Background: an optimization exercise with open tools, aiming at small area, a short achievable clock period and few clock cycles. Do not read the settings as production practice. At most, simulation tests tie the RTL to the original design; equivalence was not proved. The series may have gaps, and a smaller design here may also do less where the tests do not look. Only the layout flow was run in runs 2 to 8; the RTL was not checked for function there.

**design.v**
```verilog
`default_nettype none
module GenTrianglePoints(
						 i_clk, i_rst, i_start, i_v1, i_v2, i_v3,
						 o_write, o_done, o_point
);
   parameter SCREEN_WIDTH = 640;
   parameter SCREEN_HEIGHT = 480;
   input	 i_clk, i_rst, i_start;
   input [63:0]	i_v1, i_v2, i_v3;  
   output reg	o_write, o_done;
   output reg [31:0] o_point;  
   reg signed [31:0] x1, x2, x3;
   reg signed [31:0] y1, y2, y3;
   reg signed [31:0] next_x1, next_x2, next_x3;
   reg signed [31:0] next_y1, next_y2, next_y3;
   wire				 order_expr;
   reg [3:0]		 state;
   reg [3:0]		 next_state;
   wire				 point_inside;
   reg				 next_o_write;
   reg				 next_o_done;
   reg [31:0]		 next_o_point;
   wire signed [31:0] minxf, minyf, maxxf, maxyf;
   wire signed [31:0] minx, miny, maxx, maxy;
   wire signed [31:0] dx21, dx32, dx13, dy21, dy32, dy13;
   wire signed [31:0] fdx21, fdx32, fdx13, fdy21, fdy32, fdy13;
   wire signed [31:0] eq1init, eq2init, eq3init;
   wire signed [31:0] eq1xinc, eq2xinc, eq3xinc;
   wire signed [31:0] eq1yinc, eq2yinc, eq3yinc;
   reg signed [31:0]  eq1y, eq2y, eq3y, eq1x, eq2x, eq3x;
   reg signed [31:0]  next_eq1y, next_eq2y, next_eq3y, next_eq1x, next_eq2x, next_eq3x;
   reg signed [31:0]  x, y;
   reg signed [31:0]  next_x, next_y;
   always @(posedge i_clk) begin
	  state <= next_state;
	  o_done <= next_o_done;
	  o_write <= next_o_write;
	  x1 <= next_x1;
	  x2 <= next_x2;
	  x3 <= next_x3;
	  y1 <= next_y1;
	  y2 <= next_y2;
	  y3 <= next_y3;
	  x <= next_x;
	  y <= next_y;
	  eq1y <= next_eq1y;
	  eq2y <= next_eq2y;
	  eq3y <= next_eq3y;
	  eq1x <= next_eq1x;
	  eq2x <= next_eq2x;
	  eq3x <= next_eq3x;
	  o_point <= next_o_point;
      if (i_start && state == 0) begin
		 state <= 1;
		 o_done <= 0;
		 o_write <= 0;
		 x1 <= i_v1[31:0];
		 x2 <= i_v2[31:0];
		 x3 <= i_v3[31:0];
		 y1 <= i_v1[63:32];
		 y2 <= i_v2[63:32];
		 y3 <= i_v3[63:32];
      end
      if (i_rst) begin
		 state <= 0;
		 o_done <= 1;
		 o_write <= 0;
      end
   end
   always @(*)  begin
	  if      (state == 1)   next_state = 2;
	  else if (state == 2)   next_state = 3;
	  else if (state == 3) next_state = 4;
	  else if (state == 4) begin
		 if (x + 1 >= maxx && y + 1 >= maxy) next_state = 0;
		 else                               next_state = 4;
	  end
	  else next_state = state;
   end
   assign point_inside = (eq1x > 0 && eq2x > 0 && eq3x > 0);
   always @(*) begin
	  if (state == 0 || (state == 4 && x + 1 >= maxx && y + 1 >= maxy))
		next_o_done = 1;
	  else next_o_done = 0;
	  if (state == 4 && point_inside) next_o_write = 1;
	  else next_o_write = 0;
	  if (state == 4 && point_inside) next_o_point = {y[15:0], x[15:0]};
	  else next_o_point = o_point;
   end 
   assign minxf = ((((x1) < (x2) ? (x1) : (x2))) < (x3) ? (((x1) < (x2) ? (x1) : (x2))) : (x3));
   assign minx = (((minxf + 32'sh0F) >>> 4) > (0) ? ((minxf + 32'sh0F) >>> 4) : (0));
   assign minyf = ((((y1) < (y2) ? (y1) : (y2))) < (y3) ? (((y1) < (y2) ? (y1) : (y2))) : (y3));
   assign miny = (((minyf + 32'sh0F) >>> 4) > (0) ? ((minyf + 32'sh0F) >>> 4) : (0));
   assign maxxf = ((((x1) > (x2) ? (x1) : (x2))) > (x3) ? (((x1) > (x2) ? (x1) : (x2))) : (x3));
   assign maxx = (((maxxf + 32'sh0F) >>> 4) < (SCREEN_WIDTH) ? ((maxxf + 32'sh0F) >>> 4) : (SCREEN_WIDTH));
   assign maxyf = ((((y1) > (y2) ? (y1) : (y2))) > (y3) ? (((y1) > (y2) ? (y1) : (y2))) : (y3));
   assign maxy = (((maxyf + 32'sh0F) >>> 4) < (SCREEN_HEIGHT) ? ((maxyf + 32'sh0F) >>> 4) : (SCREEN_HEIGHT));
   assign dx21 = x2 - x1;
   assign dx32 = x3 - x2;
   assign dx13 = x1 - x3;
   assign dy21 = y2 - y1;
   assign dy32 = y3 - y2;
   assign dy13 = y1 - y3;
   assign fdx21 = dx21 <<< 4;
   assign fdx32 = dx32 <<< 4;
   assign fdx13 = dx13 <<< 4;
   assign fdy21 = dy21 <<< 4;
   assign fdy32 = dy32 <<< 4;
   assign fdy13 = dy13 <<< 4;
   assign eq1xinc = eq1x - fdy21;
   assign eq2xinc = eq2x - fdy32;
   assign eq3xinc = eq3x - fdy13;
   assign eq1yinc = eq1y + fdx21;
   assign eq2yinc = eq2y + fdx32;
   assign eq3yinc = eq3y + fdx13;
   assign eq1init = dx21*((miny <<< 4) - y1) - dy21 * ((minx <<< 4) - x1);
   assign eq2init = dx32*((miny <<< 4) - y2) - dy32 * ((minx <<< 4) - x2);
   assign eq3init = dx13*((miny <<< 4) - y3) - dy13 * ((minx <<< 4) - x3);
   always @(*) begin
	  if (state == 3) begin 
		 next_x = minx;
		 next_y = miny;
		 next_eq1y = eq1init;
		 next_eq2y = eq2init;
		 next_eq3y = eq3init;
		 next_eq1x = eq1init;
		 next_eq2x = eq2init;
		 next_eq3x = eq3init;
	  end
	  else if (state == 4 && x + 1 >= maxx) begin
		 next_x = minx;
		 next_y = y + 1;
		 next_eq1y = eq1yinc;
		 next_eq2y = eq2yinc;
		 next_eq3y = eq3yinc;
		 next_eq1x = eq1yinc;
		 next_eq2x = eq2yinc;
		 next_eq3x = eq3yinc;
	  end
	  else if (state == 4) begin
		 next_x = x + 1;
		 next_y = y;
		 next_eq1y = eq1y;
		 next_eq2y = eq2y;
		 next_eq3y = eq3y;
		 next_eq1x = eq1xinc;
		 next_eq2x = eq2xinc;
		 next_eq3x = eq3xinc;
	  end
	  else begin
		 next_x = x;
		 next_y = y;
		 next_eq1y = eq1y;
		 next_eq2y = eq2y;
		 next_eq3y = eq3y;
		 next_eq1x = eq1x;
		 next_eq2x = eq2x;
		 next_eq3x = eq3x;
	  end
   end
   assign order_expr = (y2 - y1) * (x3 - x2) - (x2 - x1) * (y3 - y2) > 0;
   always @(*) begin
	  next_x1 = x1;
	  next_y1 = y1;
	  if (state == 2 && order_expr) begin
		 next_x2 = x3;
		 next_x3 = x2;
		 next_y2 = y3;
		 next_y3 = y2;
	  end
	  else begin
		 next_x2 = x2;
		 next_x3 = x3;
		 next_y2 = y2;
		 next_y3 = y3;
	  end
   end
endmodule
```
**run.sh**
```bash
#!/bin/bash
# synth_recipe.tcl (not shown) runs the flow's synth.tcl, then flattens the netlist and writes it again
# the make line also repeats each setting of config.mk as NAME=value (left out here)
make -C /OpenROAD-flow-scripts/flow DESIGN_CONFIG=/design/flow/config.mk WORK_HOME=/design/flow/orfs CLKGATE_MAP_FILE= SYNTH_SCRIPT=/design/flow/synth_recipe.tcl finish
```
**config.mk**
```make
export PLATFORM = sky130hd
export DESIGN_NAME = GenTrianglePoints
export DESIGN_NICKNAME = GenTrianglePoints
export VERILOG_FILES = /design/flow/design.v
export SDC_FILE = /design/flow/constraint.sdc
export NUM_CORES = 4
export LEC_CHECK = 0
export CAP_MARGIN = 30
export CORE_MARGIN = 2
export CORE_UTILIZATION = 30
export SLEW_MARGIN = 20
```
**constraint.sdc**
```tcl
create_clock -name core_clock -period 24.0 [get_ports {i_clk}]
set_input_delay 4.8000 -clock core_clock [delete_from_list [all_inputs] [get_ports {i_clk}]]
set_output_delay 4.8000 -clock core_clock [all_outputs]
set_load 0.01 [all_outputs]
```
==> run_1/layer_met3.png <==
Scale: 1 px per um.
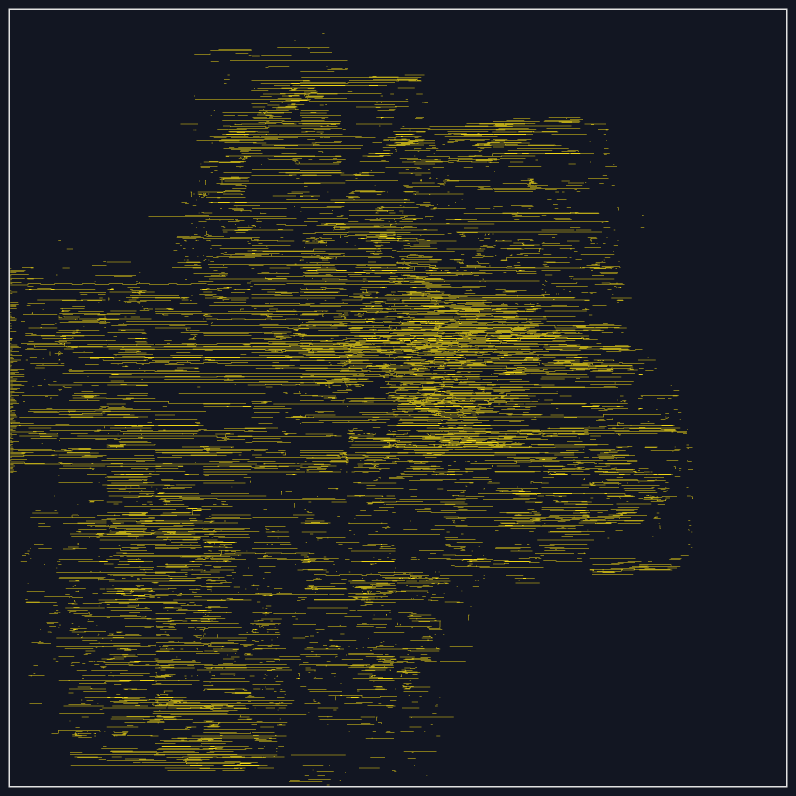
nets with wire on the layer	2211
wire length on this layer	88.2 mm
main direction	horizontal

==> run_1/io_fan.png <==
Scale: 1 px per um.
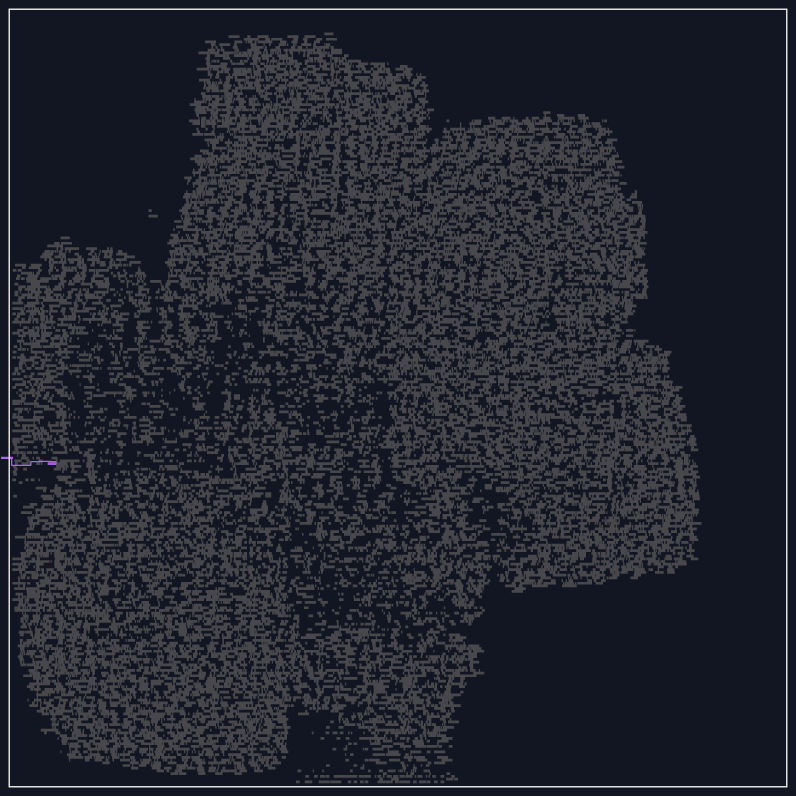
port	colour	direction	end cells	buffers	wire
`o_done`	purple	output	1	1	64.2 um
Port Buffers: 228
IO Pins: 229

==> summary.txt, run 1 <==
CTS tree built; Yosys cell types 102; largest net degree at the start of global routing 110; crit path DAT 23.59 ns; Core Box Area 0.5938 mm2; Synth Cell Area 0.1788 mm2; total gr overflow 0; # Max-Cap Violations 0; die footprint 0.6020 mm2; Seq/Total Area, Yosys 8.120%; drt first pass iters 6; Routed Antenna Nets 0; H-tree levels 3; Post-Synthesis Cells 20630; RSZ-0062 raised after global routing no; Total Wirelength 817.6 mm; most frequent cells in the layout 4166 x inv_1, 3519 x fa_1, 2710 x nor2_1, 2309 x nand2_1, 1734 x ha_1; Synth async-reset ratio 0%; Max transition margin 22.14%; crit-path max FO 30; P&R area growth vs syn 9.983%; Die X 775.9 um; hold buffers post-CTS 0; Tightest Hold Check Type reg -> reg; Avg WL per Cell 28.53 um; final setup TNS 0 ns; clock tree buffer depth 4; antenna violations before repair 86; TritonCTS Buffers 77; CP most frequent cell xnor2_1; gpl congestion 1.033; Initial Utilization 30.10%; Worst-path clk slew 0.07 ns; number of synthesized flops with an enable pin 480; Via Count 152400; #FFs+latches synth 485; Primary FF master, synth edfxtp_1; design area 0.1966 mm2; crit path time final 22.92 ns; dpl hpwl 673.2 mm; DRC viols 0; ratio of cells with drive above 1 in the final layout 5.140%; # rows 283; Syn Area/Cell 8.664 um2; CP peak stage delay 0.78 ns; DR vias/cell 5.317; Setup Viol. Count Final 0; fin. max-slew vios 0; final hold viol count 0; Clock Tree Root clkbuf_16; Critical Path Source Type flip-flop; first-pass GRT wire length 1158 mm; commonest non-fill, non-tap cell in the layout inv_1; outcome timing/DRC/antenna clean; Worst setup EP type flip-flop; CTS sink count 485; Worst Clk Skew 0.1043 ns; CP required 24.67 ns; Slowest cell on crit path xnor2_1; Initial DRC Count 16560; Yosys Warn Count 1; dpl cell area 0.1939 mm2; Die Y 775.9 um; crit share post-route 95.50%; Clk Latency, worst-skew pair 0.88 ns; GRT Total Usage 26.86%; # fillers 61800; worst-margin pin slew 1.164 ns; post-route core utilization 33.11%; fmax 43.63 MHz; vias in the first global route 157000; CP Class reg -> reg; Nets 26200
Testbench counts for the RTL of run 1, summed over its fixed seeds: cycles 431,620.
==> run_1/congestion.png <==
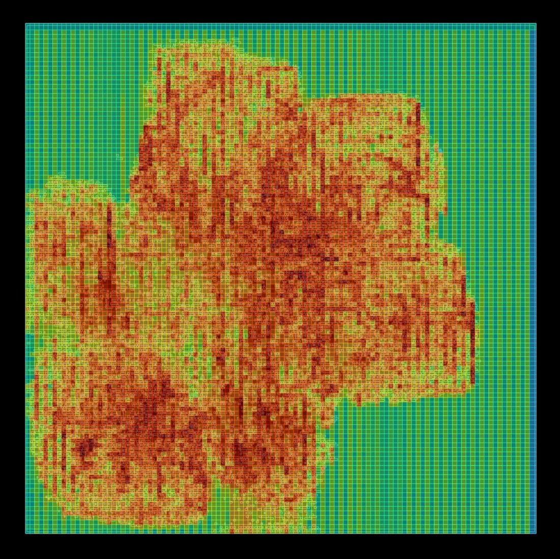
met3 GRT Util: 6.552%
grt peak-use layer: met2

==> run 1: worst paths after layout <==
kind | end | slack (ns) | start | depth (start not counted)
setup / recovery | eq1y[31] | 1.08 | x2[0] | 72
hold / removal | o_point[14] | 0.49 | x[14] | 0
setup reg to reg | eq1y[31] | 1.08 | x2[0] | 72
hold reg to reg | o_point[14] | 0.49 | x[14] | 0
==> run 1: flip-flops by register name (all words and copies together) (netlist names), 32 cells and up <==
register  flops
eq3y         32
x2           32
eq1y         32
x            32
y2           32
eq1x         32
x3           32
x1           32
eq2y         32
o_point      32
y3           32
y1           32
y            32
eq2x         32
eq3x         32
==> run 1: critical path, delay by kind of cell, from the launching register on <==
kind / cells / cell delay (ns)
AO/OA/AOI/OAI: 21 / 5.52
XOR/XNOR: 19 / 4.90
adder cells (fa/ha/maj): 14 / 6.41
buffers and inverters: 4 / 0.71
flip-flops: 1 / 0.39
AND/OR/NAND/NOR: 14 / 4.76
==> run 1: kinds of logic (layout without fill, tap and decap cells) <==
kind of cell / after synthesis / count (layout) / share of synthesized area, %
other: 0 / 26 / 0
AO/OA/AOI/OAI: 2064 / 2064 / 7.196
AND/OR/NAND/NOR: 6481 / 6481 / 15.52
flip-flops: 485 / 485 / 8.120
XOR/XNOR: 1223 / 1223 / 6.450
adder cells (fa/ha/maj): 5260 / 5260 / 51.60
multiplexers: 100 / 100 / 0.5691
buffers and inverters: 5019 / 5184 / 10.54
==> run 1: cell type report <==
type                            count  area, um2  area share [%]
Antenna cell                       26      65.06         0.03309
Tap cell                         7837       9806           4.988
Sequential cell                   485      14510           7.383
Timing Repair Buffer              821       6874           3.497
Clock buffer                       88       2011           1.023
Inverter                         4229      15880           8.079
Multi-Input combinational cell  15130     147000           74.75
Clock inverter                     46      486.7          0.2476
==> run 1: layer usage <==
layer	GRT usage [%]	share of wire (%)	vias up
met1	34.54	39	77920
met5	0	0.041	-
met2	41.53	43	8934
met4	14.73	7.0	36
li1	-	-	63490
met3	6.552	11	2005
==> run 1: synthesized netlist by cell type, types with 34 or more instances <==
master / n / area [um2]
o21ai_0: 612 / 3063
and3_1: 98 / 613.1
xnor2_1: 837 / 7331
a31oi_1: 91 / 569.3
and2_1: 298 / 1864
o31ai_1: 87 / 653.1
o211ai_1: 37 / 277.8
o21bai_1: 91 / 683.2
o21a_1: 72 / 540.5
a21oi_1: 524 / 2623
xnor3_1: 54 / 1216
nor2b_1: 108 / 675.7
clkinv_1: 44 / 165.2
clkbuf_1: 738 / 2770
a21o_1: 218 / 1637
xor2_1: 325 / 2846
mux2i_1: 87 / 870.8
nand3_1: 168 / 840.8
or2_2: 60 / 375.4
a21boi_0: 34 / 255.2
nand4_1: 100 / 625.6
ha_1: 1740 / 21770
nand2_1: 2313 / 8682
nor3_1: 181 / 905.9
a211oi_1: 44 / 330.3
nor2_1: 2724 / 10220
inv_1: 4176 / 15680
edfxtp_1: 480 / 14410
fa_1: 3520 / 70470
buf_1: 45 / 168.9
nor4_1: 60 / 375.4
nand2b_1: 182 / 1139
or3_1: 87 / 544.3
==> run 1: metrics by stage <==
stage	std cells	hold WS, ns	setup slack (ns)
after floorplan	20630	0.4264	2.221
after global placement	28460	0.4783	1.079
after global routing	28640	0.5067	0.1003
after detailed placement	28490	0.4833	1.192
after CTS	28620	0.5059	1.118
final	28660	0.4904	1.080
==> run 1: timing repair <==
action,in CTS,in global routing
resized for setup,0,1
setup buffers,0,1
hold endpoints to repair,0,0
setup endpoints to repair,0,2
==> run 2: a larger rewrite; changed files in full <==
==> design.v <==
`default_nettype none
module GenTrianglePoints(
   i_clk, i_rst, i_start, i_v1, i_v2, i_v3,
   o_write, o_done, o_point
);
   parameter SCREEN_WIDTH = 640;
   parameter SCREEN_HEIGHT = 480;
   input         i_clk, i_rst, i_start;
   input [63:0]  i_v1, i_v2, i_v3;  
   output        o_write, o_done;
   output [31:0] o_point;           
   localparam S_IDLE  = 3'd0;
   localparam S_BOX   = 3'd1;
   localparam S_MUL   = 3'd2;
   localparam S_ROW   = 3'd4;
   localparam S_WALK  = 3'd5;
   localparam S_SWEEP = 3'd6;
   localparam S_DOWN  = 3'd7;
   reg [2:0]  state;
   reg        ldown;      
   reg        dir;        
   reg        aflag;      
   reg        rsf;        
   reg        hb;         
   reg [3:0]  pos;        
   reg signed [14:0] vx0, vx1, vx2, vy0, vy1, vy2;
   reg [10:0] x, y, xlo, xhi, yhi;
   reg signed [15:0] mx0, mx1, mx2, my0, my1, my2;    
   reg signed [31:0] e0, e1, e2;
   wire st_idle  = (state == S_IDLE);
   wire st_box   = (state == S_BOX);
   wire st_mul   = (state == S_MUL);
   wire st_row   = (state == S_ROW);
   wire st_walk  = (state == S_WALK);
   wire st_sweep = (state == S_SWEEP);
   wire st_down  = (state == S_DOWN);
   wire trav     = state[2];
   wire signed [14:0] minxf = (vx0 < vx1) ? ((vx0 < vx2) ? vx0 : vx2) : ((vx1 < vx2) ? vx1 : vx2);
   wire signed [14:0] maxxf = (vx0 > vx1) ? ((vx0 > vx2) ? vx0 : vx2) : ((vx1 > vx2) ? vx1 : vx2);
   wire signed [14:0] minyf = (vy0 < vy1) ? ((vy0 < vy2) ? vy0 : vy2) : ((vy1 < vy2) ? vy1 : vy2);
   wire signed [14:0] maxyf = (vy0 > vy1) ? ((vy0 > vy2) ? vy0 : vy2) : ((vy1 > vy2) ? vy1 : vy2);
   wire signed [14:0] fminx = minxf >>> 4;
   wire signed [14:0] fmaxx = maxxf >>> 4;
   wire signed [14:0] fminy = minyf >>> 4;
   wire signed [14:0] fmaxy = maxyf >>> 4;
   wire signed [11:0] cminx = fminx[11:0] + {11'd0, |minxf[3:0]};
   wire signed [11:0] cmaxx = fmaxx[11:0] + {11'd0, |maxxf[3:0]};
   wire signed [11:0] cminy = fminy[11:0] + {11'd0, |minyf[3:0]};
   wire signed [11:0] cmaxy = fmaxy[11:0] + {11'd0, |maxyf[3:0]};
   wire signed [11:0] bx0 = cminx[11] ? 12'sd0 : cminx;
   wire signed [11:0] by0 = cminy[11] ? 12'sd0 : cminy;
   wire signed [11:0] mxx = (cmaxx > SCREEN_WIDTH)  ? SCREEN_WIDTH  : cmaxx;
   wire signed [11:0] mxy = (cmaxy > SCREEN_HEIGHT) ? SCREEN_HEIGHT : cmaxy;
   wire signed [11:0] bx1 = (mxx > bx0) ? mxx - 12'sd1 : bx0;
   wire signed [11:0] by1 = (mxy > by0) ? mxy - 12'sd1 : by0;
   wire top  = (pos == 4'd14);
   wire hi   = (pos >= 4'd4);
   wire abit = (hb ? x[10] : y[10]) & hi;
   wire b0 = hb ? vx0[14] : vy0[14];
   wire b1 = hb ? vx1[14] : vy1[14];
   wire b2 = hb ? vx2[14] : vy2[14];
   wire dp0 = top ? (abit | b0) : (abit & ~b0);
   wire dp1 = top ? (abit | b1) : (abit & ~b1);
   wire dp2 = top ? (abit | b2) : (abit & ~b2);
   wire dn0 = ~top & ~abit & b0;
   wire dn1 = ~top & ~abit & b1;
   wire dn2 = ~top & ~abit & b2;
   wire [10:0] xb = dir ? xlo : xhi;           
   wire [10:0] xa = dir ? xhi : xlo;           
   wire at_b = (x == xb);
   wire at_a = (x == xa);
   wire last_row = (y == yhi);
   wire op_back = (st_row & ~rsf) | st_walk;
   wire op_down = st_down;
   wire usey = st_mul ? hb : ~op_down;              
   wire tneg = ~op_down & (op_back ^ dir);          
   wire g0 = ~st_mul | dp0 | dn0;
   wire g1 = ~st_mul | dp1 | dn1;
   wire g2 = ~st_mul | dp2 | dn2;
   wire n0 = st_mul ? (hb ? dp0 : dn0) : tneg;
   wire n1 = st_mul ? (hb ? dp1 : dn1) : tneg;
   wire n2 = st_mul ? (hb ? dp2 : dn2) : tneg;
   wire dbl  = st_mul & ~hb & ~top;
   wire pass = ~(st_mul & ~hb);
   wire [15:0] mm0 = usey ? my0 : mx0;
   wire [15:0] mm1 = usey ? my1 : mx1;
   wire [15:0] mm2 = usey ? my2 : mx2;
   wire [19:0] ml0 = trav ? {mm0, 4'd0} : {{4{mm0[15]}}, mm0};
   wire [19:0] ml1 = trav ? {mm1, 4'd0} : {{4{mm1[15]}}, mm1};
   wire [19:0] ml2 = trav ? {mm2, 4'd0} : {{4{mm2[15]}}, mm2};
   wire [19:0] mb0 = (ml0 ^ {20{n0}}) & {20{g0}};
   wire [19:0] mb1 = (ml1 ^ {20{n1}}) & {20{g1}};
   wire [19:0] mb2 = (ml2 ^ {20{n2}}) & {20{g2}};
   wire [31:0] a0 = ({e0[30:0], 1'b0} & {32{dbl}}) | (e0 & {32{pass}});
   wire [31:0] a1 = ({e1[30:0], 1'b0} & {32{dbl}}) | (e1 & {32{pass}});
   wire [31:0] a2 = ({e2[30:0], 1'b0} & {32{dbl}}) | (e2 & {32{pass}});
   wire c0 = g0 & n0;
   wire c1 = g1 & n1;
   wire c2 = g2 & n2;
   wire [32:0] t0 = {a0, c0} + {{12{mb0[19]}}, mb0, c0};
   wire [32:0] t1 = {a1, c1} + {{12{mb1[19]}}, mb1, c1};
   wire [32:0] t2 = {a2, c2} + {{12{mb2[19]}}, mb2, c2};
   wire signed [31:0] s0 = t0[32:1];
   wire signed [31:0] s1 = t1[32:1];
   wire signed [31:0] s2 = t2[32:1];
   wire dyp0 = ~my0[15] & (|my0);
   wire dyp1 = ~my1[15] & (|my1);
   wire dyp2 = ~my2[15] & (|my2);
   wire dyn0 = my0[15];
   wire dyn1 = my1[15];
   wire dyn2 = my2[15];
   function out_test;
      input [31:0] f0, f1, f2;
      input        towards;    
      input        p0, p1, p2, q0, q1, q2;  
      reg le0, le1, le2, ge0, ge1, ge2, nd0, nd1, nd2, ni0, ni1, ni2;
      begin
         le0 = f0[31] | ~(|f0);  ge0 = ~f0[31];
         le1 = f1[31] | ~(|f1);  ge1 = ~f1[31];
         le2 = f2[31] | ~(|f2);  ge2 = ~f2[31];
         nd0 = towards ? ~q0 : ~p0;  ni0 = towards ? ~p0 : ~q0;
         nd1 = towards ? ~q1 : ~p1;  ni1 = towards ? ~p1 : ~q1;
         nd2 = towards ? ~q2 : ~p2;  ni2 = towards ? ~p2 : ~q2;
         out_test = ((le0 & nd0) | (le1 & nd1) | (le2 & nd2)) &
                    ((ge0 & ni0) | (ge1 & ni1) | (ge2 & ni2));
      end
   endfunction
   wire is_in = (~e0[31] & (|e0) & ~e1[31] & (|e1) & ~e2[31] & (|e2)) |
                (e0[31] & e1[31] & e2[31]);
   wire ao_here = out_test(e0, e1, e2,  dir, dyp0, dyp1, dyp2, dyn0, dyn1, dyn2);
   wire bo_sum  = out_test(s0, s1, s2, ~dir, dyp0, dyp1, dyp2, dyn0, dyn1, dyn2);
   wire ao_sum  = out_test(s0, s1, s2,  dir, dyp0, dyp1, dyp2, dyn0, dyn1, dyn2);
   wire fwd_ok    = ~at_a & ~ao_sum;
   wire walk_stop = at_b | bo_sum;
   wire emit = is_in & (st_sweep | (st_row & rsf) | (st_down & ldown));
   assign o_write = emit;
   assign o_done  = st_idle;
   assign o_point = {5'd0, y, 5'd0, x};
   wire row_fwd  = st_row & rsf & fwd_ok;
   wire row_back = st_row & ~rsf & ~bo_sum;
   wire walk_mv  = st_walk & ~walk_stop;
   wire sw_fwd   = st_sweep & fwd_ok;
   wire down_mv  = st_down & ~(ldown & last_row);
   wire row_end  = (st_row & rsf & ~fwd_ok) | (st_sweep & ~fwd_ok);
   wire e_en  = st_mul | row_fwd | row_back | walk_mv | sw_fwd | down_mv;
   wire x_mv  = row_fwd | row_back | walk_mv | sw_fwd;
   wire x_up  = (row_fwd | sw_fwd) ? dir : ~dir;
   wire [10:0] x_step = x + {{10{~x_up}}, 1'b1};
   always @(posedge i_clk) begin
      if (e_en) begin
         e0 <= s0;  e1 <= s1;  e2 <= s2;
      end
      if (st_idle) begin
         vx0 <= i_v1[14:0];  vy0 <= i_v1[46:32];
         vx1 <= i_v2[14:0];  vy1 <= i_v2[46:32];
         vx2 <= i_v3[14:0];  vy2 <= i_v3[46:32];
      end else if (st_mul) begin
         if (~hb) begin
            vy0 <= vy0 << 1;  vy1 <= vy1 << 1;  vy2 <= vy2 << 1;
         end else begin
            vx0 <= vx0 << 1;  vx1 <= vx1 << 1;  vx2 <= vx2 << 1;
         end
      end
      if (st_box) begin
         mx0 <= vx1 - vx0;  mx1 <= vx2 - vx1;  mx2 <= vx0 - vx2;
         my0 <= vy1 - vy0;  my1 <= vy2 - vy1;  my2 <= vy0 - vy2;
         xlo <= bx0[10:0];  xhi <= bx1[10:0];  yhi <= by1[10:0];
      end
      if (st_box)
        x <= bx0[10:0];
      else if (st_mul & hb & hi)
        x <= {x[9:0], x[10]};
      else if (x_mv)
        x <= x_step;
      if (st_box)
        y <= by0[10:0];
      else if (st_mul & ~hb & hi)
        y <= {y[9:0], y[10]};
      else if (down_mv)
        y <= y + 11'd1;
      if (st_box) begin
         pos <= 4'd14;
         hb <= 1'b0;
      end else if (st_mul) begin
         hb <= ~hb;
         if (hb) pos <= pos - 4'd1;
      end
      if (st_mul | st_down) dir <= st_mul | ~dir;
      if (st_mul | st_down) rsf <= st_mul | at_a | ao_sum;
      if (st_row | st_walk) aflag <= ao_here;
      if (st_walk) ldown <= walk_stop & aflag;
      else if (st_down | row_end) ldown <= 1'b0;
      case (state)
        S_IDLE:  if (i_start) state <= S_BOX;
        S_BOX:   state <= S_MUL;
        S_MUL:   if (hb && pos == 4'd0) state <= S_ROW;
        S_ROW:   if (rsf) begin
                    if (~fwd_ok) state <= last_row ? S_IDLE : S_DOWN;
                    else state <= S_SWEEP;
                 end else if (bo_sum) state <= S_SWEEP;
                 else state <= S_WALK;
        S_WALK:  if (walk_stop) state <= aflag ? S_DOWN : S_SWEEP;
        S_SWEEP: if (~fwd_ok) state <= last_row ? S_IDLE : S_DOWN;
        S_DOWN:  state <= (ldown & last_row) ? S_IDLE : S_ROW;
        default: state <= S_IDLE;
      endcase
      if (i_rst) state <= S_IDLE;
   end
endmodule
==> run 2 against run 1 <==
Effect of this change: flip-flop and latch count down 136; clock-buffer cell count down 40; clock skew down 0.054 ns; via count down 82%; critical path depth down 36; worst setup slack better by 12 ns; design area down 82%; maximum frequency up 110%; die area down 82%.
==> summary.txt, run 2 <==
min-delay src pos[1]; hold buffers post-CTS 0; clock tree buffer depth 3; crit path DAT 11.21 ns; # fillers 10790; TritonCTS Buffers 44; Clk Latency, worst-skew pair 0.62 ns; die footprint 0.1087 mm2; Worst-path clk slew 0.06 ns; fmax 92.90 MHz; final setup TNS 0 ns; outcome timing/DRC/antenna clean; Port Buffers 116; crit path to x[10]; Critical Path Source Type flip-flop; Die X 329.7 um; crit-path max FO 27; total gr overflow 0; Setup Viol. Count Final 0; CP Class reg -> reg; CP peak stage delay 0.80 ns; hold_ws 0.5489 ns; Seq/Total Area, Yosys 32.69%; Yosys cell types 106; crit share post-route 44.85%; largest net degree at the start of global routing 102; gpl congestion 0.9375; H-tree levels 2; synth top area cells edfxtp_1 32%, ha_1 9.1%, mux2i_1 4.1%; Initial DRC Count 2409; worst-margin pin slew 0.9880 ns; P&R area growth vs syn 12.87%; fin. max-slew vios 0; r2r startpoint dir; antenna violations before repair 2; DR vias/cell 5.535; Nets 4094; most frequent cells in the layout 341 x edfxtp_1, 318 x nand2_1, 277 x nor2_1, 249 x o21ai_0, 232 x a21oi_1; Syn Area/Cell 8.808 um2; Clock Tree Root clkbuf_16; flop2flop setup slack 13.24 ns; # Post-CTS Setup Buffers 0; vias in the first global route 26630; CTS tree built; IO Pins 229; # Max-Cap Violations 0; Multi-input gate area 0.02003 mm2; Ant. Diodes 0; cell depth of the worst hold path 2; final hold viol count 0; RSZ-0062 raised after global routing no; Post-synth top cells 341 x edfxtp_1, 319 x nand2_1, 278 x nor2_1; Routed Antenna Nets 0; GRT Total Usage 18.48%; drt first pass iters 6; crit path time final 10.76 ns; top-area cell type share of the netlist area 32.18%; Max transition margin 33.52%; Worst setup EP type flip-flop; CTS sink count 349; dpl hpwl 81.77 mm; Primary FF master, synth edfxtp_1; FF-to-FF End x[10]; biggest regs e0 x32, e1 x32, e2 x32; Yosys Warn Count 1; Synth Cell Area 0.03182 mm2; #FFs+latches synth 349; Worst Clk Skew 0.05051 ns; commonest non-fill, non-tap cell in the layout edfxtp_1; Storage cell area 0.01040 mm2; CP required 24.45 ns; Die Y 329.7 um; Tightest Hold Check Type reg -> reg; Initial Utilization 30.22%; Core Box Area 0.1053 mm2; largest area contributor in the netlist edfxtp_1; most numerous cell in the Yosys netlist edfxtp_1; CTS-repair resized insts 0; Synth async-reset ratio 0%; non-filler cells, final 5084; DRC viols 0; first-pass GRT wire length 157.0 mm
-- run 2: cell count changes after synthesis, moves of 251 or more --
| cell | previous run | this run |
|---|---|---|
| inv_1 | 4176 | 214 |
| nor2_1 | 2724 | 278 |
| a21oi_1 | 524 | 232 |
| fa_1 | 3520 | 10 |
| xnor2_1 | 837 | 135 |
| o21ai_0 | 612 | 249 |
| nand2_1 | 2313 | 319 |
| and2_1 | 298 | 47 |
| ha_1 | 1740 | 231 |
| clkbuf_1 | 738 | 123 |
-- run 2: worst min path at each step --
stage,to,slack [ns]
after floorplan,pos[1],0.49
after global placement,pos[1],0.51
after detailed placement,pos[1],0.54
after CTS,pos[1],0.55
after global routing,pos[1],0.59
final,pos[1],0.55
-- run 2: through the flow --
stage,cell area [um2],util (%),worst slack (ns)
after CTS,35890,34.10,13.23
after global routing,35910,34.11,12.57
after detailed placement,34390,32.67,13.22
after global placement,34370,32.65,13.33
after floorplan,31850,-,15.54
final,35910,34.11,13.24
-- run 2: metal layers --
metal / track usage (%) / wire length, um
met1: 24.47 / 45800
met2: 30.95 / 48040
met3: 2.018 / 5411
met4: 7.045 / 4192
met5: 0 / 0
-- run 2: layout make-up --
class / count / area share (%)
Tap cell: 1391 / 4.847
Timing Repair Buffer: 149 / 3.937
Sequential cell: 349 / 28.96
Clock inverter: 33 / 1.077
Clock buffer: 48 / 3.108
Inverter: 217 / 2.282
Multi-Input combinational cell: 2897 / 55.79
-- run 2: cells by family (layout without fill, tap and decap cells) --
group / Yosys count / after routing / synth area share, %
AO/OA/AOI/OAI: 1107 / 1107 / 23.64
XOR/XNOR: 261 / 261 / 7.271
adder cells (fa/ha/maj): 241 / 241 / 9.714
buffers and inverters: 375 / 447 / 4.625
flip-flops: 349 / 349 / 32.69
multiplexers: 149 / 149 / 4.770
other: 1 / 10 / 0.01179
AND/OR/NAND/NOR: 1129 / 1129 / 17.28
-- run 2: worst max-delay path: cells and delay by family, from the launching register on --
family	cells	cell delay [ns]
mux	1	0.14
fa+ha+maj	2	0.73
simple gates	8	2.55
compound gates	18	4.43
buf+inv	3	1.19
xor+xnor	4	0.73
flops	1	0.80
==> run_2/congestion.png <==
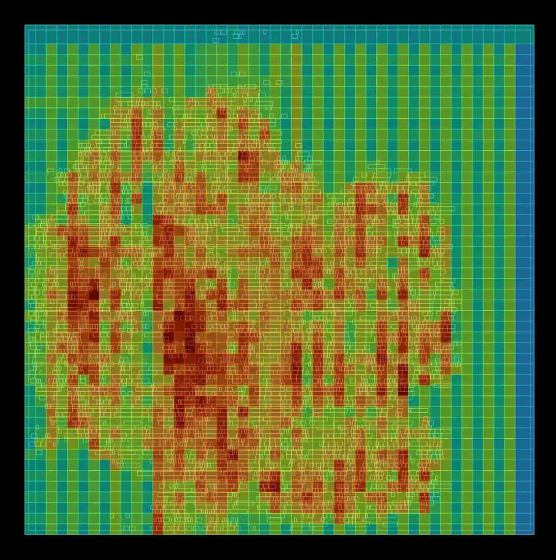
post-route core utilization: 34.11%
GR Layer Usage met1: 24.47%
GRT met2 Usage: 30.95%
Avg WL per Cell: 20.35 um

==> run_2/layer_met3.png <==
Scale: 1.5 px per um.
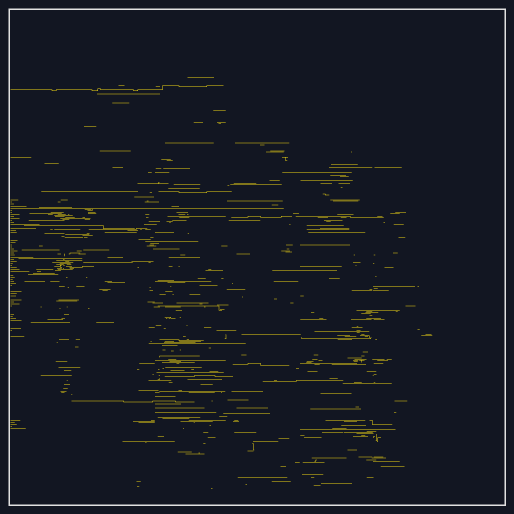
main direction	horizontal
longest straight run	182 um
wire length on this layer	5410 um
nets with wire on the layer	362
Total Wirelength: 103.4 mm
Via Count: 28140
met3 GRT Util: 2.018%

==> run_2/io_fan.png <==
Scale: 2 px per um.
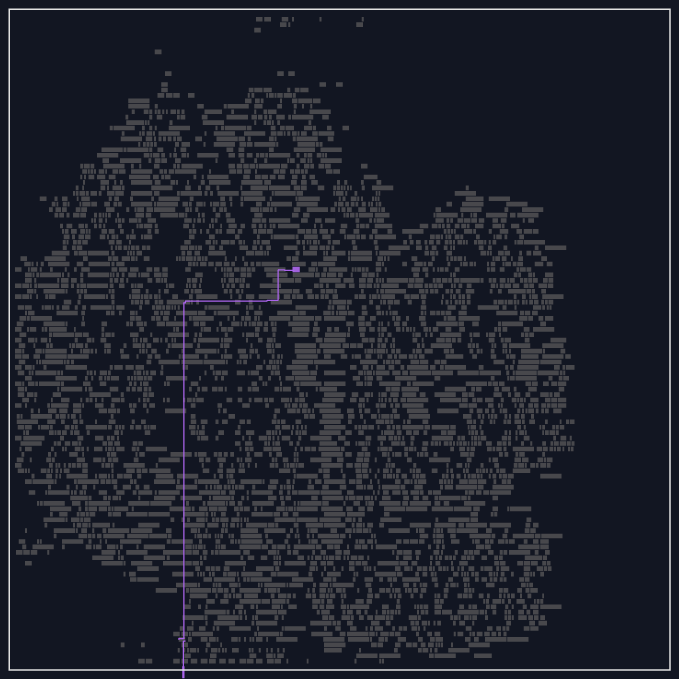
port	colour	direction	end cells	buffers	wire
`o_done`	purple	output	1	1	258 um

==> run 3: changes to the inputs <==
--- a/design.v
+++ b/design.v
@@ -10,12 +10,6 @@
    output        o_write, o_done;
    output [31:0] o_point;           
-   localparam S_IDLE  = 3'd0;
-   localparam S_BOX   = 3'd1;
-   localparam S_MUL   = 3'd2;
-   localparam S_ROW   = 3'd4;
-   localparam S_WALK  = 3'd5;
-   localparam S_SWEEP = 3'd6;
-   localparam S_DOWN  = 3'd7;
-   reg [2:0]  state;
+   reg st_idle, st_box, st_mul, st_row, st_walk, st_sweep, st_down;
+   reg tneg;       
    reg        ldown;      
    reg        dir;        
@@ -28,12 +22,5 @@
    reg signed [15:0] mx0, mx1, mx2, my0, my1, my2;    
    reg signed [31:0] e0, e1, e2;
-   wire st_idle  = (state == S_IDLE);
-   wire st_box   = (state == S_BOX);
-   wire st_mul   = (state == S_MUL);
-   wire st_row   = (state == S_ROW);
-   wire st_walk  = (state == S_WALK);
-   wire st_sweep = (state == S_SWEEP);
-   wire st_down  = (state == S_DOWN);
-   wire trav     = state[2];
+   wire trav = st_row | st_walk | st_sweep | st_down;
    wire signed [14:0] minxf = (vx0 < vx1) ? ((vx0 < vx2) ? vx0 : vx2) : ((vx1 < vx2) ? vx1 : vx2);
    wire signed [14:0] maxxf = (vx0 > vx1) ? ((vx0 > vx2) ? vx0 : vx2) : ((vx1 > vx2) ? vx1 : vx2);
@@ -74,11 +61,10 @@
    wire op_down = st_down;
    wire usey = st_mul ? hb : ~op_down;              
-   wire tneg = ~op_down & (op_back ^ dir);          
    wire g0 = ~st_mul | dp0 | dn0;
    wire g1 = ~st_mul | dp1 | dn1;
    wire g2 = ~st_mul | dp2 | dn2;
-   wire n0 = st_mul ? (hb ? dp0 : dn0) : tneg;
-   wire n1 = st_mul ? (hb ? dp1 : dn1) : tneg;
-   wire n2 = st_mul ? (hb ? dp2 : dn2) : tneg;
+   wire n0 = st_mul ? (hb ? dp0 : dn0) : (tneg & ~st_down);
+   wire n1 = st_mul ? (hb ? dp1 : dn1) : (tneg & ~st_down);
+   wire n2 = st_mul ? (hb ? dp2 : dn2) : (tneg & ~st_down);
    wire dbl  = st_mul & ~hb & ~top;
    wire pass = ~(st_mul & ~hb);
@@ -104,4 +90,13 @@
    wire signed [31:0] s1 = t1[32:1];
    wire signed [31:0] s2 = t2[32:1];
+   wire [31:0] b0w = {{12{mb0[19]}}, mb0};
+   wire [31:0] b1w = {{12{mb1[19]}}, mb1};
+   wire [31:0] b2w = {{12{mb2[19]}}, mb2};
+   wire [31:0] p0w = a0 ^ b0w;
+   wire [31:0] p1w = a1 ^ b1w;
+   wire [31:0] p2w = a2 ^ b2w;
+   wire z0 = (p0w[0] == c0) & (&(p0w[31:1] ~^ (a0[30:0] | b0w[30:0])));
+   wire z1 = (p1w[0] == c1) & (&(p1w[31:1] ~^ (a1[30:0] | b1w[30:0])));
+   wire z2 = (p2w[0] == c2) & (&(p2w[31:1] ~^ (a2[30:0] | b2w[30:0])));
    wire dyp0 = ~my0[15] & (|my0);
    wire dyp1 = ~my1[15] & (|my1);
@@ -111,12 +106,12 @@
    wire dyn2 = my2[15];
    function out_test;
-      input [31:0] f0, f1, f2;
+      input        sg0, sg1, sg2, zr0, zr1, zr2;   
       input        towards;    
       input        p0, p1, p2, q0, q1, q2;  
       reg le0, le1, le2, ge0, ge1, ge2, nd0, nd1, nd2, ni0, ni1, ni2;
       begin
-         le0 = f0[31] | ~(|f0);  ge0 = ~f0[31];
-         le1 = f1[31] | ~(|f1);  ge1 = ~f1[31];
-         le2 = f2[31] | ~(|f2);  ge2 = ~f2[31];
+         le0 = sg0 | zr0;  ge0 = ~sg0;
+         le1 = sg1 | zr1;  ge1 = ~sg1;
+         le2 = sg2 | zr2;  ge2 = ~sg2;
          nd0 = towards ? ~q0 : ~p0;  ni0 = towards ? ~p0 : ~q0;
          nd1 = towards ? ~q1 : ~p1;  ni1 = towards ? ~p1 : ~q1;
@@ -128,7 +123,7 @@
    wire is_in = (~e0[31] & (|e0) & ~e1[31] & (|e1) & ~e2[31] & (|e2)) |
                 (e0[31] & e1[31] & e2[31]);
-   wire ao_here = out_test(e0, e1, e2,  dir, dyp0, dyp1, dyp2, dyn0, dyn1, dyn2);
-   wire bo_sum  = out_test(s0, s1, s2, ~dir, dyp0, dyp1, dyp2, dyn0, dyn1, dyn2);
-   wire ao_sum  = out_test(s0, s1, s2,  dir, dyp0, dyp1, dyp2, dyn0, dyn1, dyn2);
+   wire ao_here = out_test(e0[31], e1[31], e2[31], ~(|e0), ~(|e1), ~(|e2),  dir, dyp0, dyp1, dyp2, dyn0, dyn1, dyn2);
+   wire bo_sum  = out_test(s0[31], s1[31], s2[31], z0, z1, z2, ~dir, dyp0, dyp1, dyp2, dyn0, dyn1, dyn2);
+   wire ao_sum  = out_test(s0[31], s1[31], s2[31], z0, z1, z2,  dir, dyp0, dyp1, dyp2, dyn0, dyn1, dyn2);
    wire fwd_ok    = ~at_a & ~ao_sum;
    wire walk_stop = at_b | bo_sum;
@@ -191,19 +186,20 @@
       if (st_walk) ldown <= walk_stop & aflag;
       else if (st_down | row_end) ldown <= 1'b0;
-      case (state)
-        S_IDLE:  if (i_start) state <= S_BOX;
-        S_BOX:   state <= S_MUL;
-        S_MUL:   if (hb && pos == 4'd0) state <= S_ROW;
-        S_ROW:   if (rsf) begin
-                    if (~fwd_ok) state <= last_row ? S_IDLE : S_DOWN;
-                    else state <= S_SWEEP;
-                 end else if (bo_sum) state <= S_SWEEP;
-                 else state <= S_WALK;
-        S_WALK:  if (walk_stop) state <= aflag ? S_DOWN : S_SWEEP;
-        S_SWEEP: if (~fwd_ok) state <= last_row ? S_IDLE : S_DOWN;
-        S_DOWN:  state <= (ldown & last_row) ? S_IDLE : S_ROW;
-        default: state <= S_IDLE;
-      endcase
-      if (i_rst) state <= S_IDLE;
+      st_box   <= st_idle & i_start;
+      st_mul   <= st_box | (st_mul & ~(hb & (pos == 4'd0)));
+      st_row   <= (st_mul & hb & (pos == 4'd0)) | (st_down & ~(ldown & last_row));
+      st_walk  <= (st_row & ~rsf & ~bo_sum) | (st_walk & ~walk_stop);
+      st_sweep <= (st_row & rsf & fwd_ok) | (st_row & ~rsf & bo_sum) |
+                  (st_walk & walk_stop & ~aflag) | (st_sweep & fwd_ok);
+      st_down  <= (row_end & ~last_row) | (st_walk & walk_stop & aflag);
+      st_idle  <= (st_idle & ~i_start) | (row_end & last_row) | (st_down & ldown & last_row);
+      tneg <= (st_mul & hb & (pos == 4'd0)) ? 1'b1 :                  
+              st_down ? ~(at_a | ao_sum) ^ ~dir :                        
+              (st_row & ~rsf & ~bo_sum) | (st_walk & ~walk_stop) ? ~dir :  
+              dir;                                                       
+      if (i_rst) begin
+         st_idle <= 1'b1;  st_box <= 1'b0;  st_mul <= 1'b0;  st_row <= 1'b0;
+         st_walk <= 1'b0;  st_sweep <= 1'b0;  st_down <= 1'b0;
+      end
    end
 endmodule
==> run 3 against run 2 <==
Effect of this change: still clean; die area up 4.2%; final cell count up 5.9%; first-iteration DRC count fell by 5.5%; clock-buffer cell count rose by 7; critical path type unchanged; largest cell class unchanged.
==> summary.txt, run 3 <==
clock tree buffer depth 3; Worst Clk Skew 0.03536 ns; hold buffers post-CTS 0; CP peak stage delay 0.74 ns; Synth async-reset ratio 0%; TritonCTS Buffers 44; die footprint 0.1132 mm2; Tightest Hold Check Type reg -> reg; fmax 107.2 MHz; Initial DRC Count 2276; Yosys Warn Count 1; number of synthesized flops with an enable pin 341; Syn Area/Cell 8.594 um2; Clk Latency, worst-skew pair 0.60 ns; IO Pins 229; # rows 121; crit share post-route 38.86%; cell depth of the worst hold path 2; Die Y 336.4 um; CP Class reg -> reg; Yosys cell types 96; Reg2Reg Depth 26; # fillers 11410; Inst Count DP 5304; synth top area cells edfxtp_1 31%, ha_1 12%, xnor2_1 5.5%; DRC viols 0; largest area contributor in the netlist edfxtp_1; Clock Tree Root clkbuf_16; crit path DAT 9.66 ns; Post-Synth Adder-Cell Area 12.47%; dpl hpwl 79.27 mm; CTS-repair resized insts 0; Die X 336.4 um; Routed Antenna Nets 0; fin. max-slew vios 0; CP required 24.34 ns; Seq/Total Area, Yosys 31.67%; biggest regs e0 x32, e1 x32, e2 x32; top-area cell type share of the netlist area 30.89%; GRT Total Usage 17.29%; Critical Path Source Type flip-flop; Core Box Area 0.1093 mm2; DR vias/cell 5.155; crit path to x[10]; Synth Cell Area 0.03315 mm2; crit-path max FO 93; main combinational cell family by area after synthesis compound AO/OA/AOI/OAI gates; FF-to-FF End x[10]; multiplexer share of the synthesized area 4.502%; Slowest cell on crit path dfxtp_1; Post-synth top cells 472 x nand2_1, 346 x inv_1, 341 x edfxtp_1; P&R area growth vs syn 11.82%; Worst-path clk slew 0.06 ns; flop2flop setup slack 14.67 ns; Max transition margin 36.11%; most numerous cell in the Yosys netlist nand2_1; # Max-Cap Violations 0; Critical Path Start st_mul; commonest non-fill, non-tap cell in the layout nand2_1; largest net degree at the start of global routing 101; Nets 4396; most frequent cells in the layout 469 x nand2_1, 346 x inv_1, 341 x edfxtp_1, 322 x o21ai_0, 316 x ha_1; antenna violations before repair 2; drt first pass iters 6; final setup TNS 0 ns; Worst setup EP type flip-flop; Primary FF master, synth edfxtp_1; Via Count 27740; Setup Viol. Count Final 0; # Post-CTS Setup Buffers 0; Post-Synthesis Cells 3858; final hold viol count 0; CTS tree built; Total Wirelength 100.9 mm; gpl congestion 0.9612; outcome timing/DRC/antenna clean; CTS sink count 354; Initial Utilization 30.33%; H-tree levels 2; complex-gate fraction of the synthesized area 17.85%; total gr overflow 0; post-synthesis xor/xnor area fraction 10.17%; r2r startpoint st_mul; Avg WL per Cell 18.75 um; #FFs+latches synth 354; non-filler cells, final 5382; RSZ-0062 raised after global routing no; crit path time final 9.326 ns; worst-margin pin slew 0.9583 ns; Ant. Diodes 0; Simple-Gate Fraction of Synth Area 17.11%; ratio of cells with drive above 1 in the final layout 3.866%; first-pass GRT wire length 153.4 mm; vias in the first global route 26090
==> run 3: changes by cell type after synthesis, moves of 25 or more <==
cell	previous run	this run
xor2_1	124	174
inv_1	214	346
nand2_1	319	472
nand3_1	85	60
o21ai_0	249	323
nor2_1	278	176
a22o_1	92	4
ha_1	231	316
and2_1	47	89
xnor2_1	135	208
==> run 3: how the worst min path moves through the flow <==
| stage | startpoint | to | slack [ns] |
|---|---|---|---|
| global route | pos[1] | pos[1] | 0.56 |
| detailed placement | pos[1] | pos[1] | 0.52 |
| floorplan | pos[1] | pos[1] | 0.50 |
| finish | pos[1] | pos[1] | 0.53 |
| CTS | pos[1] | pos[1] | 0.53 |
| global placement | pos[1] | pos[1] | 0.51 |
==> run 3: routing by layer <==
| metal | global-route usage (%) | up-vias | routed length (um) | part of all wire (%) |
|---|---|---|---|---|
| met5 | 0 | - | 7 | 0.0069 |
| li1 | - | 13720 | - | - |
| met4 | 5.975 | 2 | 3492 | 3.5 |
| met1 | 23.07 | 13160 | 45800 | 45 |
| met2 | 29.09 | 709 | 47230 | 47 |
| met3 | 1.743 | 150 | 4395 | 4.4 |
==> run 3: stage by stage <==
step	area (um2)	worst slack [ns]	hold slack, ns	utilization, %
floorplan	33190	16.56	0.4962	-
global placement	35670	14.83	0.5089	32.63
detailed placement	35690	14.82	0.5173	32.65
CTS	37060	14.78	0.5280	33.91
global route	37070	13.85	0.5614	33.92
finish	37070	14.67	0.5253	33.92
==> run 3: kinds of logic (layout without fill, tap and decap cells) <==
| logic type | count (synthesis) | count (layout) |
|---|---|---|
| adder cells (fa/ha/maj) | 325 | 325 |
| flip-flops | 354 | 354 |
| XOR/XNOR | 383 | 383 |
| multiplexers | 146 | 146 |
| AND/OR/NAND/NOR | 1170 | 1170 |
| buffers and inverters | 528 | 567 |
| other | 1 | 10 |
| AO/OA/AOI/OAI | 951 | 951 |
==> run 3: worst max-delay path, delay by kind of cell (launching register included) <==
kind,cells,cell delay (ns)
xor gates and xnor gates,3,0.80
muxes,2,0.62
DFF,1,0.74
and+or+nand+nor,6,2.24
buffers and inverters,2,1.04
adders and majority gates,2,0.81
AOI/OAI and AO/OA,11,2.71
==> run 3: area by class of cell <==
type	count	area (um2)	share of cell area, %
inverters	349	1310	3.533
multi-input cells	2985	20680	55.78
flip-flops and latches	354	10510	28.34
well taps	1476	1847	4.981
clock inverters	21	180.2	0.4860
repair buffers	142	1354	3.652
clock buffers	55	1195	3.223
==> run_3/io_fan.png <==
Scale: 2 px per um.
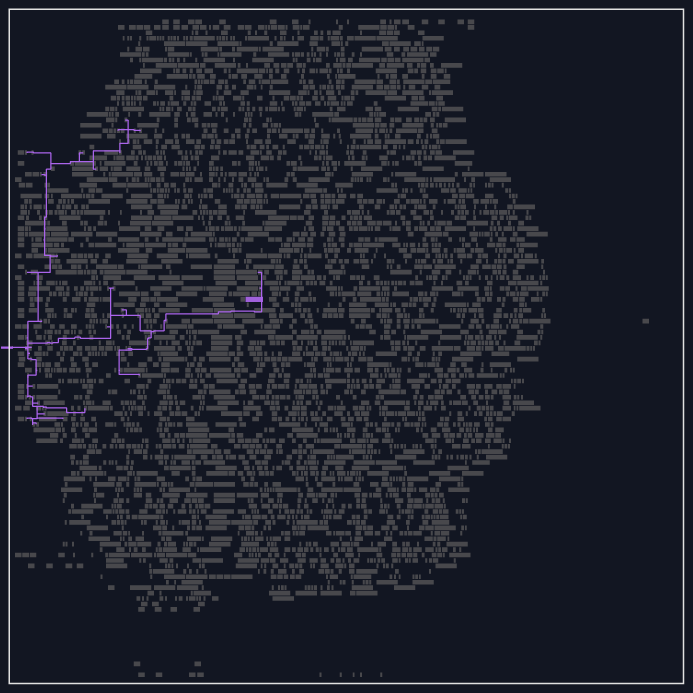
port	colour	direction	end cells	buffers	wire
`o_done`	purple	output	1	1	604 um
Port Buffers: 116

==> run_3/sizes.png <==
Scale: 1.5 px per um.
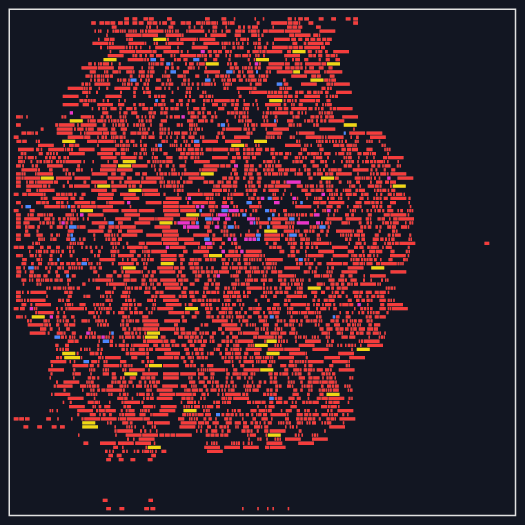
size	colour	cells
_2 cells	blue	54
_6 and larger	yellow	50
_0 and _1 cells	red	3755
_3 and _4 cells	magenta	47

==> run_3/detail.png <==
Window x 227 to 277, y 227 to 277 um. Cells in grey, sequential cells in the stronger grey; small squares are vias.
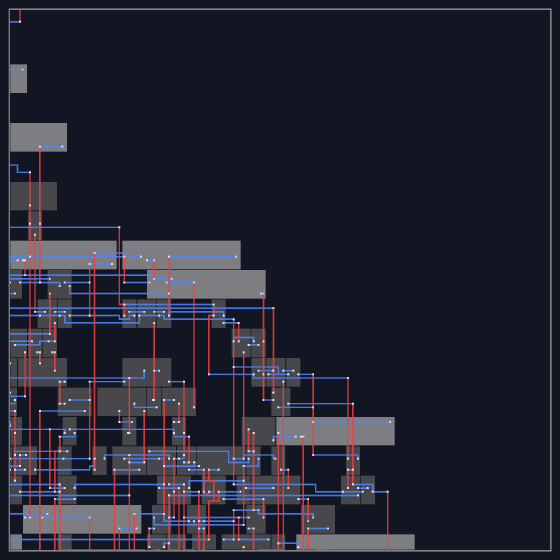
layer	colour
metal 2	red
metal 1	blue
cells with their middle in the window	60
netlist names of flops here include	`e1` (6)
most frequent	nand2_1 (11), o21ai_0 (9), inv_1 (9)
sequential cells in the window	6

--- run 4 (changed files replaced; the others as in run 3) ---
==> design.v <==
`default_nettype none
module GenTrianglePoints(
   i_clk, i_rst, i_start, i_v1, i_v2, i_v3,
   o_write, o_done, o_point
);
   parameter SCREEN_WIDTH = 640;
   parameter SCREEN_HEIGHT = 480;
   input         i_clk, i_rst, i_start;
   input [63:0]  i_v1, i_v2, i_v3;  
   output        o_write, o_done;
   output [31:0] o_point;           
   reg st_idle, st_box, st_mul, st_row, st_walk, st_sweep, st_down;
   reg        ldown;      
   reg        dir;        
   reg        aflag;      
   reg        rsf;        
   reg        hb;         
   reg [3:0]  pos;        
   reg        trav;       
   reg        cy0, cy1, cy2;      
   reg        cn0, cn1, cn2;      
   reg        cg0, cg1, cg2;      
   reg        cdbl, cpass;        
   reg signed [14:0] vx0, vx1, vx2, vy0, vy1, vy2;
   reg [10:0] x, y, xlo, xhi, yhi;
   reg signed [15:0] mx0, mx1, mx2, my0, my1, my2;    
   reg signed [31:0] e0, e1, e2;
   wire signed [14:0] minxf = (vx0 < vx1) ? ((vx0 < vx2) ? vx0 : vx2) : ((vx1 < vx2) ? vx1 : vx2);
   wire signed [14:0] maxxf = (vx0 > vx1) ? ((vx0 > vx2) ? vx0 : vx2) : ((vx1 > vx2) ? vx1 : vx2);
   wire signed [14:0] minyf = (vy0 < vy1) ? ((vy0 < vy2) ? vy0 : vy2) : ((vy1 < vy2) ? vy1 : vy2);
   wire signed [14:0] maxyf = (vy0 > vy1) ? ((vy0 > vy2) ? vy0 : vy2) : ((vy1 > vy2) ? vy1 : vy2);
   wire signed [14:0] fminx = minxf >>> 4;
   wire signed [14:0] fmaxx = maxxf >>> 4;
   wire signed [14:0] fminy = minyf >>> 4;
   wire signed [14:0] fmaxy = maxyf >>> 4;
   wire signed [11:0] cminx = fminx[11:0] + {11'd0, |minxf[3:0]};
   wire signed [11:0] cmaxx = fmaxx[11:0] + {11'd0, |maxxf[3:0]};
   wire signed [11:0] cminy = fminy[11:0] + {11'd0, |minyf[3:0]};
   wire signed [11:0] cmaxy = fmaxy[11:0] + {11'd0, |maxyf[3:0]};
   wire signed [11:0] bx0 = cminx[11] ? 12'sd0 : cminx;
   wire signed [11:0] by0 = cminy[11] ? 12'sd0 : cminy;
   wire signed [11:0] mxx = (cmaxx > SCREEN_WIDTH)  ? SCREEN_WIDTH  : cmaxx;
   wire signed [11:0] mxy = (cmaxy > SCREEN_HEIGHT) ? SCREEN_HEIGHT : cmaxy;
   wire signed [11:0] bx1 = (mxx > bx0) ? mxx - 12'sd1 : bx0;
   wire signed [11:0] by1 = (mxy > by0) ? mxy - 12'sd1 : by0;
   wire [15:0] mm0 = cy0 ? my0 : mx0;
   wire [15:0] mm1 = cy1 ? my1 : mx1;
   wire [15:0] mm2 = cy2 ? my2 : mx2;
   wire [19:0] ml0 = trav ? {mm0, 4'd0} : {{4{mm0[15]}}, mm0};
   wire [19:0] ml1 = trav ? {mm1, 4'd0} : {{4{mm1[15]}}, mm1};
   wire [19:0] ml2 = trav ? {mm2, 4'd0} : {{4{mm2[15]}}, mm2};
   wire [19:0] mb0 = (ml0 ^ {20{cn0}}) & {20{cg0}};
   wire [19:0] mb1 = (ml1 ^ {20{cn1}}) & {20{cg1}};
   wire [19:0] mb2 = (ml2 ^ {20{cn2}}) & {20{cg2}};
   wire [31:0] a0 = ({e0[30:0], 1'b0} & {32{cdbl}}) | (e0 & {32{cpass}});
   wire [31:0] a1 = ({e1[30:0], 1'b0} & {32{cdbl}}) | (e1 & {32{cpass}});
   wire [31:0] a2 = ({e2[30:0], 1'b0} & {32{cdbl}}) | (e2 & {32{cpass}});
   wire c0 = cg0 & cn0;
   wire c1 = cg1 & cn1;
   wire c2 = cg2 & cn2;
   wire [31:0] b0w = {{12{mb0[19]}}, mb0};
   wire [31:0] b1w = {{12{mb1[19]}}, mb1};
   wire [31:0] b2w = {{12{mb2[19]}}, mb2};
   wire [32:0] t0 = {a0, c0} + {b0w, c0};
   wire [32:0] t1 = {a1, c1} + {b1w, c1};
   wire [32:0] t2 = {a2, c2} + {b2w, c2};
   wire signed [31:0] s0 = t0[32:1];
   wire signed [31:0] s1 = t1[32:1];
   wire signed [31:0] s2 = t2[32:1];
   wire [31:0] p0w = a0 ^ b0w;
   wire [31:0] p1w = a1 ^ b1w;
   wire [31:0] p2w = a2 ^ b2w;
   wire z0 = (p0w[0] == c0) & (&(p0w[31:1] ~^ (a0[30:0] | b0w[30:0])));
   wire z1 = (p1w[0] == c1) & (&(p1w[31:1] ~^ (a1[30:0] | b1w[30:0])));
   wire z2 = (p2w[0] == c2) & (&(p2w[31:1] ~^ (a2[30:0] | b2w[30:0])));
   wire dyp0 = ~my0[15] & (|my0);
   wire dyp1 = ~my1[15] & (|my1);
   wire dyp2 = ~my2[15] & (|my2);
   wire dyn0 = my0[15];
   wire dyn1 = my1[15];
   wire dyn2 = my2[15];
   function out_test;
      input        sg0, sg1, sg2, zr0, zr1, zr2;   
      input        towards;    
      input        p0, p1, p2, q0, q1, q2;  
      reg le0, le1, le2, ge0, ge1, ge2, nd0, nd1, nd2, ni0, ni1, ni2;
      begin
         le0 = sg0 | zr0;  ge0 = ~sg0;
         le1 = sg1 | zr1;  ge1 = ~sg1;
         le2 = sg2 | zr2;  ge2 = ~sg2;
         nd0 = towards ? ~q0 : ~p0;  ni0 = towards ? ~p0 : ~q0;
         nd1 = towards ? ~q1 : ~p1;  ni1 = towards ? ~p1 : ~q1;
         nd2 = towards ? ~q2 : ~p2;  ni2 = towards ? ~p2 : ~q2;
         out_test = ((le0 & nd0) | (le1 & nd1) | (le2 & nd2)) &
                    ((ge0 & ni0) | (ge1 & ni1) | (ge2 & ni2));
      end
   endfunction
   wire ze0 = ~(|e0);
   wire ze1 = ~(|e1);
   wire ze2 = ~(|e2);
   wire is_in = (~e0[31] & ~ze0 & ~e1[31] & ~ze1 & ~e2[31] & ~ze2) |
                (e0[31] & e1[31] & e2[31]);
   wire ao_here = out_test(e0[31], e1[31], e2[31], ze0, ze1, ze2, dir,
                           dyp0, dyp1, dyp2, dyn0, dyn1, dyn2);
   wire bo_sum  = out_test(s0[31], s1[31], s2[31], z0, z1, z2, ~dir,
                           dyp0, dyp1, dyp2, dyn0, dyn1, dyn2);
   wire ao_sum  = out_test(s0[31], s1[31], s2[31], z0, z1, z2, dir,
                           dyp0, dyp1, dyp2, dyn0, dyn1, dyn2);
   wire [10:0] xb = dir ? xlo : xhi;           
   wire [10:0] xa = dir ? xhi : xlo;           
   wire at_b = (x == xb);
   wire at_a = (x == xa);
   wire last_row = (y == yhi);
   wire fwd_ok    = ~at_a & ~ao_sum;
   wire walk_stop = at_b | bo_sum;
   wire emit = is_in & (st_sweep | (st_row & rsf) | (st_down & ldown));
   assign o_write = emit;
   assign o_done  = st_idle;
   assign o_point = {5'd0, y, 5'd0, x};
   wire mul_end  = st_mul & hb & (pos == 4'd0);
   wire row_fwd  = st_row & rsf & fwd_ok;
   wire row_back = st_row & ~rsf & ~bo_sum;
   wire walk_mv  = st_walk & ~walk_stop;
   wire sw_fwd   = st_sweep & fwd_ok;
   wire down_mv  = st_down & ~(ldown & last_row);
   wire row_end  = (st_row & rsf & ~fwd_ok) | (st_sweep & ~fwd_ok);
   wire n_box   = st_idle & i_start;
   wire n_mul   = st_box | (st_mul & ~mul_end);
   wire n_row   = mul_end | down_mv;
   wire n_walk  = row_back | walk_mv;
   wire n_sweep = row_fwd | (st_row & ~rsf & bo_sum) | (st_walk & walk_stop & ~aflag) | sw_fwd;
   wire n_down  = (row_end & ~last_row) | (st_walk & walk_stop & aflag);
   wire n_idle  = (st_idle & ~i_start) | (row_end & last_row) | (st_down & ldown & last_row);
   wire n_dir = st_mul | (st_down ? ~dir : dir);
   wire n_rsf = st_mul | (st_down ? (at_a | ao_sum) : rsf);
   wire n_back = n_walk | (n_row & ~n_rsf);
   wire n_hb  = st_mul & ~hb;
   wire [3:0] n_pos = st_box ? 4'd14 : (hb ? pos - 4'd1 : pos);
   wire n_top = (n_pos == 4'd14);
   wire n_hi  = (n_pos >= 4'd4);
   wire nabit = (st_box ? by0[10] : (hb ? y[10] : x[10])) & n_hi;
   wire nb0 = hb | st_box ? vy0[14] : vx0[14];
   wire nb1 = hb | st_box ? vy1[14] : vx1[14];
   wire nb2 = hb | st_box ? vy2[14] : vx2[14];
   wire ndp0 = n_top ? (nabit | nb0) : (nabit & ~nb0);
   wire ndp1 = n_top ? (nabit | nb1) : (nabit & ~nb1);
   wire ndp2 = n_top ? (nabit | nb2) : (nabit & ~nb2);
   wire ndn0 = ~n_top & ~nabit & nb0;
   wire ndn1 = ~n_top & ~nabit & nb1;
   wire ndn2 = ~n_top & ~nabit & nb2;
   wire e_en  = st_mul | row_fwd | row_back | walk_mv | sw_fwd | down_mv;
   wire [10:0] x_inc = x + 11'd1;
   wire [10:0] x_dec = x - 11'd1;
   wire x_fwd_mv  = row_fwd | sw_fwd;
   wire x_back_mv = row_back | walk_mv;
   always @(posedge i_clk) begin
      if (e_en) begin
         e0 <= s0;  e1 <= s1;  e2 <= s2;
      end
      if (st_idle) begin
         vx0 <= i_v1[14:0];  vy0 <= i_v1[46:32];
         vx1 <= i_v2[14:0];  vy1 <= i_v2[46:32];
         vx2 <= i_v3[14:0];  vy2 <= i_v3[46:32];
      end else if (st_mul) begin
         if (~hb) begin
            vy0 <= vy0 << 1;  vy1 <= vy1 << 1;  vy2 <= vy2 << 1;
         end else begin
            vx0 <= vx0 << 1;  vx1 <= vx1 << 1;  vx2 <= vx2 << 1;
         end
      end
      if (st_box) begin
         mx0 <= vx1 - vx0;  mx1 <= vx2 - vx1;  mx2 <= vx0 - vx2;
         my0 <= vy1 - vy0;  my1 <= vy2 - vy1;  my2 <= vy0 - vy2;
         xlo <= bx0[10:0];  xhi <= bx1[10:0];  yhi <= by1[10:0];
      end
      if (st_box)
        x <= bx0[10:0];
      else if (st_mul & hb & (pos >= 4'd4))
        x <= {x[9:0], x[10]};
      else if (x_fwd_mv | x_back_mv)
        x <= (x_fwd_mv ^ dir) ? x_dec : x_inc;
      if (st_box)
        y <= by0[10:0];
      else if (st_mul & ~hb & (pos >= 4'd4))
        y <= {y[9:0], y[10]};
      else if (down_mv)
        y <= y + 11'd1;
      if (st_box | st_mul) begin
         pos <= n_pos;
         hb <= n_hb;
      end
      dir <= n_dir;
      rsf <= n_rsf;
      trav <= ~(n_idle | n_box | n_mul);
      if (st_row | st_walk) aflag <= ao_here;
      if (st_walk) ldown <= walk_stop & aflag;
      else if (st_down | row_end) ldown <= 1'b0;
      if (n_mul) begin
         cy0 <= n_hb;  cy1 <= n_hb;  cy2 <= n_hb;
         cg0 <= ndp0 | ndn0;  cg1 <= ndp1 | ndn1;  cg2 <= ndp2 | ndn2;
         cn0 <= n_hb ? ndp0 : ndn0;
         cn1 <= n_hb ? ndp1 : ndn1;
         cn2 <= n_hb ? ndp2 : ndn2;
         cdbl  <= ~n_hb & ~n_top;
         cpass <= n_hb;
      end else begin
         cy0 <= ~n_down;  cy1 <= ~n_down;  cy2 <= ~n_down;
         cg0 <= 1'b1;  cg1 <= 1'b1;  cg2 <= 1'b1;
         cn0 <= ~n_down & (n_back ^ n_dir);
         cn1 <= ~n_down & (n_back ^ n_dir);
         cn2 <= ~n_down & (n_back ^ n_dir);
         cdbl  <= 1'b0;
         cpass <= 1'b1;
      end
      st_box   <= n_box;
      st_mul   <= n_mul;
      st_row   <= n_row;
      st_walk  <= n_walk;
      st_sweep <= n_sweep;
      st_down  <= n_down;
      st_idle  <= n_idle;
      if (i_rst) begin
         st_idle <= 1'b1;  st_box <= 1'b0;  st_mul <= 1'b0;  st_row <= 1'b0;
         st_walk <= 1'b0;  st_sweep <= 1'b0;  st_down <= 1'b0;
      end
   end
endmodule
==> run 4 against run 3 <==
Effect of this change: worst setup slack better by 0.40 ns; via count is 5.9% lower; still clean; design area is 0.82% lower; flip-flop and latch count is 9 higher; synthesized cell count is 8.7% lower; critical path depth is 6 higher; area after synthesis is 1.6% lower; die area is 1.5% lower; first-iteration DRC count is 15% lower.
==> summary.txt, run 4 <==
worst-margin pin slew 0.8979 ns; # Max-Cap Violations 0; largest area contributor in the netlist edfxtp_1; crit-path max FO 26; Port Buffers 116; Initial DRC Count 1931; hold_ws 0.5322 ns; TritonCTS Buffers 46; Via Count 26100; most frequent cells in the layout 364 x inv_1, 344 x edfxtp_1, 320 x ha_1, 253 x nand2_1, 233 x xnor2_1; IO Pins 229; Worst-path clk slew 0.06 ns; Die Y 333.8 um; Yosys cell types 112; Die X 333.8 um; #FFs+latches synth 363; number of synthesized flops with an enable pin 344; antenna violations before repair 4; CTS tree built; crit path DAT 9.23 ns; Primary FF master, synth edfxtp_1; commonest non-fill, non-tap cell in the layout inv_1; Initial Utilization 30.36%; crit path time final 8.922 ns; DRC viols 0; largest net degree at the start of global routing 102; Synth Cell Area 0.03264 mm2; synth top area cells edfxtp_1 32%, ha_1 12%, xnor2_1 6.3%; Critical Path Source Type flip-flop; fmax 112.1 MHz; outcome timing/DRC/antenna clean; CTS sink count 363; CTS-repair resized insts 0; # rows 120; Setup Viol. Count Final 0; first-pass GRT wire length 147.7 mm; CP required 24.31 ns; DR vias/cell 5.198; Yosys Warn Count 1; drt first pass iters 5; total gr overflow 0; Core Box Area 0.1075 mm2; Ant. Diodes 0; Avg WL per Cell 19.12 um; P&R area growth vs syn 12.67%; Tightest Hold Check Type reg -> reg; Synth async-reset ratio 0%; hold buffers post-CTS 0; # Post-CTS Setup Buffers 0; GRT Total Usage 16.79%; ratio of cells with drive above 1 in the final layout 6.108%; Seq/Total Area, Yosys 32.82%; Max transition margin 39.59%; Post-Synthesis Cells 3523; die footprint 0.1114 mm2; crit share post-route 37.18%; Slowest cell on crit path a221oi_1; biggest regs e0 x32, e1 x32, e2 x32; H-tree levels 2; most numerous cell in the Yosys netlist inv_1; Total Wirelength 96.02 mm; Syn Area/Cell 9.264 um2; gpl congestion 0.9421; top-area cell type share of the netlist area 31.65%; Worst Clk Skew 0.05022 ns; dpl hpwl 76.16 mm; final setup TNS 0 ns; Worst setup EP type flip-flop; Nets 4109; clock tree buffer depth 3; CP Class reg -> reg; RSZ-0062 raised after global routing no; Routed Antenna Nets 0; fin. max-slew vios 0
run 4: cell types whose count changed in the layout (fill, tap and decap cells not counted), moves of 26 or more:
| cell | delta |
|---|---|
| a21oi_1 | -32 |
| nor2_1 | +47 |
| mux2i_1 | -57 |
| nand2_1 | -216 |
| and2_1 | -26 |
| nor2b_1 | +27 |
| o21ai_0 | -109 |
| a22o_1 | +89 |
| mux4_2 | +45 |
run 4: final timing paths:
check	cells after the start	startpoint	to	slack [ns]
worst max-delay path	32	cy2	x[10]	15.08
worst min-delay path	1	rsf	rsf	0.53
worst max register to register	32	cy2	x[10]	15.08
worst min register to register	1	rsf	rsf	0.53
run 4: area by class of cell:
| type | count | area (um2) |
|---|---|---|
| Fill cell | 11010 | 70730 |
| Multi-Input combinational cell | 2664 | 19980 |
| Sequential cell | 363 | 10730 |
| Tap cell | 1403 | 1755 |
| Timing Repair Buffer | 145 | 1413 |
| Inverter | 364 | 1366 |
| Clock buffer | 50 | 1166 |
| Clock inverter | 32 | 357.8 |
run 4: through the flow:
step	cells	cell area, um2
finish	5021	36770
global route	5021	36770
CTS	5017	36710
detailed placement	4935	35190
global placement	4934	35180
floorplan	3532	32670
run 4: critical path, delay by kind of cell (launching register included):
family / cells / cell delay (ns)
XOR/XNOR: 4 / 0.87
flip-flops: 1 / 0.63
multiplexers: 1 / 0.28
buffers and inverters: 2 / 0.79
AO/OA/AOI/OAI: 15 / 3.92
adder cells (fa/ha/maj): 2 / 0.67
AND/OR/NAND/NOR: 8 / 1.44
run 4: routing by layer:
| metal | wire length (um) | GRT usage [%] | up-vias |
|---|---|---|---|
| li1 | - | - | 12750 |
| met1 | 42140 | 21.82 | 12360 |
| met2 | 44130 | 27.83 | 789 |
| met3 | 5505 | 2.470 | 190 |
| met4 | 4240 | 6.929 | 0 |
| met5 | 0 | 0 | - |
run 4: kinds of logic (layout without fill, tap and decap cells):
| group | after synthesis | count (layout) | share of synthesized area [%] |
|---|---|---|---|
| fa+ha+maj | 331 | 331 | 12.91 |
| compound gates | 831 | 831 | 17.02 |
| xor+xnor | 383 | 383 | 10.32 |
| mux | 129 | 129 | 5.735 |
| flops | 363 | 363 | 32.82 |
| other cells | 1 | 10 | 0.01149 |
| buf+inv | 505 | 591 | 6.084 |
| simple gates | 980 | 980 | 15.10 |
==> run_4/sizes.png <==
Scale: 1.5 px per um.
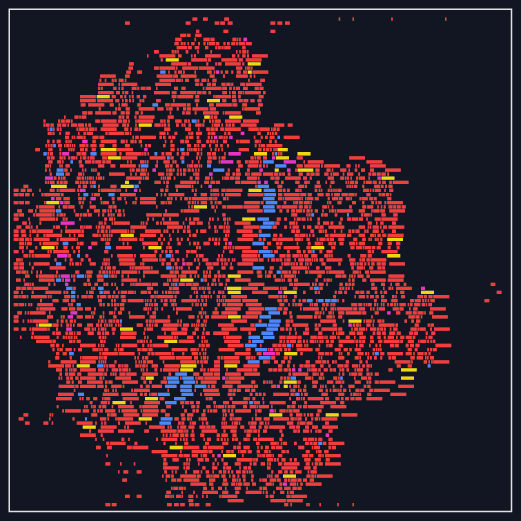
size	colour	cells
_3 and _4 cells	magenta	51
_0 and _1 cells	red	3397
_6 and larger	yellow	60
_2 cells	blue	110

==> run_4/io_fan.png <==
Scale: 2 px per um.
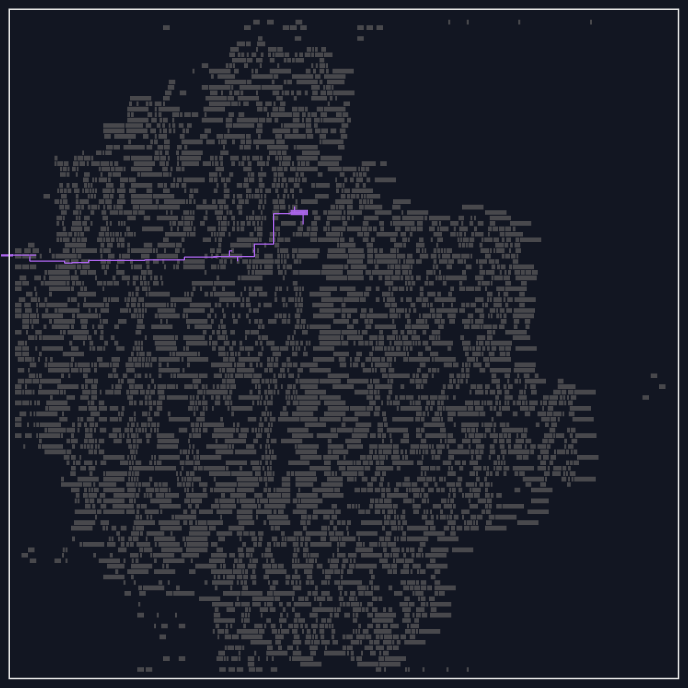
port	colour	direction	end cells	buffers	wire
`o_done`	purple	output	1	1	197 um

==> run_4/detail.png <==
Window x 225 to 275, y 225 to 275 um. Cells in grey, sequential cells in the stronger grey; small squares are vias.
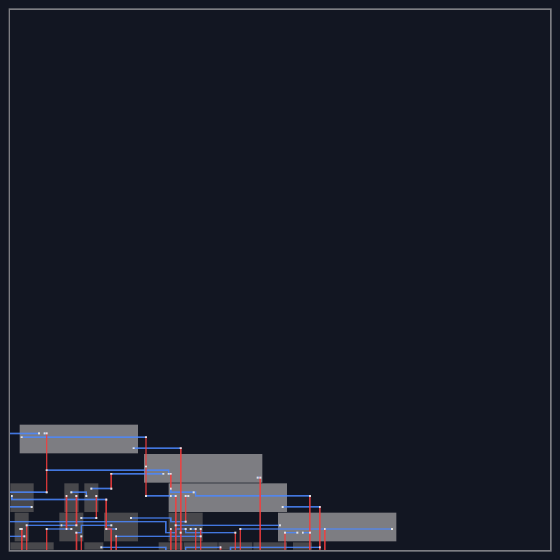
layer	colour
metal 2	red
metal 1	blue
netlist names of flops here include	`e2` (4)
most frequent	edfxtp_1 (4), nor2_1 (2)
cells with their middle in the window	11
sequential cells in the window	4

==> run 5: changes to the inputs <==
--- a/design.v
+++ b/design.v
@@ -11,7 +11,6 @@
    output [31:0] o_point;           
    reg st_idle, st_box, st_mul, st_row, st_walk, st_sweep, st_down;
-   reg        ldown;      
+   reg        inr;        
    reg        dir;        
-   reg        aflag;      
    reg        rsf;        
    reg        hb;         
@@ -96,11 +95,6 @@
       end
    endfunction
-   wire ze0 = ~(|e0);
-   wire ze1 = ~(|e1);
-   wire ze2 = ~(|e2);
-   wire is_in = (~e0[31] & ~ze0 & ~e1[31] & ~ze1 & ~e2[31] & ~ze2) |
-                (e0[31] & e1[31] & e2[31]);
-   wire ao_here = out_test(e0[31], e1[31], e2[31], ze0, ze1, ze2, dir,
-                           dyp0, dyp1, dyp2, dyn0, dyn1, dyn2);
+   wire s_in = (~s0[31] & ~z0 & ~s1[31] & ~z1 & ~s2[31] & ~z2) |
+               (s0[31] & s1[31] & s2[31]);
    wire bo_sum  = out_test(s0[31], s1[31], s2[31], z0, z1, z2, ~dir,
                            dyp0, dyp1, dyp2, dyn0, dyn1, dyn2);
@@ -114,22 +108,23 @@
    wire fwd_ok    = ~at_a & ~ao_sum;
    wire walk_stop = at_b | bo_sum;
-   wire emit = is_in & (st_sweep | (st_row & rsf) | (st_down & ldown));
+   wire emit = inr & (st_sweep | (st_row & rsf));
    assign o_write = emit;
    assign o_done  = st_idle;
    assign o_point = {5'd0, y, 5'd0, x};
    wire mul_end  = st_mul & hb & (pos == 4'd0);
-   wire row_fwd  = st_row & rsf & fwd_ok;
-   wire row_back = st_row & ~rsf & ~bo_sum;
-   wire walk_mv  = st_walk & ~walk_stop;
-   wire sw_fwd   = st_sweep & fwd_ok;
-   wire down_mv  = st_down & ~(ldown & last_row);
+   wire row_fwd  = st_row & rsf & ~at_a;
+   wire row_back = st_row & ~rsf;
+   wire walk_mv  = st_walk & ~at_b;
+   wire sw_fwd   = st_sweep & ~at_a;
+   wire down_mv  = st_down;
    wire row_end  = (st_row & rsf & ~fwd_ok) | (st_sweep & ~fwd_ok);
    wire n_box   = st_idle & i_start;
    wire n_mul   = st_box | (st_mul & ~mul_end);
    wire n_row   = mul_end | down_mv;
-   wire n_walk  = row_back | walk_mv;
-   wire n_sweep = row_fwd | (st_row & ~rsf & bo_sum) | (st_walk & walk_stop & ~aflag) | sw_fwd;
-   wire n_down  = (row_end & ~last_row) | (st_walk & walk_stop & aflag);
-   wire n_idle  = (st_idle & ~i_start) | (row_end & last_row) | (st_down & ldown & last_row);
+   wire n_walk  = (st_row & ~rsf & ~bo_sum) | (st_walk & ~walk_stop);
+   wire n_sweep = (st_row & rsf & fwd_ok) | (st_row & ~rsf & bo_sum) | (st_walk & walk_stop) |
+                  (st_sweep & fwd_ok);
+   wire n_down  = (row_end & ~last_row);
+   wire n_idle  = (st_idle & ~i_start) | (row_end & last_row);
    wire n_dir = st_mul | (st_down ? ~dir : dir);
    wire n_rsf = st_mul | (st_down ? (at_a | ao_sum) : rsf);
@@ -193,7 +188,5 @@
       rsf <= n_rsf;
       trav <= ~(n_idle | n_box | n_mul);
-      if (st_row | st_walk) aflag <= ao_here;
-      if (st_walk) ldown <= walk_stop & aflag;
-      else if (st_down | row_end) ldown <= 1'b0;
+      if (e_en) inr <= s_in;
       if (n_mul) begin
          cy0 <= n_hb;  cy1 <= n_hb;  cy2 <= n_hb;
==> run 5 against run 4 <==
Effect of this change: first-iteration DRC count decreased by 4.6%; critical path depth decreased by 3; still clean; sequential share of layout area decreased by 0.55 points; die area increased by 1.7%; clock-buffer cell count increased by 3; highest routed layer unchanged.
==> summary.txt, run 5 <==
outcome timing/DRC/antenna clean; hold buffers post-CTS 0; crit-path max FO 11; fin. max-slew vios 0; crit share post-route 35.81%; Core Box Area 0.1102 mm2; H-tree levels 2; Post-synth top cells 349 x inv_1, 343 x edfxtp_1, 318 x ha_1; post-route core utilization 33.92%; IO Pins 229; Initial Utilization 30.13%; Reg2Reg Depth 29; crit path time final 8.595 ns; Die Y 336.7 um; Die X 336.7 um; most numerous cell in the Yosys netlist inv_1; Clock Tree Root clkbuf_16; Primary FF master, synth edfxtp_1; Yosys Warn Count 1; final hold viol count 0; first-pass GRT wire length 151.4 mm; Synth Cell Area 0.03321 mm2; # fillers 11470; Worst-path clk slew 0.06 ns; Tightest Hold Check Type reg -> reg; number of synthesized flops with an enable pin 343; vias in the first global route 26130; Setup Viol. Count Final 0; CP peak stage delay 0.58 ns; Worst Clk Skew 0.02874 ns; die footprint 0.1134 mm2; r2r startpoint vy1[14]; Port Buffers 116; Max transition margin 37.68%; Avg WL per Cell 18.84 um; Routed Antenna Nets 0; CTS tree built; CTS sink count 362; crit path DAT 8.93 ns; TritonCTS Buffers 46; Post-Synthesis Cells 3614; #FFs+latches synth 362; CTS-repair resized insts 0; Storage cell area 0.01070 mm2; DR vias/cell 5.200; Via Count 26990; CP required 24.33 ns; Nets 4187; Clk Latency, worst-skew pair 0.60 ns; gpl congestion 0.9733; top-area cell type share of the netlist area 31.02%; GRT Total Usage 16.96%; ratio of cells with drive above 1 in the final layout 5.838%; RSZ-0062 raised after global routing no; Worst setup EP type flip-flop; # rows 122; Multi-input gate area 0.02063 mm2; # Max-Cap Violations 0; dpl hpwl 76.85 mm; Syn Area/Cell 9.188 um2; antenna violations before repair 1; min-delay src st_idle; Yosys cell types 103; CP most frequent cell ha_1; biggest regs e0 x32, e1 x32, e2 x32
run 5: cell types whose count changed after synthesis, sizes merged, moves of 11 or more:
cell,change
a2111oi,+14
buf,+14
inv,-13
nand2,+33
nand2b,-11
nor2,+32
nor4,-29
o2111ai,+11
run 5: cell type report:
| class | count | area share, % |
|---|---|---|
| Timing Repair Buffer | 138 | 3.548 |
| Clock inverter | 31 | 0.9037 |
| Multi-Input combinational cell | 2765 | 55.19 |
| Tap cell | 1488 | 4.981 |
| Antenna cell | 2 | 0.01339 |
| Clock buffer | 53 | 3.207 |
| Inverter | 351 | 3.525 |
| Sequential cell | 362 | 28.63 |
run 5: how the worst min path moves through the flow:
stage / endpoint / slack [ns] / depth (start not counted)
after floorplan: st_sweep / 0.51 / 2
after global placement: st_box / 0.51 / 2
after detailed placement: st_box / 0.51 / 2
after CTS: st_box / 0.52 / 2
after global routing: st_box / 0.54 / 2
final: st_box / 0.52 / 2
run 5: per-layer routing:
layer,GRT usage (%),part of all wire (%),up-vias
met5,0,0,-
met4,5.946,3.6,0
met3,1.921,5.0,160
met2,28.92,48,781
met1,22.15,44,12920
li1,-,-,13120
run 5: critical path: cells and delay by family, from the launching register on:
family	cells	cell delay, ns
simple gates	10	2.28
buf+inv	2	0.18
compound gates	12	3.62
flops	1	0.57
mux	1	0.38
fa+ha+maj	4	1.29
run 5: kinds of logic after synthesis:
kind of cell,after synthesis,share of synthesized area (%)
flops,362,32.16
other cells,1,0.01129
xor+xnor,378,9.970
fa+ha+maj,328,12.59
compound gates,878,18.12
mux,135,5.840
buf+inv,496,5.840
simple gates,1036,15.47
run 5: stage by stage:
stage / setup slack, ns / instances / cell area, um2
final: 15.41 / 5190 / 37380
after global routing: 14.75 / 5188 / 37380
after CTS: 15.53 / 5187 / 37370
after detailed placement: 15.56 / 5103 / 35830
after global placement: 15.63 / 5102 / 35820
after floorplan: 17.44 / 3623 / 33240
==> run_5/sizes.png <==
Scale: 1.5 px per um.
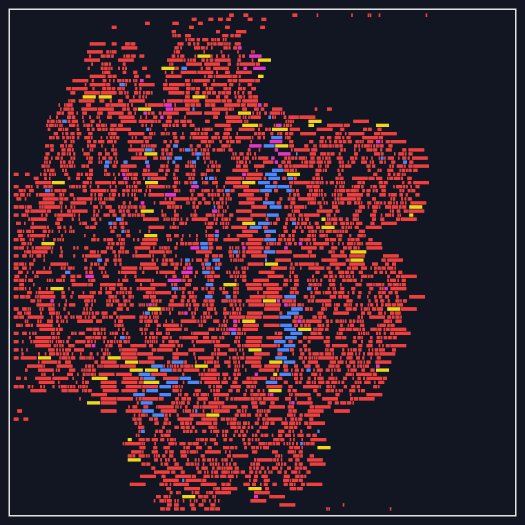
size	colour	cells
_6 and larger	yellow	58
_0 and _1 cells	red	3484
_2 cells	blue	108
_3 and _4 cells	magenta	50
P&R area growth vs syn: 12.57%
design area: 0.03738 mm2
Setup WS post-layout: 15.41 ns

==> run_5/io_fan.png <==
Scale: 2 px per um.
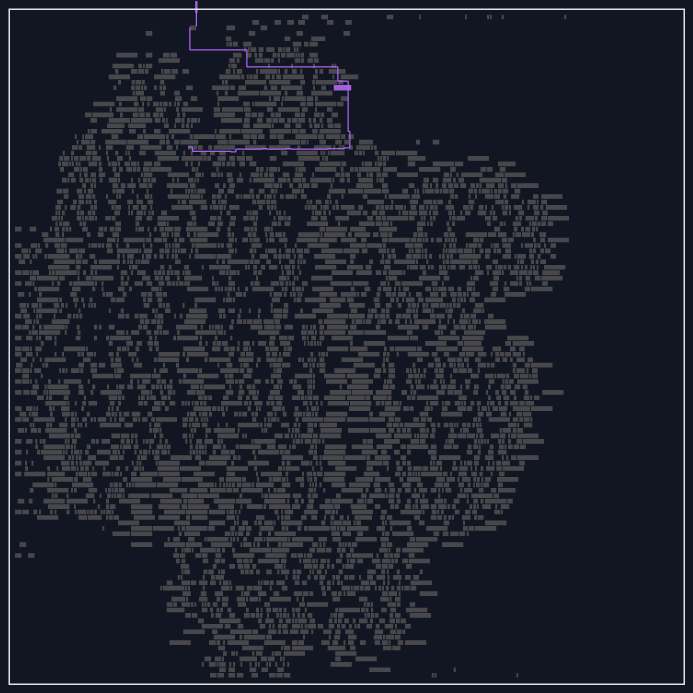
port	colour	direction	end cells	buffers	wire
`o_done`	purple	output	1	1	235 um

==> run_5/layer_met3.png <==
Scale: 1.5 px per um.
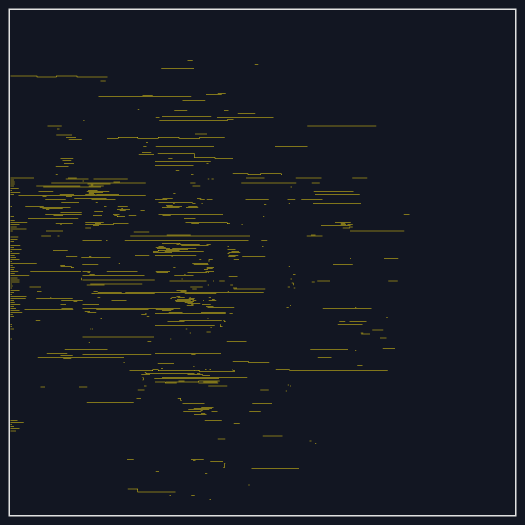
wire length on this layer	4930 um
main direction	horizontal
nets with wire on the layer	338
share of all routed wire	5.0%
longest straight run	92.0 um

==> run 6: changes to the inputs <==
--- a/design.v
+++ b/design.v
@@ -73,4 +73,7 @@
    wire z1 = (p1w[0] == c1) & (&(p1w[31:1] ~^ (a1[30:0] | b1w[30:0])));
    wire z2 = (p2w[0] == c2) & (&(p2w[31:1] ~^ (a2[30:0] | b2w[30:0])));
+   wire sg0 = p0w[31] ^ carry31(a0[30:0], b0w[30:0], c0);
+   wire sg1 = p1w[31] ^ carry31(a1[30:0], b1w[30:0], c1);
+   wire sg2 = p2w[31] ^ carry31(a2[30:0], b2w[30:0], c2);
    wire dyp0 = ~my0[15] & (|my0);
    wire dyp1 = ~my1[15] & (|my1);
@@ -79,4 +82,35 @@
    wire dyn1 = my1[15];
    wire dyn2 = my2[15];
+   function carry31;
+      input [30:0] fa, fb;
+      input        fc;
+      reg [31:0] g, p;
+      reg [15:0] g1, p1;
+      reg [7:0]  g2, p2;
+      reg [3:0]  g3, p3;
+      reg [1:0]  g4, p4;
+      integer i;
+      begin
+         g = {fa & fb, fc};
+         p = {fa ^ fb, 1'b0};
+         for (i = 0; i < 16; i = i + 1) begin
+            g1[i] = g[2*i+1] | (p[2*i+1] & g[2*i]);
+            p1[i] = p[2*i+1] & p[2*i];
+         end
+         for (i = 0; i < 8; i = i + 1) begin
+            g2[i] = g1[2*i+1] | (p1[2*i+1] & g1[2*i]);
+            p2[i] = p1[2*i+1] & p1[2*i];
+         end
+         for (i = 0; i < 4; i = i + 1) begin
+            g3[i] = g2[2*i+1] | (p2[2*i+1] & g2[2*i]);
+            p3[i] = p2[2*i+1] & p2[2*i];
+         end
+         for (i = 0; i < 2; i = i + 1) begin
+            g4[i] = g3[2*i+1] | (p3[2*i+1] & g3[2*i]);
+            p4[i] = p3[2*i+1] & p3[2*i];
+         end
+         carry31 = g4[1] | (p4[1] & g4[0]);
+      end
+   endfunction
    function out_test;
       input        sg0, sg1, sg2, zr0, zr1, zr2;   
@@ -95,9 +129,9 @@
       end
    endfunction
-   wire s_in = (~s0[31] & ~z0 & ~s1[31] & ~z1 & ~s2[31] & ~z2) |
-               (s0[31] & s1[31] & s2[31]);
-   wire bo_sum  = out_test(s0[31], s1[31], s2[31], z0, z1, z2, ~dir,
+   wire s_in = (~sg0 & ~z0 & ~sg1 & ~z1 & ~sg2 & ~z2) |
+               (sg0 & sg1 & sg2);
+   wire bo_sum  = out_test(sg0, sg1, sg2, z0, z1, z2, ~dir,
                            dyp0, dyp1, dyp2, dyn0, dyn1, dyn2);
-   wire ao_sum  = out_test(s0[31], s1[31], s2[31], z0, z1, z2, dir,
+   wire ao_sum  = out_test(sg0, sg1, sg2, z0, z1, z2, dir,
                            dyp0, dyp1, dyp2, dyn0, dyn1, dyn2);
    wire [10:0] xb = dir ? xlo : xhi;           
==> run 6 against run 5 <==
Effect of this change: still clean; sequential share of layout area is 0.32 points higher; non-clock buffer count did not move; via count is 2.8% lower; die area fell by 1.3%; register-to-register slack gained 0.09 ns; global-route usage fell by 0.71 points; clock-buffer cell count is 5 lower; flip-flop and latch count is the same; maximum frequency grew 1.0%; critical path type unchanged; largest cell class unchanged.
==> summary.txt, run 6 <==
Reg2Reg Depth 35; crit-path max FO 19; Critical Path Start vx0[0]; met3 wire length 4.572 mm; # Max-Cap Violations 0; Nets 4108; synth top area cells edfxtp_1 31%, ha_1 12%, xnor2_1 5.7%; Via Count 26220; Initial DRC Count 2100; Critical Path Source Type flip-flop; # rows 121; fmax 117.5 MHz; Initial Utilization 30.17%; Clk Latency, worst-skew pair 0.60 ns; Total Wirelength 93.37 mm; final hold viol count 0; most frequent cells in the layout 361 x inv_1, 343 x edfxtp_1, 320 x ha_1, 272 x nand2_1, 230 x o21ai_0; P&R area growth vs syn 12.85%; #FFs+latches synth 362; Ant. Diodes 0; crit path to xhi[2]; final setup TNS 0 ns; GRT Total Usage 16.25%; Slowest cell on crit path ha_1; Tightest Hold Check Type reg -> reg; antenna violations before repair 0; most numerous cell in the Yosys netlist inv_1; Synth async-reset ratio 0%; Post-synth top cells 361 x inv_1, 343 x edfxtp_1, 320 x ha_1; crit share post-route 35.45%; RSZ-0062 raised after global routing no; Routed Antenna Nets 0; H-tree levels 2; CTS tree built; CP Class reg -> reg; Primary FF master, synth edfxtp_1; uppermost layer routed met4; Synth Cell Area 0.03275 mm2; CP peak stage delay 0.55 ns; Worst-path clk slew 0.06 ns; TritonCTS Buffers 45; r2r startpoint vx0[0]; CTS sink count 362; clock tree buffer depth 3; flop2flop setup slack 15.49 ns; crit path time final 8.509 ns; largest area contributor in the netlist edfxtp_1; # Post-CTS Setup Buffers 0; Crit path depth 35; first-pass GRT wire length 144.4 mm; DR vias/cell 5.210; Setup Viol. Count Final 0; wl on met1 41.76 mm; hold buffers post-CTS 0; gpl congestion 0.9036; drt first pass iters 6; Seq/Total Area, Yosys 32.61%; IO Pins 229; Max transition margin 32.11%; Yosys cell types 95; Die X 334.4 um; non-filler cells, final 5033; die footprint 0.1118 mm2; Inst Count DP 4949; Syn Area/Cell 9.239 um2; top-area cell type share of the netlist area 31.45%; total gr overflow 0; Post-Synthesis Cells 3545; crit path DAT 8.82 ns; fin. max-slew vios 0; Buffers & Inverters on Critical Path 2; Worst Clk Skew 0.03078 ns; number of synthesized flops with an enable pin 343; Clock Tree Root clkbuf_16; CTS-repair resized insts 0; dpl hpwl 73.01 mm; Port Buffers 116; worst-margin pin slew 1.003 ns; Core Box Area 0.1086 mm2; vias in the first global route 25210; Die Y 334.4 um; largest net degree at the start of global routing 96; commonest non-fill, non-tap cell in the layout inv_1; biggest regs e0 x32, e1 x32, e2 x32; CP required 24.31 ns; DRC viols 0; Worst setup EP type flip-flop; ratio of cells with drive above 1 in the final layout 6.272%; outcome timing/DRC/antenna clean; Yosys Warn Count 1; delay-heaviest family, CP compound AO/OA/AOI/OAI gates; metal2 WL 43.67 mm; FF-to-FF End xhi[2]; Avg WL per Cell 18.55 um
-- run 6: layout make-up --
type,instances,area (um2)
inverter,362,1359
fill,11030,71590
clock buffer,48,1159
sequential,362,10700
multi-input combinational,2674,20090
clock inverter,35,548.0
tap,1414,1769
timing repair buffer,138,1336
-- run 6: cells by family after synthesis --
kind of cell,Yosys count,synth area share (%)
muxes,132,5.822
DFF,362,32.61
buffers and inverters,518,6.219
other,1,0.01145
xor gates and xnor gates,374,10.00
AOI/OAI and AO/OA,887,18.57
and+or+nand+nor,941,13.93
adders and majority gates,330,12.84
-- run 6: routing by layer --
layer	vias to the layer above	global-route usage [%]
li1	12850	-
met3	152	1.856
met5	-	0
met2	716	27.21
met1	12510	21.64
met4	0	5.664
-- run 6: metrics by stage --
| stage | setup WS (ns) | hold slack, ns | utilization (%) | area, um2 |
|---|---|---|---|---|
| global route | 15.10 | 0.5344 | 34.05 | 36960 |
| CTS | 15.74 | 0.5242 | 34.05 | 36960 |
| floorplan | 17.49 | 0.4687 | - | 32790 |
| detailed placement | 15.78 | 0.5011 | 32.47 | 35250 |
| global placement | 15.79 | 0.5207 | 32.45 | 35220 |
| finish | 15.49 | 0.5290 | 34.05 | 36960 |
-- run 6: worst min path at each step --
stage,startpoint,cells past startpoint,slack [ns],endpoint
after global routing,st_walk,2,0.53,st_sweep
after CTS,st_walk,2,0.52,st_sweep
after floorplan,st_walk,2,0.47,st_sweep
after detailed placement,st_walk,2,0.50,st_sweep
final,st_walk,2,0.53,st_sweep
after global placement,st_walk,2,0.52,st_sweep
-- run 6: worst min-delay path: stages, from the launching register on --
cell     delay (ns)
dfxtp_1        0.32
nand4_1        0.07
a31oi_1        0.08
==> run_6/layer_met3.png <==
Scale: 1.5 px per um.
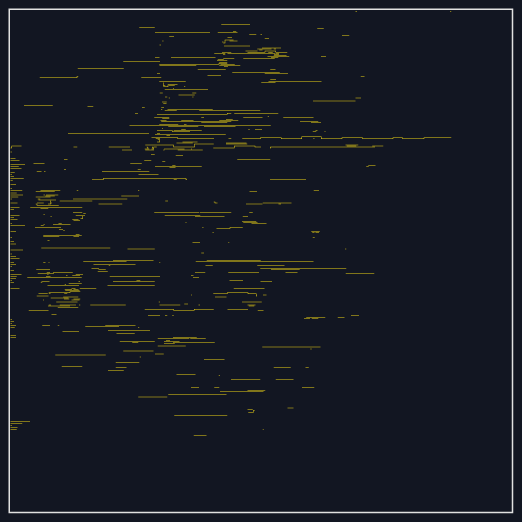
nets with wire on the layer	312
share of all routed wire	4.9%
wire length on this layer	4570 um
main direction	horizontal

==> run_6/sizes.png <==
Scale: 1.5 px per um.
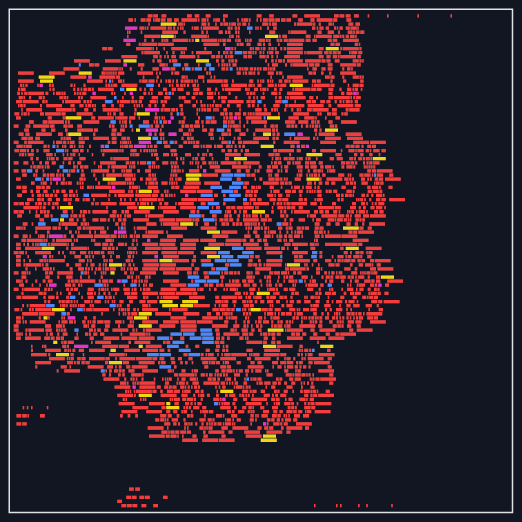
size	colour	cells
_3 and _4 cells	magenta	41
_2 cells	blue	116
_6 and larger	yellow	70
_0 and _1 cells	red	3392

==> run_6/detail.png <==
Window x 226 to 276, y 226 to 276 um. Cells in grey, sequential cells in the stronger grey; small squares are vias.
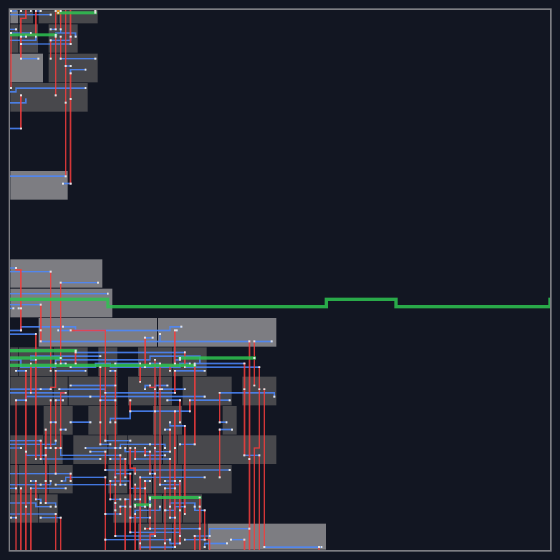
layer	colour
metal 4	orange
metal 3	green
metal 1	blue
metal 2	red
most frequent	a21oi_1 (7), ha_1 (6)
sequential cells in the window	5
netlist names of flops here include	`e2` (5)
cells with their middle in the window	47

## Run 7: large edit since run 6, in outline
design.v: 254 -> 293 lines; modules unchanged: 0
  GenTrianglePoints: edited, 253 -> 292 lines
==> run 7 against run 6 <==
Effect of this change: first-iteration DRC count is 12% higher; global-route usage is 1.7 points higher; core utilization is 0.79 points higher; highest routed layer is now met5; maximum frequency is 22% higher; wire length is 14% lower.
==> summary.txt, run 7 <==
post-synthesis xor/xnor area fraction 7.332%; Clk Latency, worst-skew pair 0.59 ns; worst-margin pin slew 1.010 ns; Synth async-reset ratio 0%; outcome timing/DRC/antenna clean; # Post-CTS Setup Buffers 0; Critical Path Source Type flip-flop; Clock Tree Root clkbuf_16; delay-heaviest family, CP simple AND/OR/NAND/NOR gates; Buffers & Inverters on Critical Path 2; dpl ws 17.09 ns; Routed Antenna Nets 0; largest net degree at the start of global routing 233; CP Class reg -> reg; # Max-Cap Violations 0; complex-gate fraction of the synthesized area 19.92%; Syn Area/Cell 9.193 um2; Multi-input gate area 0.01424 mm2; main combinational cell family by area after synthesis compound AO/OA/AOI/OAI gates; Yosys cell types 90; final setup TNS 0 ns; # rows 106; Storage cell area 0.009976 mm2; # fillers 8558; CP required 24.34 ns; drt first pass iters 6; number of synthesized flops with an enable pin 253; P&R area growth vs syn 14.56%; Tightest Hold Check Type reg -> reg; Port Buffers 116; Setup Viol. Count Final 0; r2r startpoint cy1; DR vias/cell 5.377; biggest regs e0 x32, e1 x32, e2 x32; crit-path max FO 48; ratio of cells with drive above 1 in the final layout 6.270%; TritonCTS Buffers 44; Post-synth top cells 262 x o21ai_0, 260 x nand2_1, 253 x edfxtp_1; most frequent cells in the layout 262 x o21ai_0, 259 x nand2_1, 253 x edfxtp_1, 189 x inv_1, 173 x a21oi_1; Seq/Total Area, Yosys 39.01%; gpl congestion 0.8989; #FFs+latches synth 371; crit share post-route 29.04%; crit path DAT 7.31 ns; top-area cell type share of the netlist area 29.76%; min-delay src w0[0]; Ant. Diodes 0; die footprint 0.08744 mm2; Slowest cell on crit path mux2i_1; cell depth of the worst hold path 2; commonest non-fill, non-tap cell in the layout o21ai_0; Die X 295.7 um; RSZ-0062 raised after global routing no; IO Pins 229; Post-Synthesis Cells 2777; CTS sink count 371; multiplexer share of the synthesized area 7.386%; Nets 3139; CTS tree built; Primary FF master, synth edfxtp_1; crit path time final 6.970 ns; first-pass GRT wire length 121.1 mm; FF-to-FF End inr; Initial Utilization 30.41%; clock tree buffer depth 3; synth top area cells edfxtp_1 30%, dfxtp_1 9.3%, ha_1 5.9%; Simple-Gate Fraction of Synth Area 14.74%; Avg WL per Cell 20.22 um; antenna violations before repair 7; Yosys Warn Count 1; Reg2Reg Depth 17; fmax 143.5 MHz; Worst Clk Skew 0.02266 ns; vias in the first global route 19770; GRT Total Usage 17.99%; Worst-path clk slew 0.06 ns; total gr overflow 0; Max transition margin 32.66%; Core Box Area 0.08395 mm2; crit path cell chain buf_4 > mux2i_1 > nor2_2 > a221o_1 > ha_1 > nand4_1 > nor4_1 > o211ai_1 > nand3_1 > a31oi_1 > xor2_1 > inv_1 > nand3_1 > or4b_1 > or4_1 > or4b_1 > o211a_1; hold buffers post-CTS 0; H-tree levels 2; CTS-repair resized insts 0; DRC viols 0; Worst setup EP type flip-flop; most numerous cell in the Yosys netlist o21ai_0; Die Y 295.7 um; largest area contributor in the netlist edfxtp_1; Worst Hold Endpoint w0[1]; final hold viol count 0; Setup WS post-layout 17.03 ns; dpl hpwl 60.83 mm; Post-Synth Adder-Cell Area 6.244%; fin. max-slew vios 0; Synth Cell Area 0.02553 mm2; flop2flop setup slack 17.03 ns; Initial DRC Count 2362; CP peak stage delay 0.81 ns
-- run 7: changes by cell type after synthesis, sizes merged, moves of 81 or more --
| cell | delta |
|---|---|
| xor2 | -81 |
| a22o | -89 |
| xnor2 | -81 |
| dfxtp | +99 |
| edfxtp | -90 |
| nor2 | -90 |
| inv | -170 |
| ha | -199 |
-- run 7: worst max-delay path by stage --
stage,endpoint,cells past startpoint,startpoint
final,inr,17,cy1
after global routing,inr,19,cy1
after CTS,inr,17,cy1
after detailed placement,inr,17,cy1
after global placement,inr,17,cy1
after floorplan,yhi[5],27,my0[15]
-- run 7: tightest hold or removal path, cell delays in order, from the launching register on --
cell     delay (ns)
dfxtp_1        0.29
inv_1          0.04
o21ai_0        0.05
-- run 7: kinds of logic (layout without fill, tap and decap cells) --
family | Yosys count | count (layout)
adder cells (fa/ha/maj) | 125 | 125
XOR/XNOR | 212 | 212
buffers and inverters | 349 | 418
other | 1 | 10
AO/OA/AOI/OAI | 778 | 778
flip-flops | 371 | 371
multiplexers | 183 | 183
AND/OR/NAND/NOR | 758 | 758
-- run 7: area by class of cell --
| type | count | area share, % |
|---|---|---|
| Timing Repair Buffer | 144 | 4.847 |
| Clock buffer | 64 | 4.342 |
| Inverter | 192 | 2.464 |
| Sequential cell | 371 | 34.11 |
| Multi-Input combinational cell | 2066 | 48.71 |
| Tap cell | 1134 | 4.852 |
| Clock inverter | 18 | 0.6760 |
-- run 7: metrics by stage --
step	cell area (um2)	hold WS, ns	std cells	util, %
floorplan	25560	0.4154	2786	-
global placement	27710	0.4276	3903	33.01
detailed placement	27710	0.4300	3903	33.01
CTS	29180	0.4394	3985	34.76
global route	29250	0.4663	3989	34.84
finish	29250	0.4358	3989	34.84
-- run 7: routing by layer --
metal | global-route usage [%] | part of all wire (%)
met3 | 2.736 | 6.9
met1 | 26.42 | 48
met2 | 27.50 | 43
met5 | 0 | 0.012
met4 | 4.358 | 2.4
==> run_7/io_fan.png <==
Scale: 2 px per um.
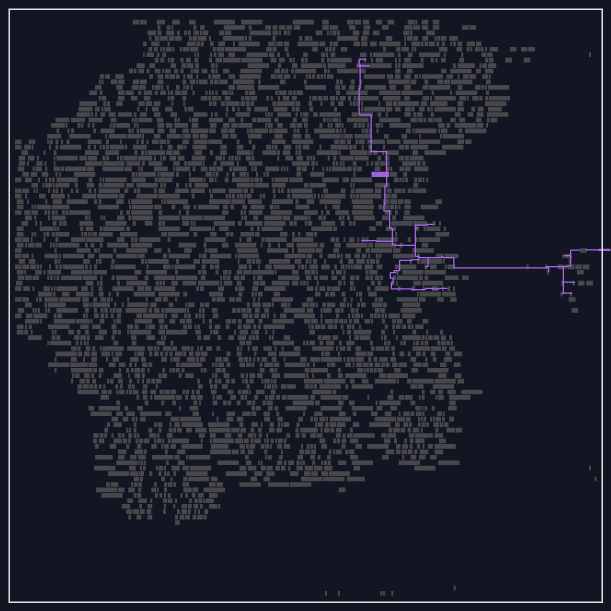
port	colour	direction	end cells	buffers	wire
`o_done`	purple	output	1	1	388 um

==> run_7/layer_met3.png <==
Scale: 1.5 px per um.
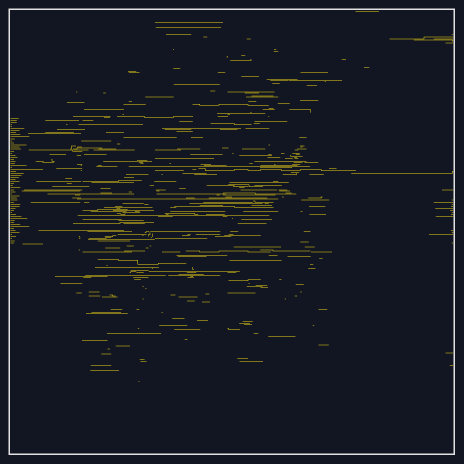
nets with wire on the layer	305
wire length on this layer	5590 um
main direction	horizontal
share of all routed wire	6.9%
Total Wirelength: 80.66 mm
Via Count: 21450
met3 GRT Util: 2.736%

==> run_7/detail.png <==
Window x 197 to 247, y 197 to 247 um. Cells in grey, sequential cells in the stronger grey; small squares are vias.
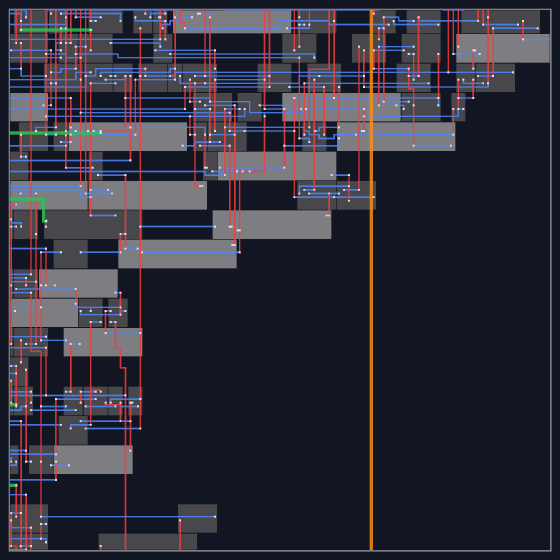
layer	colour
metal 3	green
metal 2	red
metal 1	blue
metal 4	orange
cells with their middle in the window	74
sequential cells in the window	14
netlist names of flops here include	`xlo` (4), `xhi` (3), `x` (2)
most frequent	mux2i_1 (12), edfxtp_1 (9)

==> run 8: changes to the inputs <==
--- a/design.v
+++ b/design.v
@@ -47,4 +47,5 @@
    wire signed [14:0] vy0 = dly(w0), vy1 = dly(w1), vy2 = dly(w2);
    reg [10:0] x, y, xlo, xhi, yhi;
+   reg        yhm;        
    reg signed [15:0] mx0, mx1, mx2, my0, my1, my2;    
    reg signed [31:0] e0, e1, e2;
@@ -61,6 +62,7 @@
    wire signed [11:0] by0 = cminy[11] ? 12'sd0 : cminy;
    wire signed [11:0] bx1 = (bx0 > SCREEN_WIDTH - 1) ? bx0 : SCREEN_WIDTH - 1;
-   wire signed [11:0] mxy = (cmaxy > SCREEN_HEIGHT) ? SCREEN_HEIGHT : cmaxy;
-   wire signed [11:0] by1 = (mxy > by0) ? mxy - 12'sd1 : by0;
+   wire signed [11:0] ymx = {yhm, yhi};
+   wire signed [11:0] mxy = (ymx > SCREEN_HEIGHT) ? SCREEN_HEIGHT : ymx;
+   wire signed [11:0] by1 = (mxy > $signed({1'b0, y})) ? mxy - 12'sd1 : {1'b0, y};
    wire [15:0] mm0 = cy0 ? my0 : mx0;
    wire [15:0] mm1 = cy1 ? my1 : mx1;
@@ -177,4 +179,5 @@
    wire row_end  = (st_row & rsf & ~fwd_ok) | (st_sweep & ~fwd_ok);
    wire n_dx    = st_idle & i_start;
+   wire n_dxc   = st_idle;                
    wire n_dy    = st_dx;
    wire n_box   = st_dy;
@@ -186,5 +189,5 @@
    wire n_down  = (row_end & ~last_row);
    wire n_idle  = (st_idle & ~i_start) | (row_end & last_row);
-   wire n_setup = n_dx | n_dy | n_box | n_mul;
+   wire n_setup = st_idle | n_dy | n_box | n_mul;
    wire n_dir = st_mul | (st_down ? ~dir : dir);
    wire n_rsf = st_mul | (st_down ? (at_a | ao_sum) : rsf);
@@ -231,5 +234,5 @@
       end
       if (st_box) begin
-         xlo <= bx0[10:0];  xhi <= bx1[10:0];  yhi <= by1[10:0];
+         xlo <= bx0[10:0];  xhi <= bx1[10:0];  {yhm, yhi} <= cmaxy;
       end
       if (st_box)
@@ -239,4 +242,5 @@
       else if (x_fwd_mv | x_back_mv)
         x <= (x_fwd_mv ^ dir) ? x_dec : x_inc;
+      if (st_mul & ~hb & (pos == 4'd14)) yhi <= by1[10:0];
       if (st_box)
         y <= by0[10:0];
@@ -253,6 +257,6 @@
       trav <= ~(n_idle | n_setup);
       if (e_en) inr <= s_in;
-      cdel <= n_dx | n_dy;
-      if (n_dx | n_dy) begin
+      cdel <= n_dxc | n_dy;
+      if (n_dxc | n_dy) begin
          cy0 <= n_dy;  cy1 <= n_dy;  cy2 <= n_dy;
          cg0 <= 1'b1;  cg1 <= 1'b1;  cg2 <= 1'b1;
--- a/config.mk
+++ b/config.mk
@@ -6,6 +6,8 @@
 export NUM_CORES = 4
 export LEC_CHECK = 0
-export CAP_MARGIN = 30
+export CAP_MARGIN = 20
 export CORE_MARGIN = 2
-export CORE_UTILIZATION = 30
+export CORE_UTILIZATION = 60
+export CTS_BUF_LIST = sky130_fd_sc_hd__clkbuf_8
+export CTS_CLUSTER_SIZE = 30
 export SLEW_MARGIN = 20
==> run 8 against run 7 <==
Effect of this change: final cell count down 15%; global-route usage rose by 17 points; die area is 50% lower; wire length down 4.1%.
==> summary.txt, run 8 <==
outcome timing/DRC/antenna clean; Seq/Total Area, Yosys 39.79%; Ant. Diodes 0; H-tree levels 3; Synth Cell Area 0.02510 mm2; CP Class reg -> out; top-area cell type share of the netlist area 30.38%; P&R area growth vs syn 11.01%; commonest non-fill, non-tap cell in the layout o21ai_0; number of synthesized flops with an enable pin 254; Syn Area/Cell 9.182 um2; Nets 3132; Slowest cell on crit path dfxtp_4; dpl cell area 0.02654 mm2; crit path cell chain clkdlybuf4s50_1; CP required 19.20 ns; synth top area cells edfxtp_1 30%, dfxtp_1 9.4%, ha_1 6.1%; CP peak stage delay 0.74 ns; die footprint 0.04349 mm2; Clock Tree Root clkbuf_8; Worst Clk Skew 0.03815 ns; Yosys cell types 94; Max transition margin 25.31%; Worst-path clk slew 0.06 ns; Primary FF master, synth edfxtp_1; Yosys Warn Count 1; CTS sink count 372; most frequent cells in the layout 265 x o21ai_0, 259 x nand2_1, 254 x edfxtp_1, 223 x inv_1, 186 x a21oi_1; Initial DRC Count 2711; Post-synth top cells 265 x o21ai_0, 260 x nand2_1, 254 x edfxtp_1; RSZ-0062 raised after global routing no; ratio of cells with drive above 1 in the final layout 7.193%; CTS tree built; Critical Path Source Type flip-flop; Initial Utilization 61.07%; non-filler cells, final 3396; IO Pins 229; Clk Latency, worst-skew pair 0.66 ns; biggest regs e0 x32, e1 x32, e2 x32; Core Box Area 0.04111 mm2; Inst Count DP 3270; gpl congestion 0.9831; total gr overflow 0; antenna violations before repair 0; first-pass GRT wire length 117.3 mm; clock tree buffer depth 3; fmax 146.2 MHz; # rows 74; crit path time final 6.838 ns; worst-margin pin slew 1.120 ns; final setup TNS 0 ns; Setup Viol. Count Final 0; dpl hpwl 58.73 mm; Port Buffers 116; vias in the first global route 20370; # Max-Cap Violations 0; Tightest Hold Check Type reg -> reg; hold buffers post-CTS 0; DRC viols 0; Die X 208.6 um; Synth async-reset ratio 0%; crit share post-route 28.49%; Die Y 208.6 um; dpl ws 17.59 ns; # Post-CTS Setup Buffers 0; delay-heaviest family, CP flip-flops; Worst setup EP type output port; most numerous cell in the Yosys netlist o21ai_0; largest area contributor in the netlist edfxtp_1; Post-Synthesis Cells 2734; crit-path max FO 64; design area 0.02787 mm2; Routed Antenna Nets 0; CTS-repair resized insts 0; TritonCTS Buffers 70; drt first pass iters 8; DR vias/cell 6.372; final hold viol count 0; #FFs+latches synth 372; fin. max-slew vios 0; crit path DAT 2.04 ns; largest net degree at the start of global routing 116; Setup WS post-layout 17.16 ns; Buffers & Inverters on Critical Path 1
==> run 8: metal layers <==
layer	wire [um]	GRT usage, %	share of wire [%]	vias to the layer above
li1	-	-	-	10090
met1	32880	47.65	43	10350
met2	35020	55.32	45	1010
met3	6155	5.962	8.0	189
met4	3287	14.75	4.2	0
met5	0	0	0	-
==> run 8: path summary, 6_finish.rpt <==
check	startpoint	to	slack, ns	depth (start not counted)
worst min register to register	w1[0]	w1[1]	0.45	2
worst min-delay path	w1[0]	w1[1]	0.45	2
worst max-delay path	st_idle	o_done	17.16	1
worst max register to register	cy2	inr	17.47	19
==> run 8: layout make-up <==
cell class,instances,area (um2)
Clock buffer,76,1046
Clock inverter,50,284.0
Fill cell,3383,13240
Inverter,201,754.5
Multi-Input combinational cell,2022,13750
Sequential cell,372,10010
Tap cell,532,665.6
Timing Repair Buffer,143,1364
==> run 8: cells by family (layout without fill, tap and decap cells) <==
kind of cell               Yosys count  after routing  synth area share (%)
buffers and inverters              349            470                 5.602
other                                1             10               0.01494
xor gates and xnor gates           217            217                 7.601
and+or+nand+nor                    736            736                 14.31
muxes                              128            128                 5.323
DFF                                372            372                 39.79
adders and majority gates          127            127                 6.449
AOI/OAI and AO/OA                  804            804                 20.91
==> run 8: stage by stage <==
step                hold slack (ns)  util (%)
floorplan                    0.4154         -
global placement             0.4290     64.56
detailed placement           0.4416     64.56
CTS                          0.4496     67.79
global route                 0.4739     67.79
finish                       0.4462     67.79
==> run_8/layer_met3.png <==
Scale: 2 px per um.
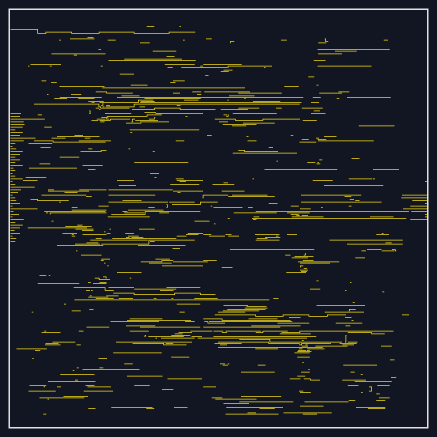
main direction	horizontal
wire length on this layer	6160 um
nets with wire on the layer	379
Total Wirelength: 77.35 mm
Via Count: 21640
met3 GRT Util: 5.962%

==> run_8/congestion.png <==
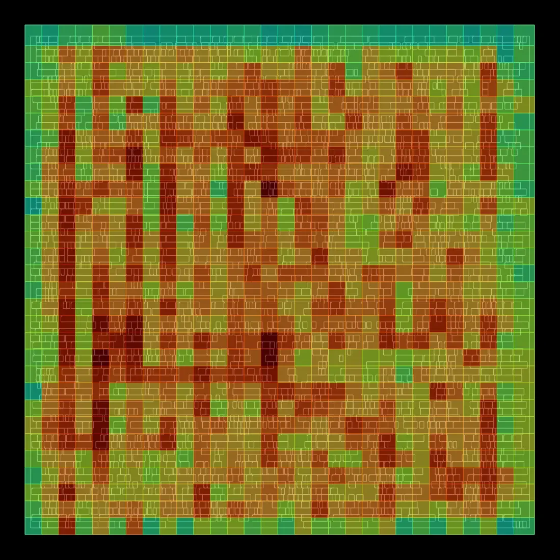
post-route core utilization: 67.79%
Avg WL per Cell: 22.78 um
GRT Total Usage: 34.98%

==> run_8/sizes.png <==
Scale: 2 px per um.
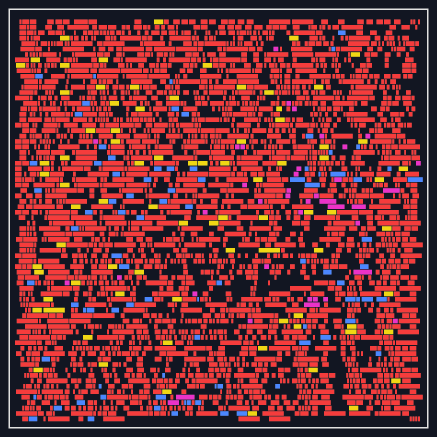
size	colour	cells
_2 cells	blue	86
_3 and _4 cells	magenta	39
_0 and _1 cells	red	2658
_6 and larger	yellow	81


==> screenshots <==
Congestion heat map.
image #1
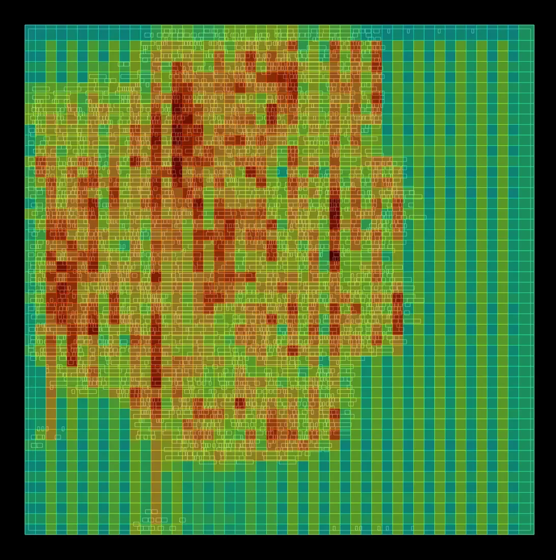
image #2
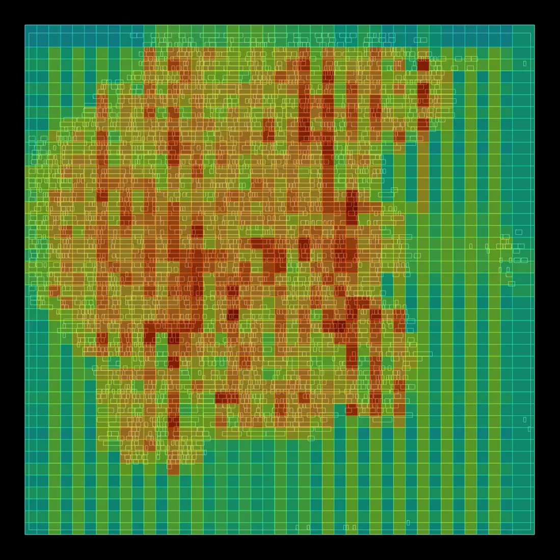
image #3
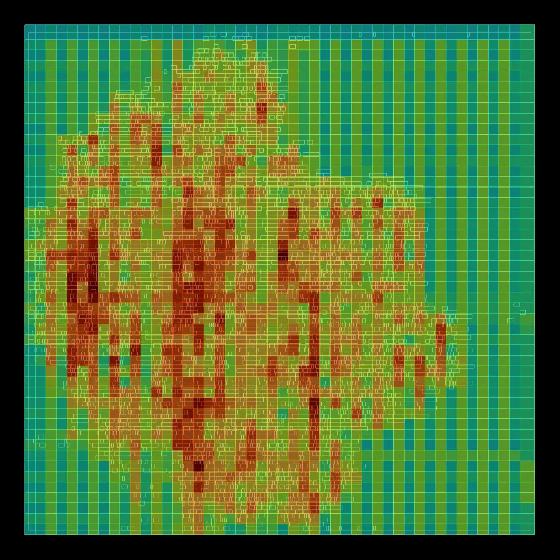
Run 6 is image #1.
Run 7 is image #2.
Run 4 is image #3.

==> what the ideal ports hide <==
The flow's constraints put no driver on any port. The routed layouts listed below were extracted and timed again, unchanged, in two steps. Step 1: set_driving_cell puts a clkbuf_16 on i_clk and a buf_2 on each other input, an assumption about the parent block. Step 2 also shifts input and output timing later by t, the mid clock arrival at the registers, as if the neighbouring blocks saw the same clock. Three values: no drivers, after step 1, after step 2; two values: the first two.
run	shift t [ns]	setup WS [ns]	cell pins on the clock port's net
run 1	0.928	1.080 / 1.080 / 1.080	1
run 2	0.661	13.236 / 13.236 / 13.236	1
run 3	0.648	14.674 / 14.674 / 14.674	1
run 4	0.672	15.078 / 15.078 / 15.078	1
run 5	0.659	15.405 / 15.405 / 15.405	1
run 6	0.656	15.491 / 15.491 / 15.491	1
run 7	0.644	17.030 / 17.030 / 17.030	1
run 8	0.694	17.162 / 17.105 / 17.466	1
After both steps setup and hold are still met in every run listed.
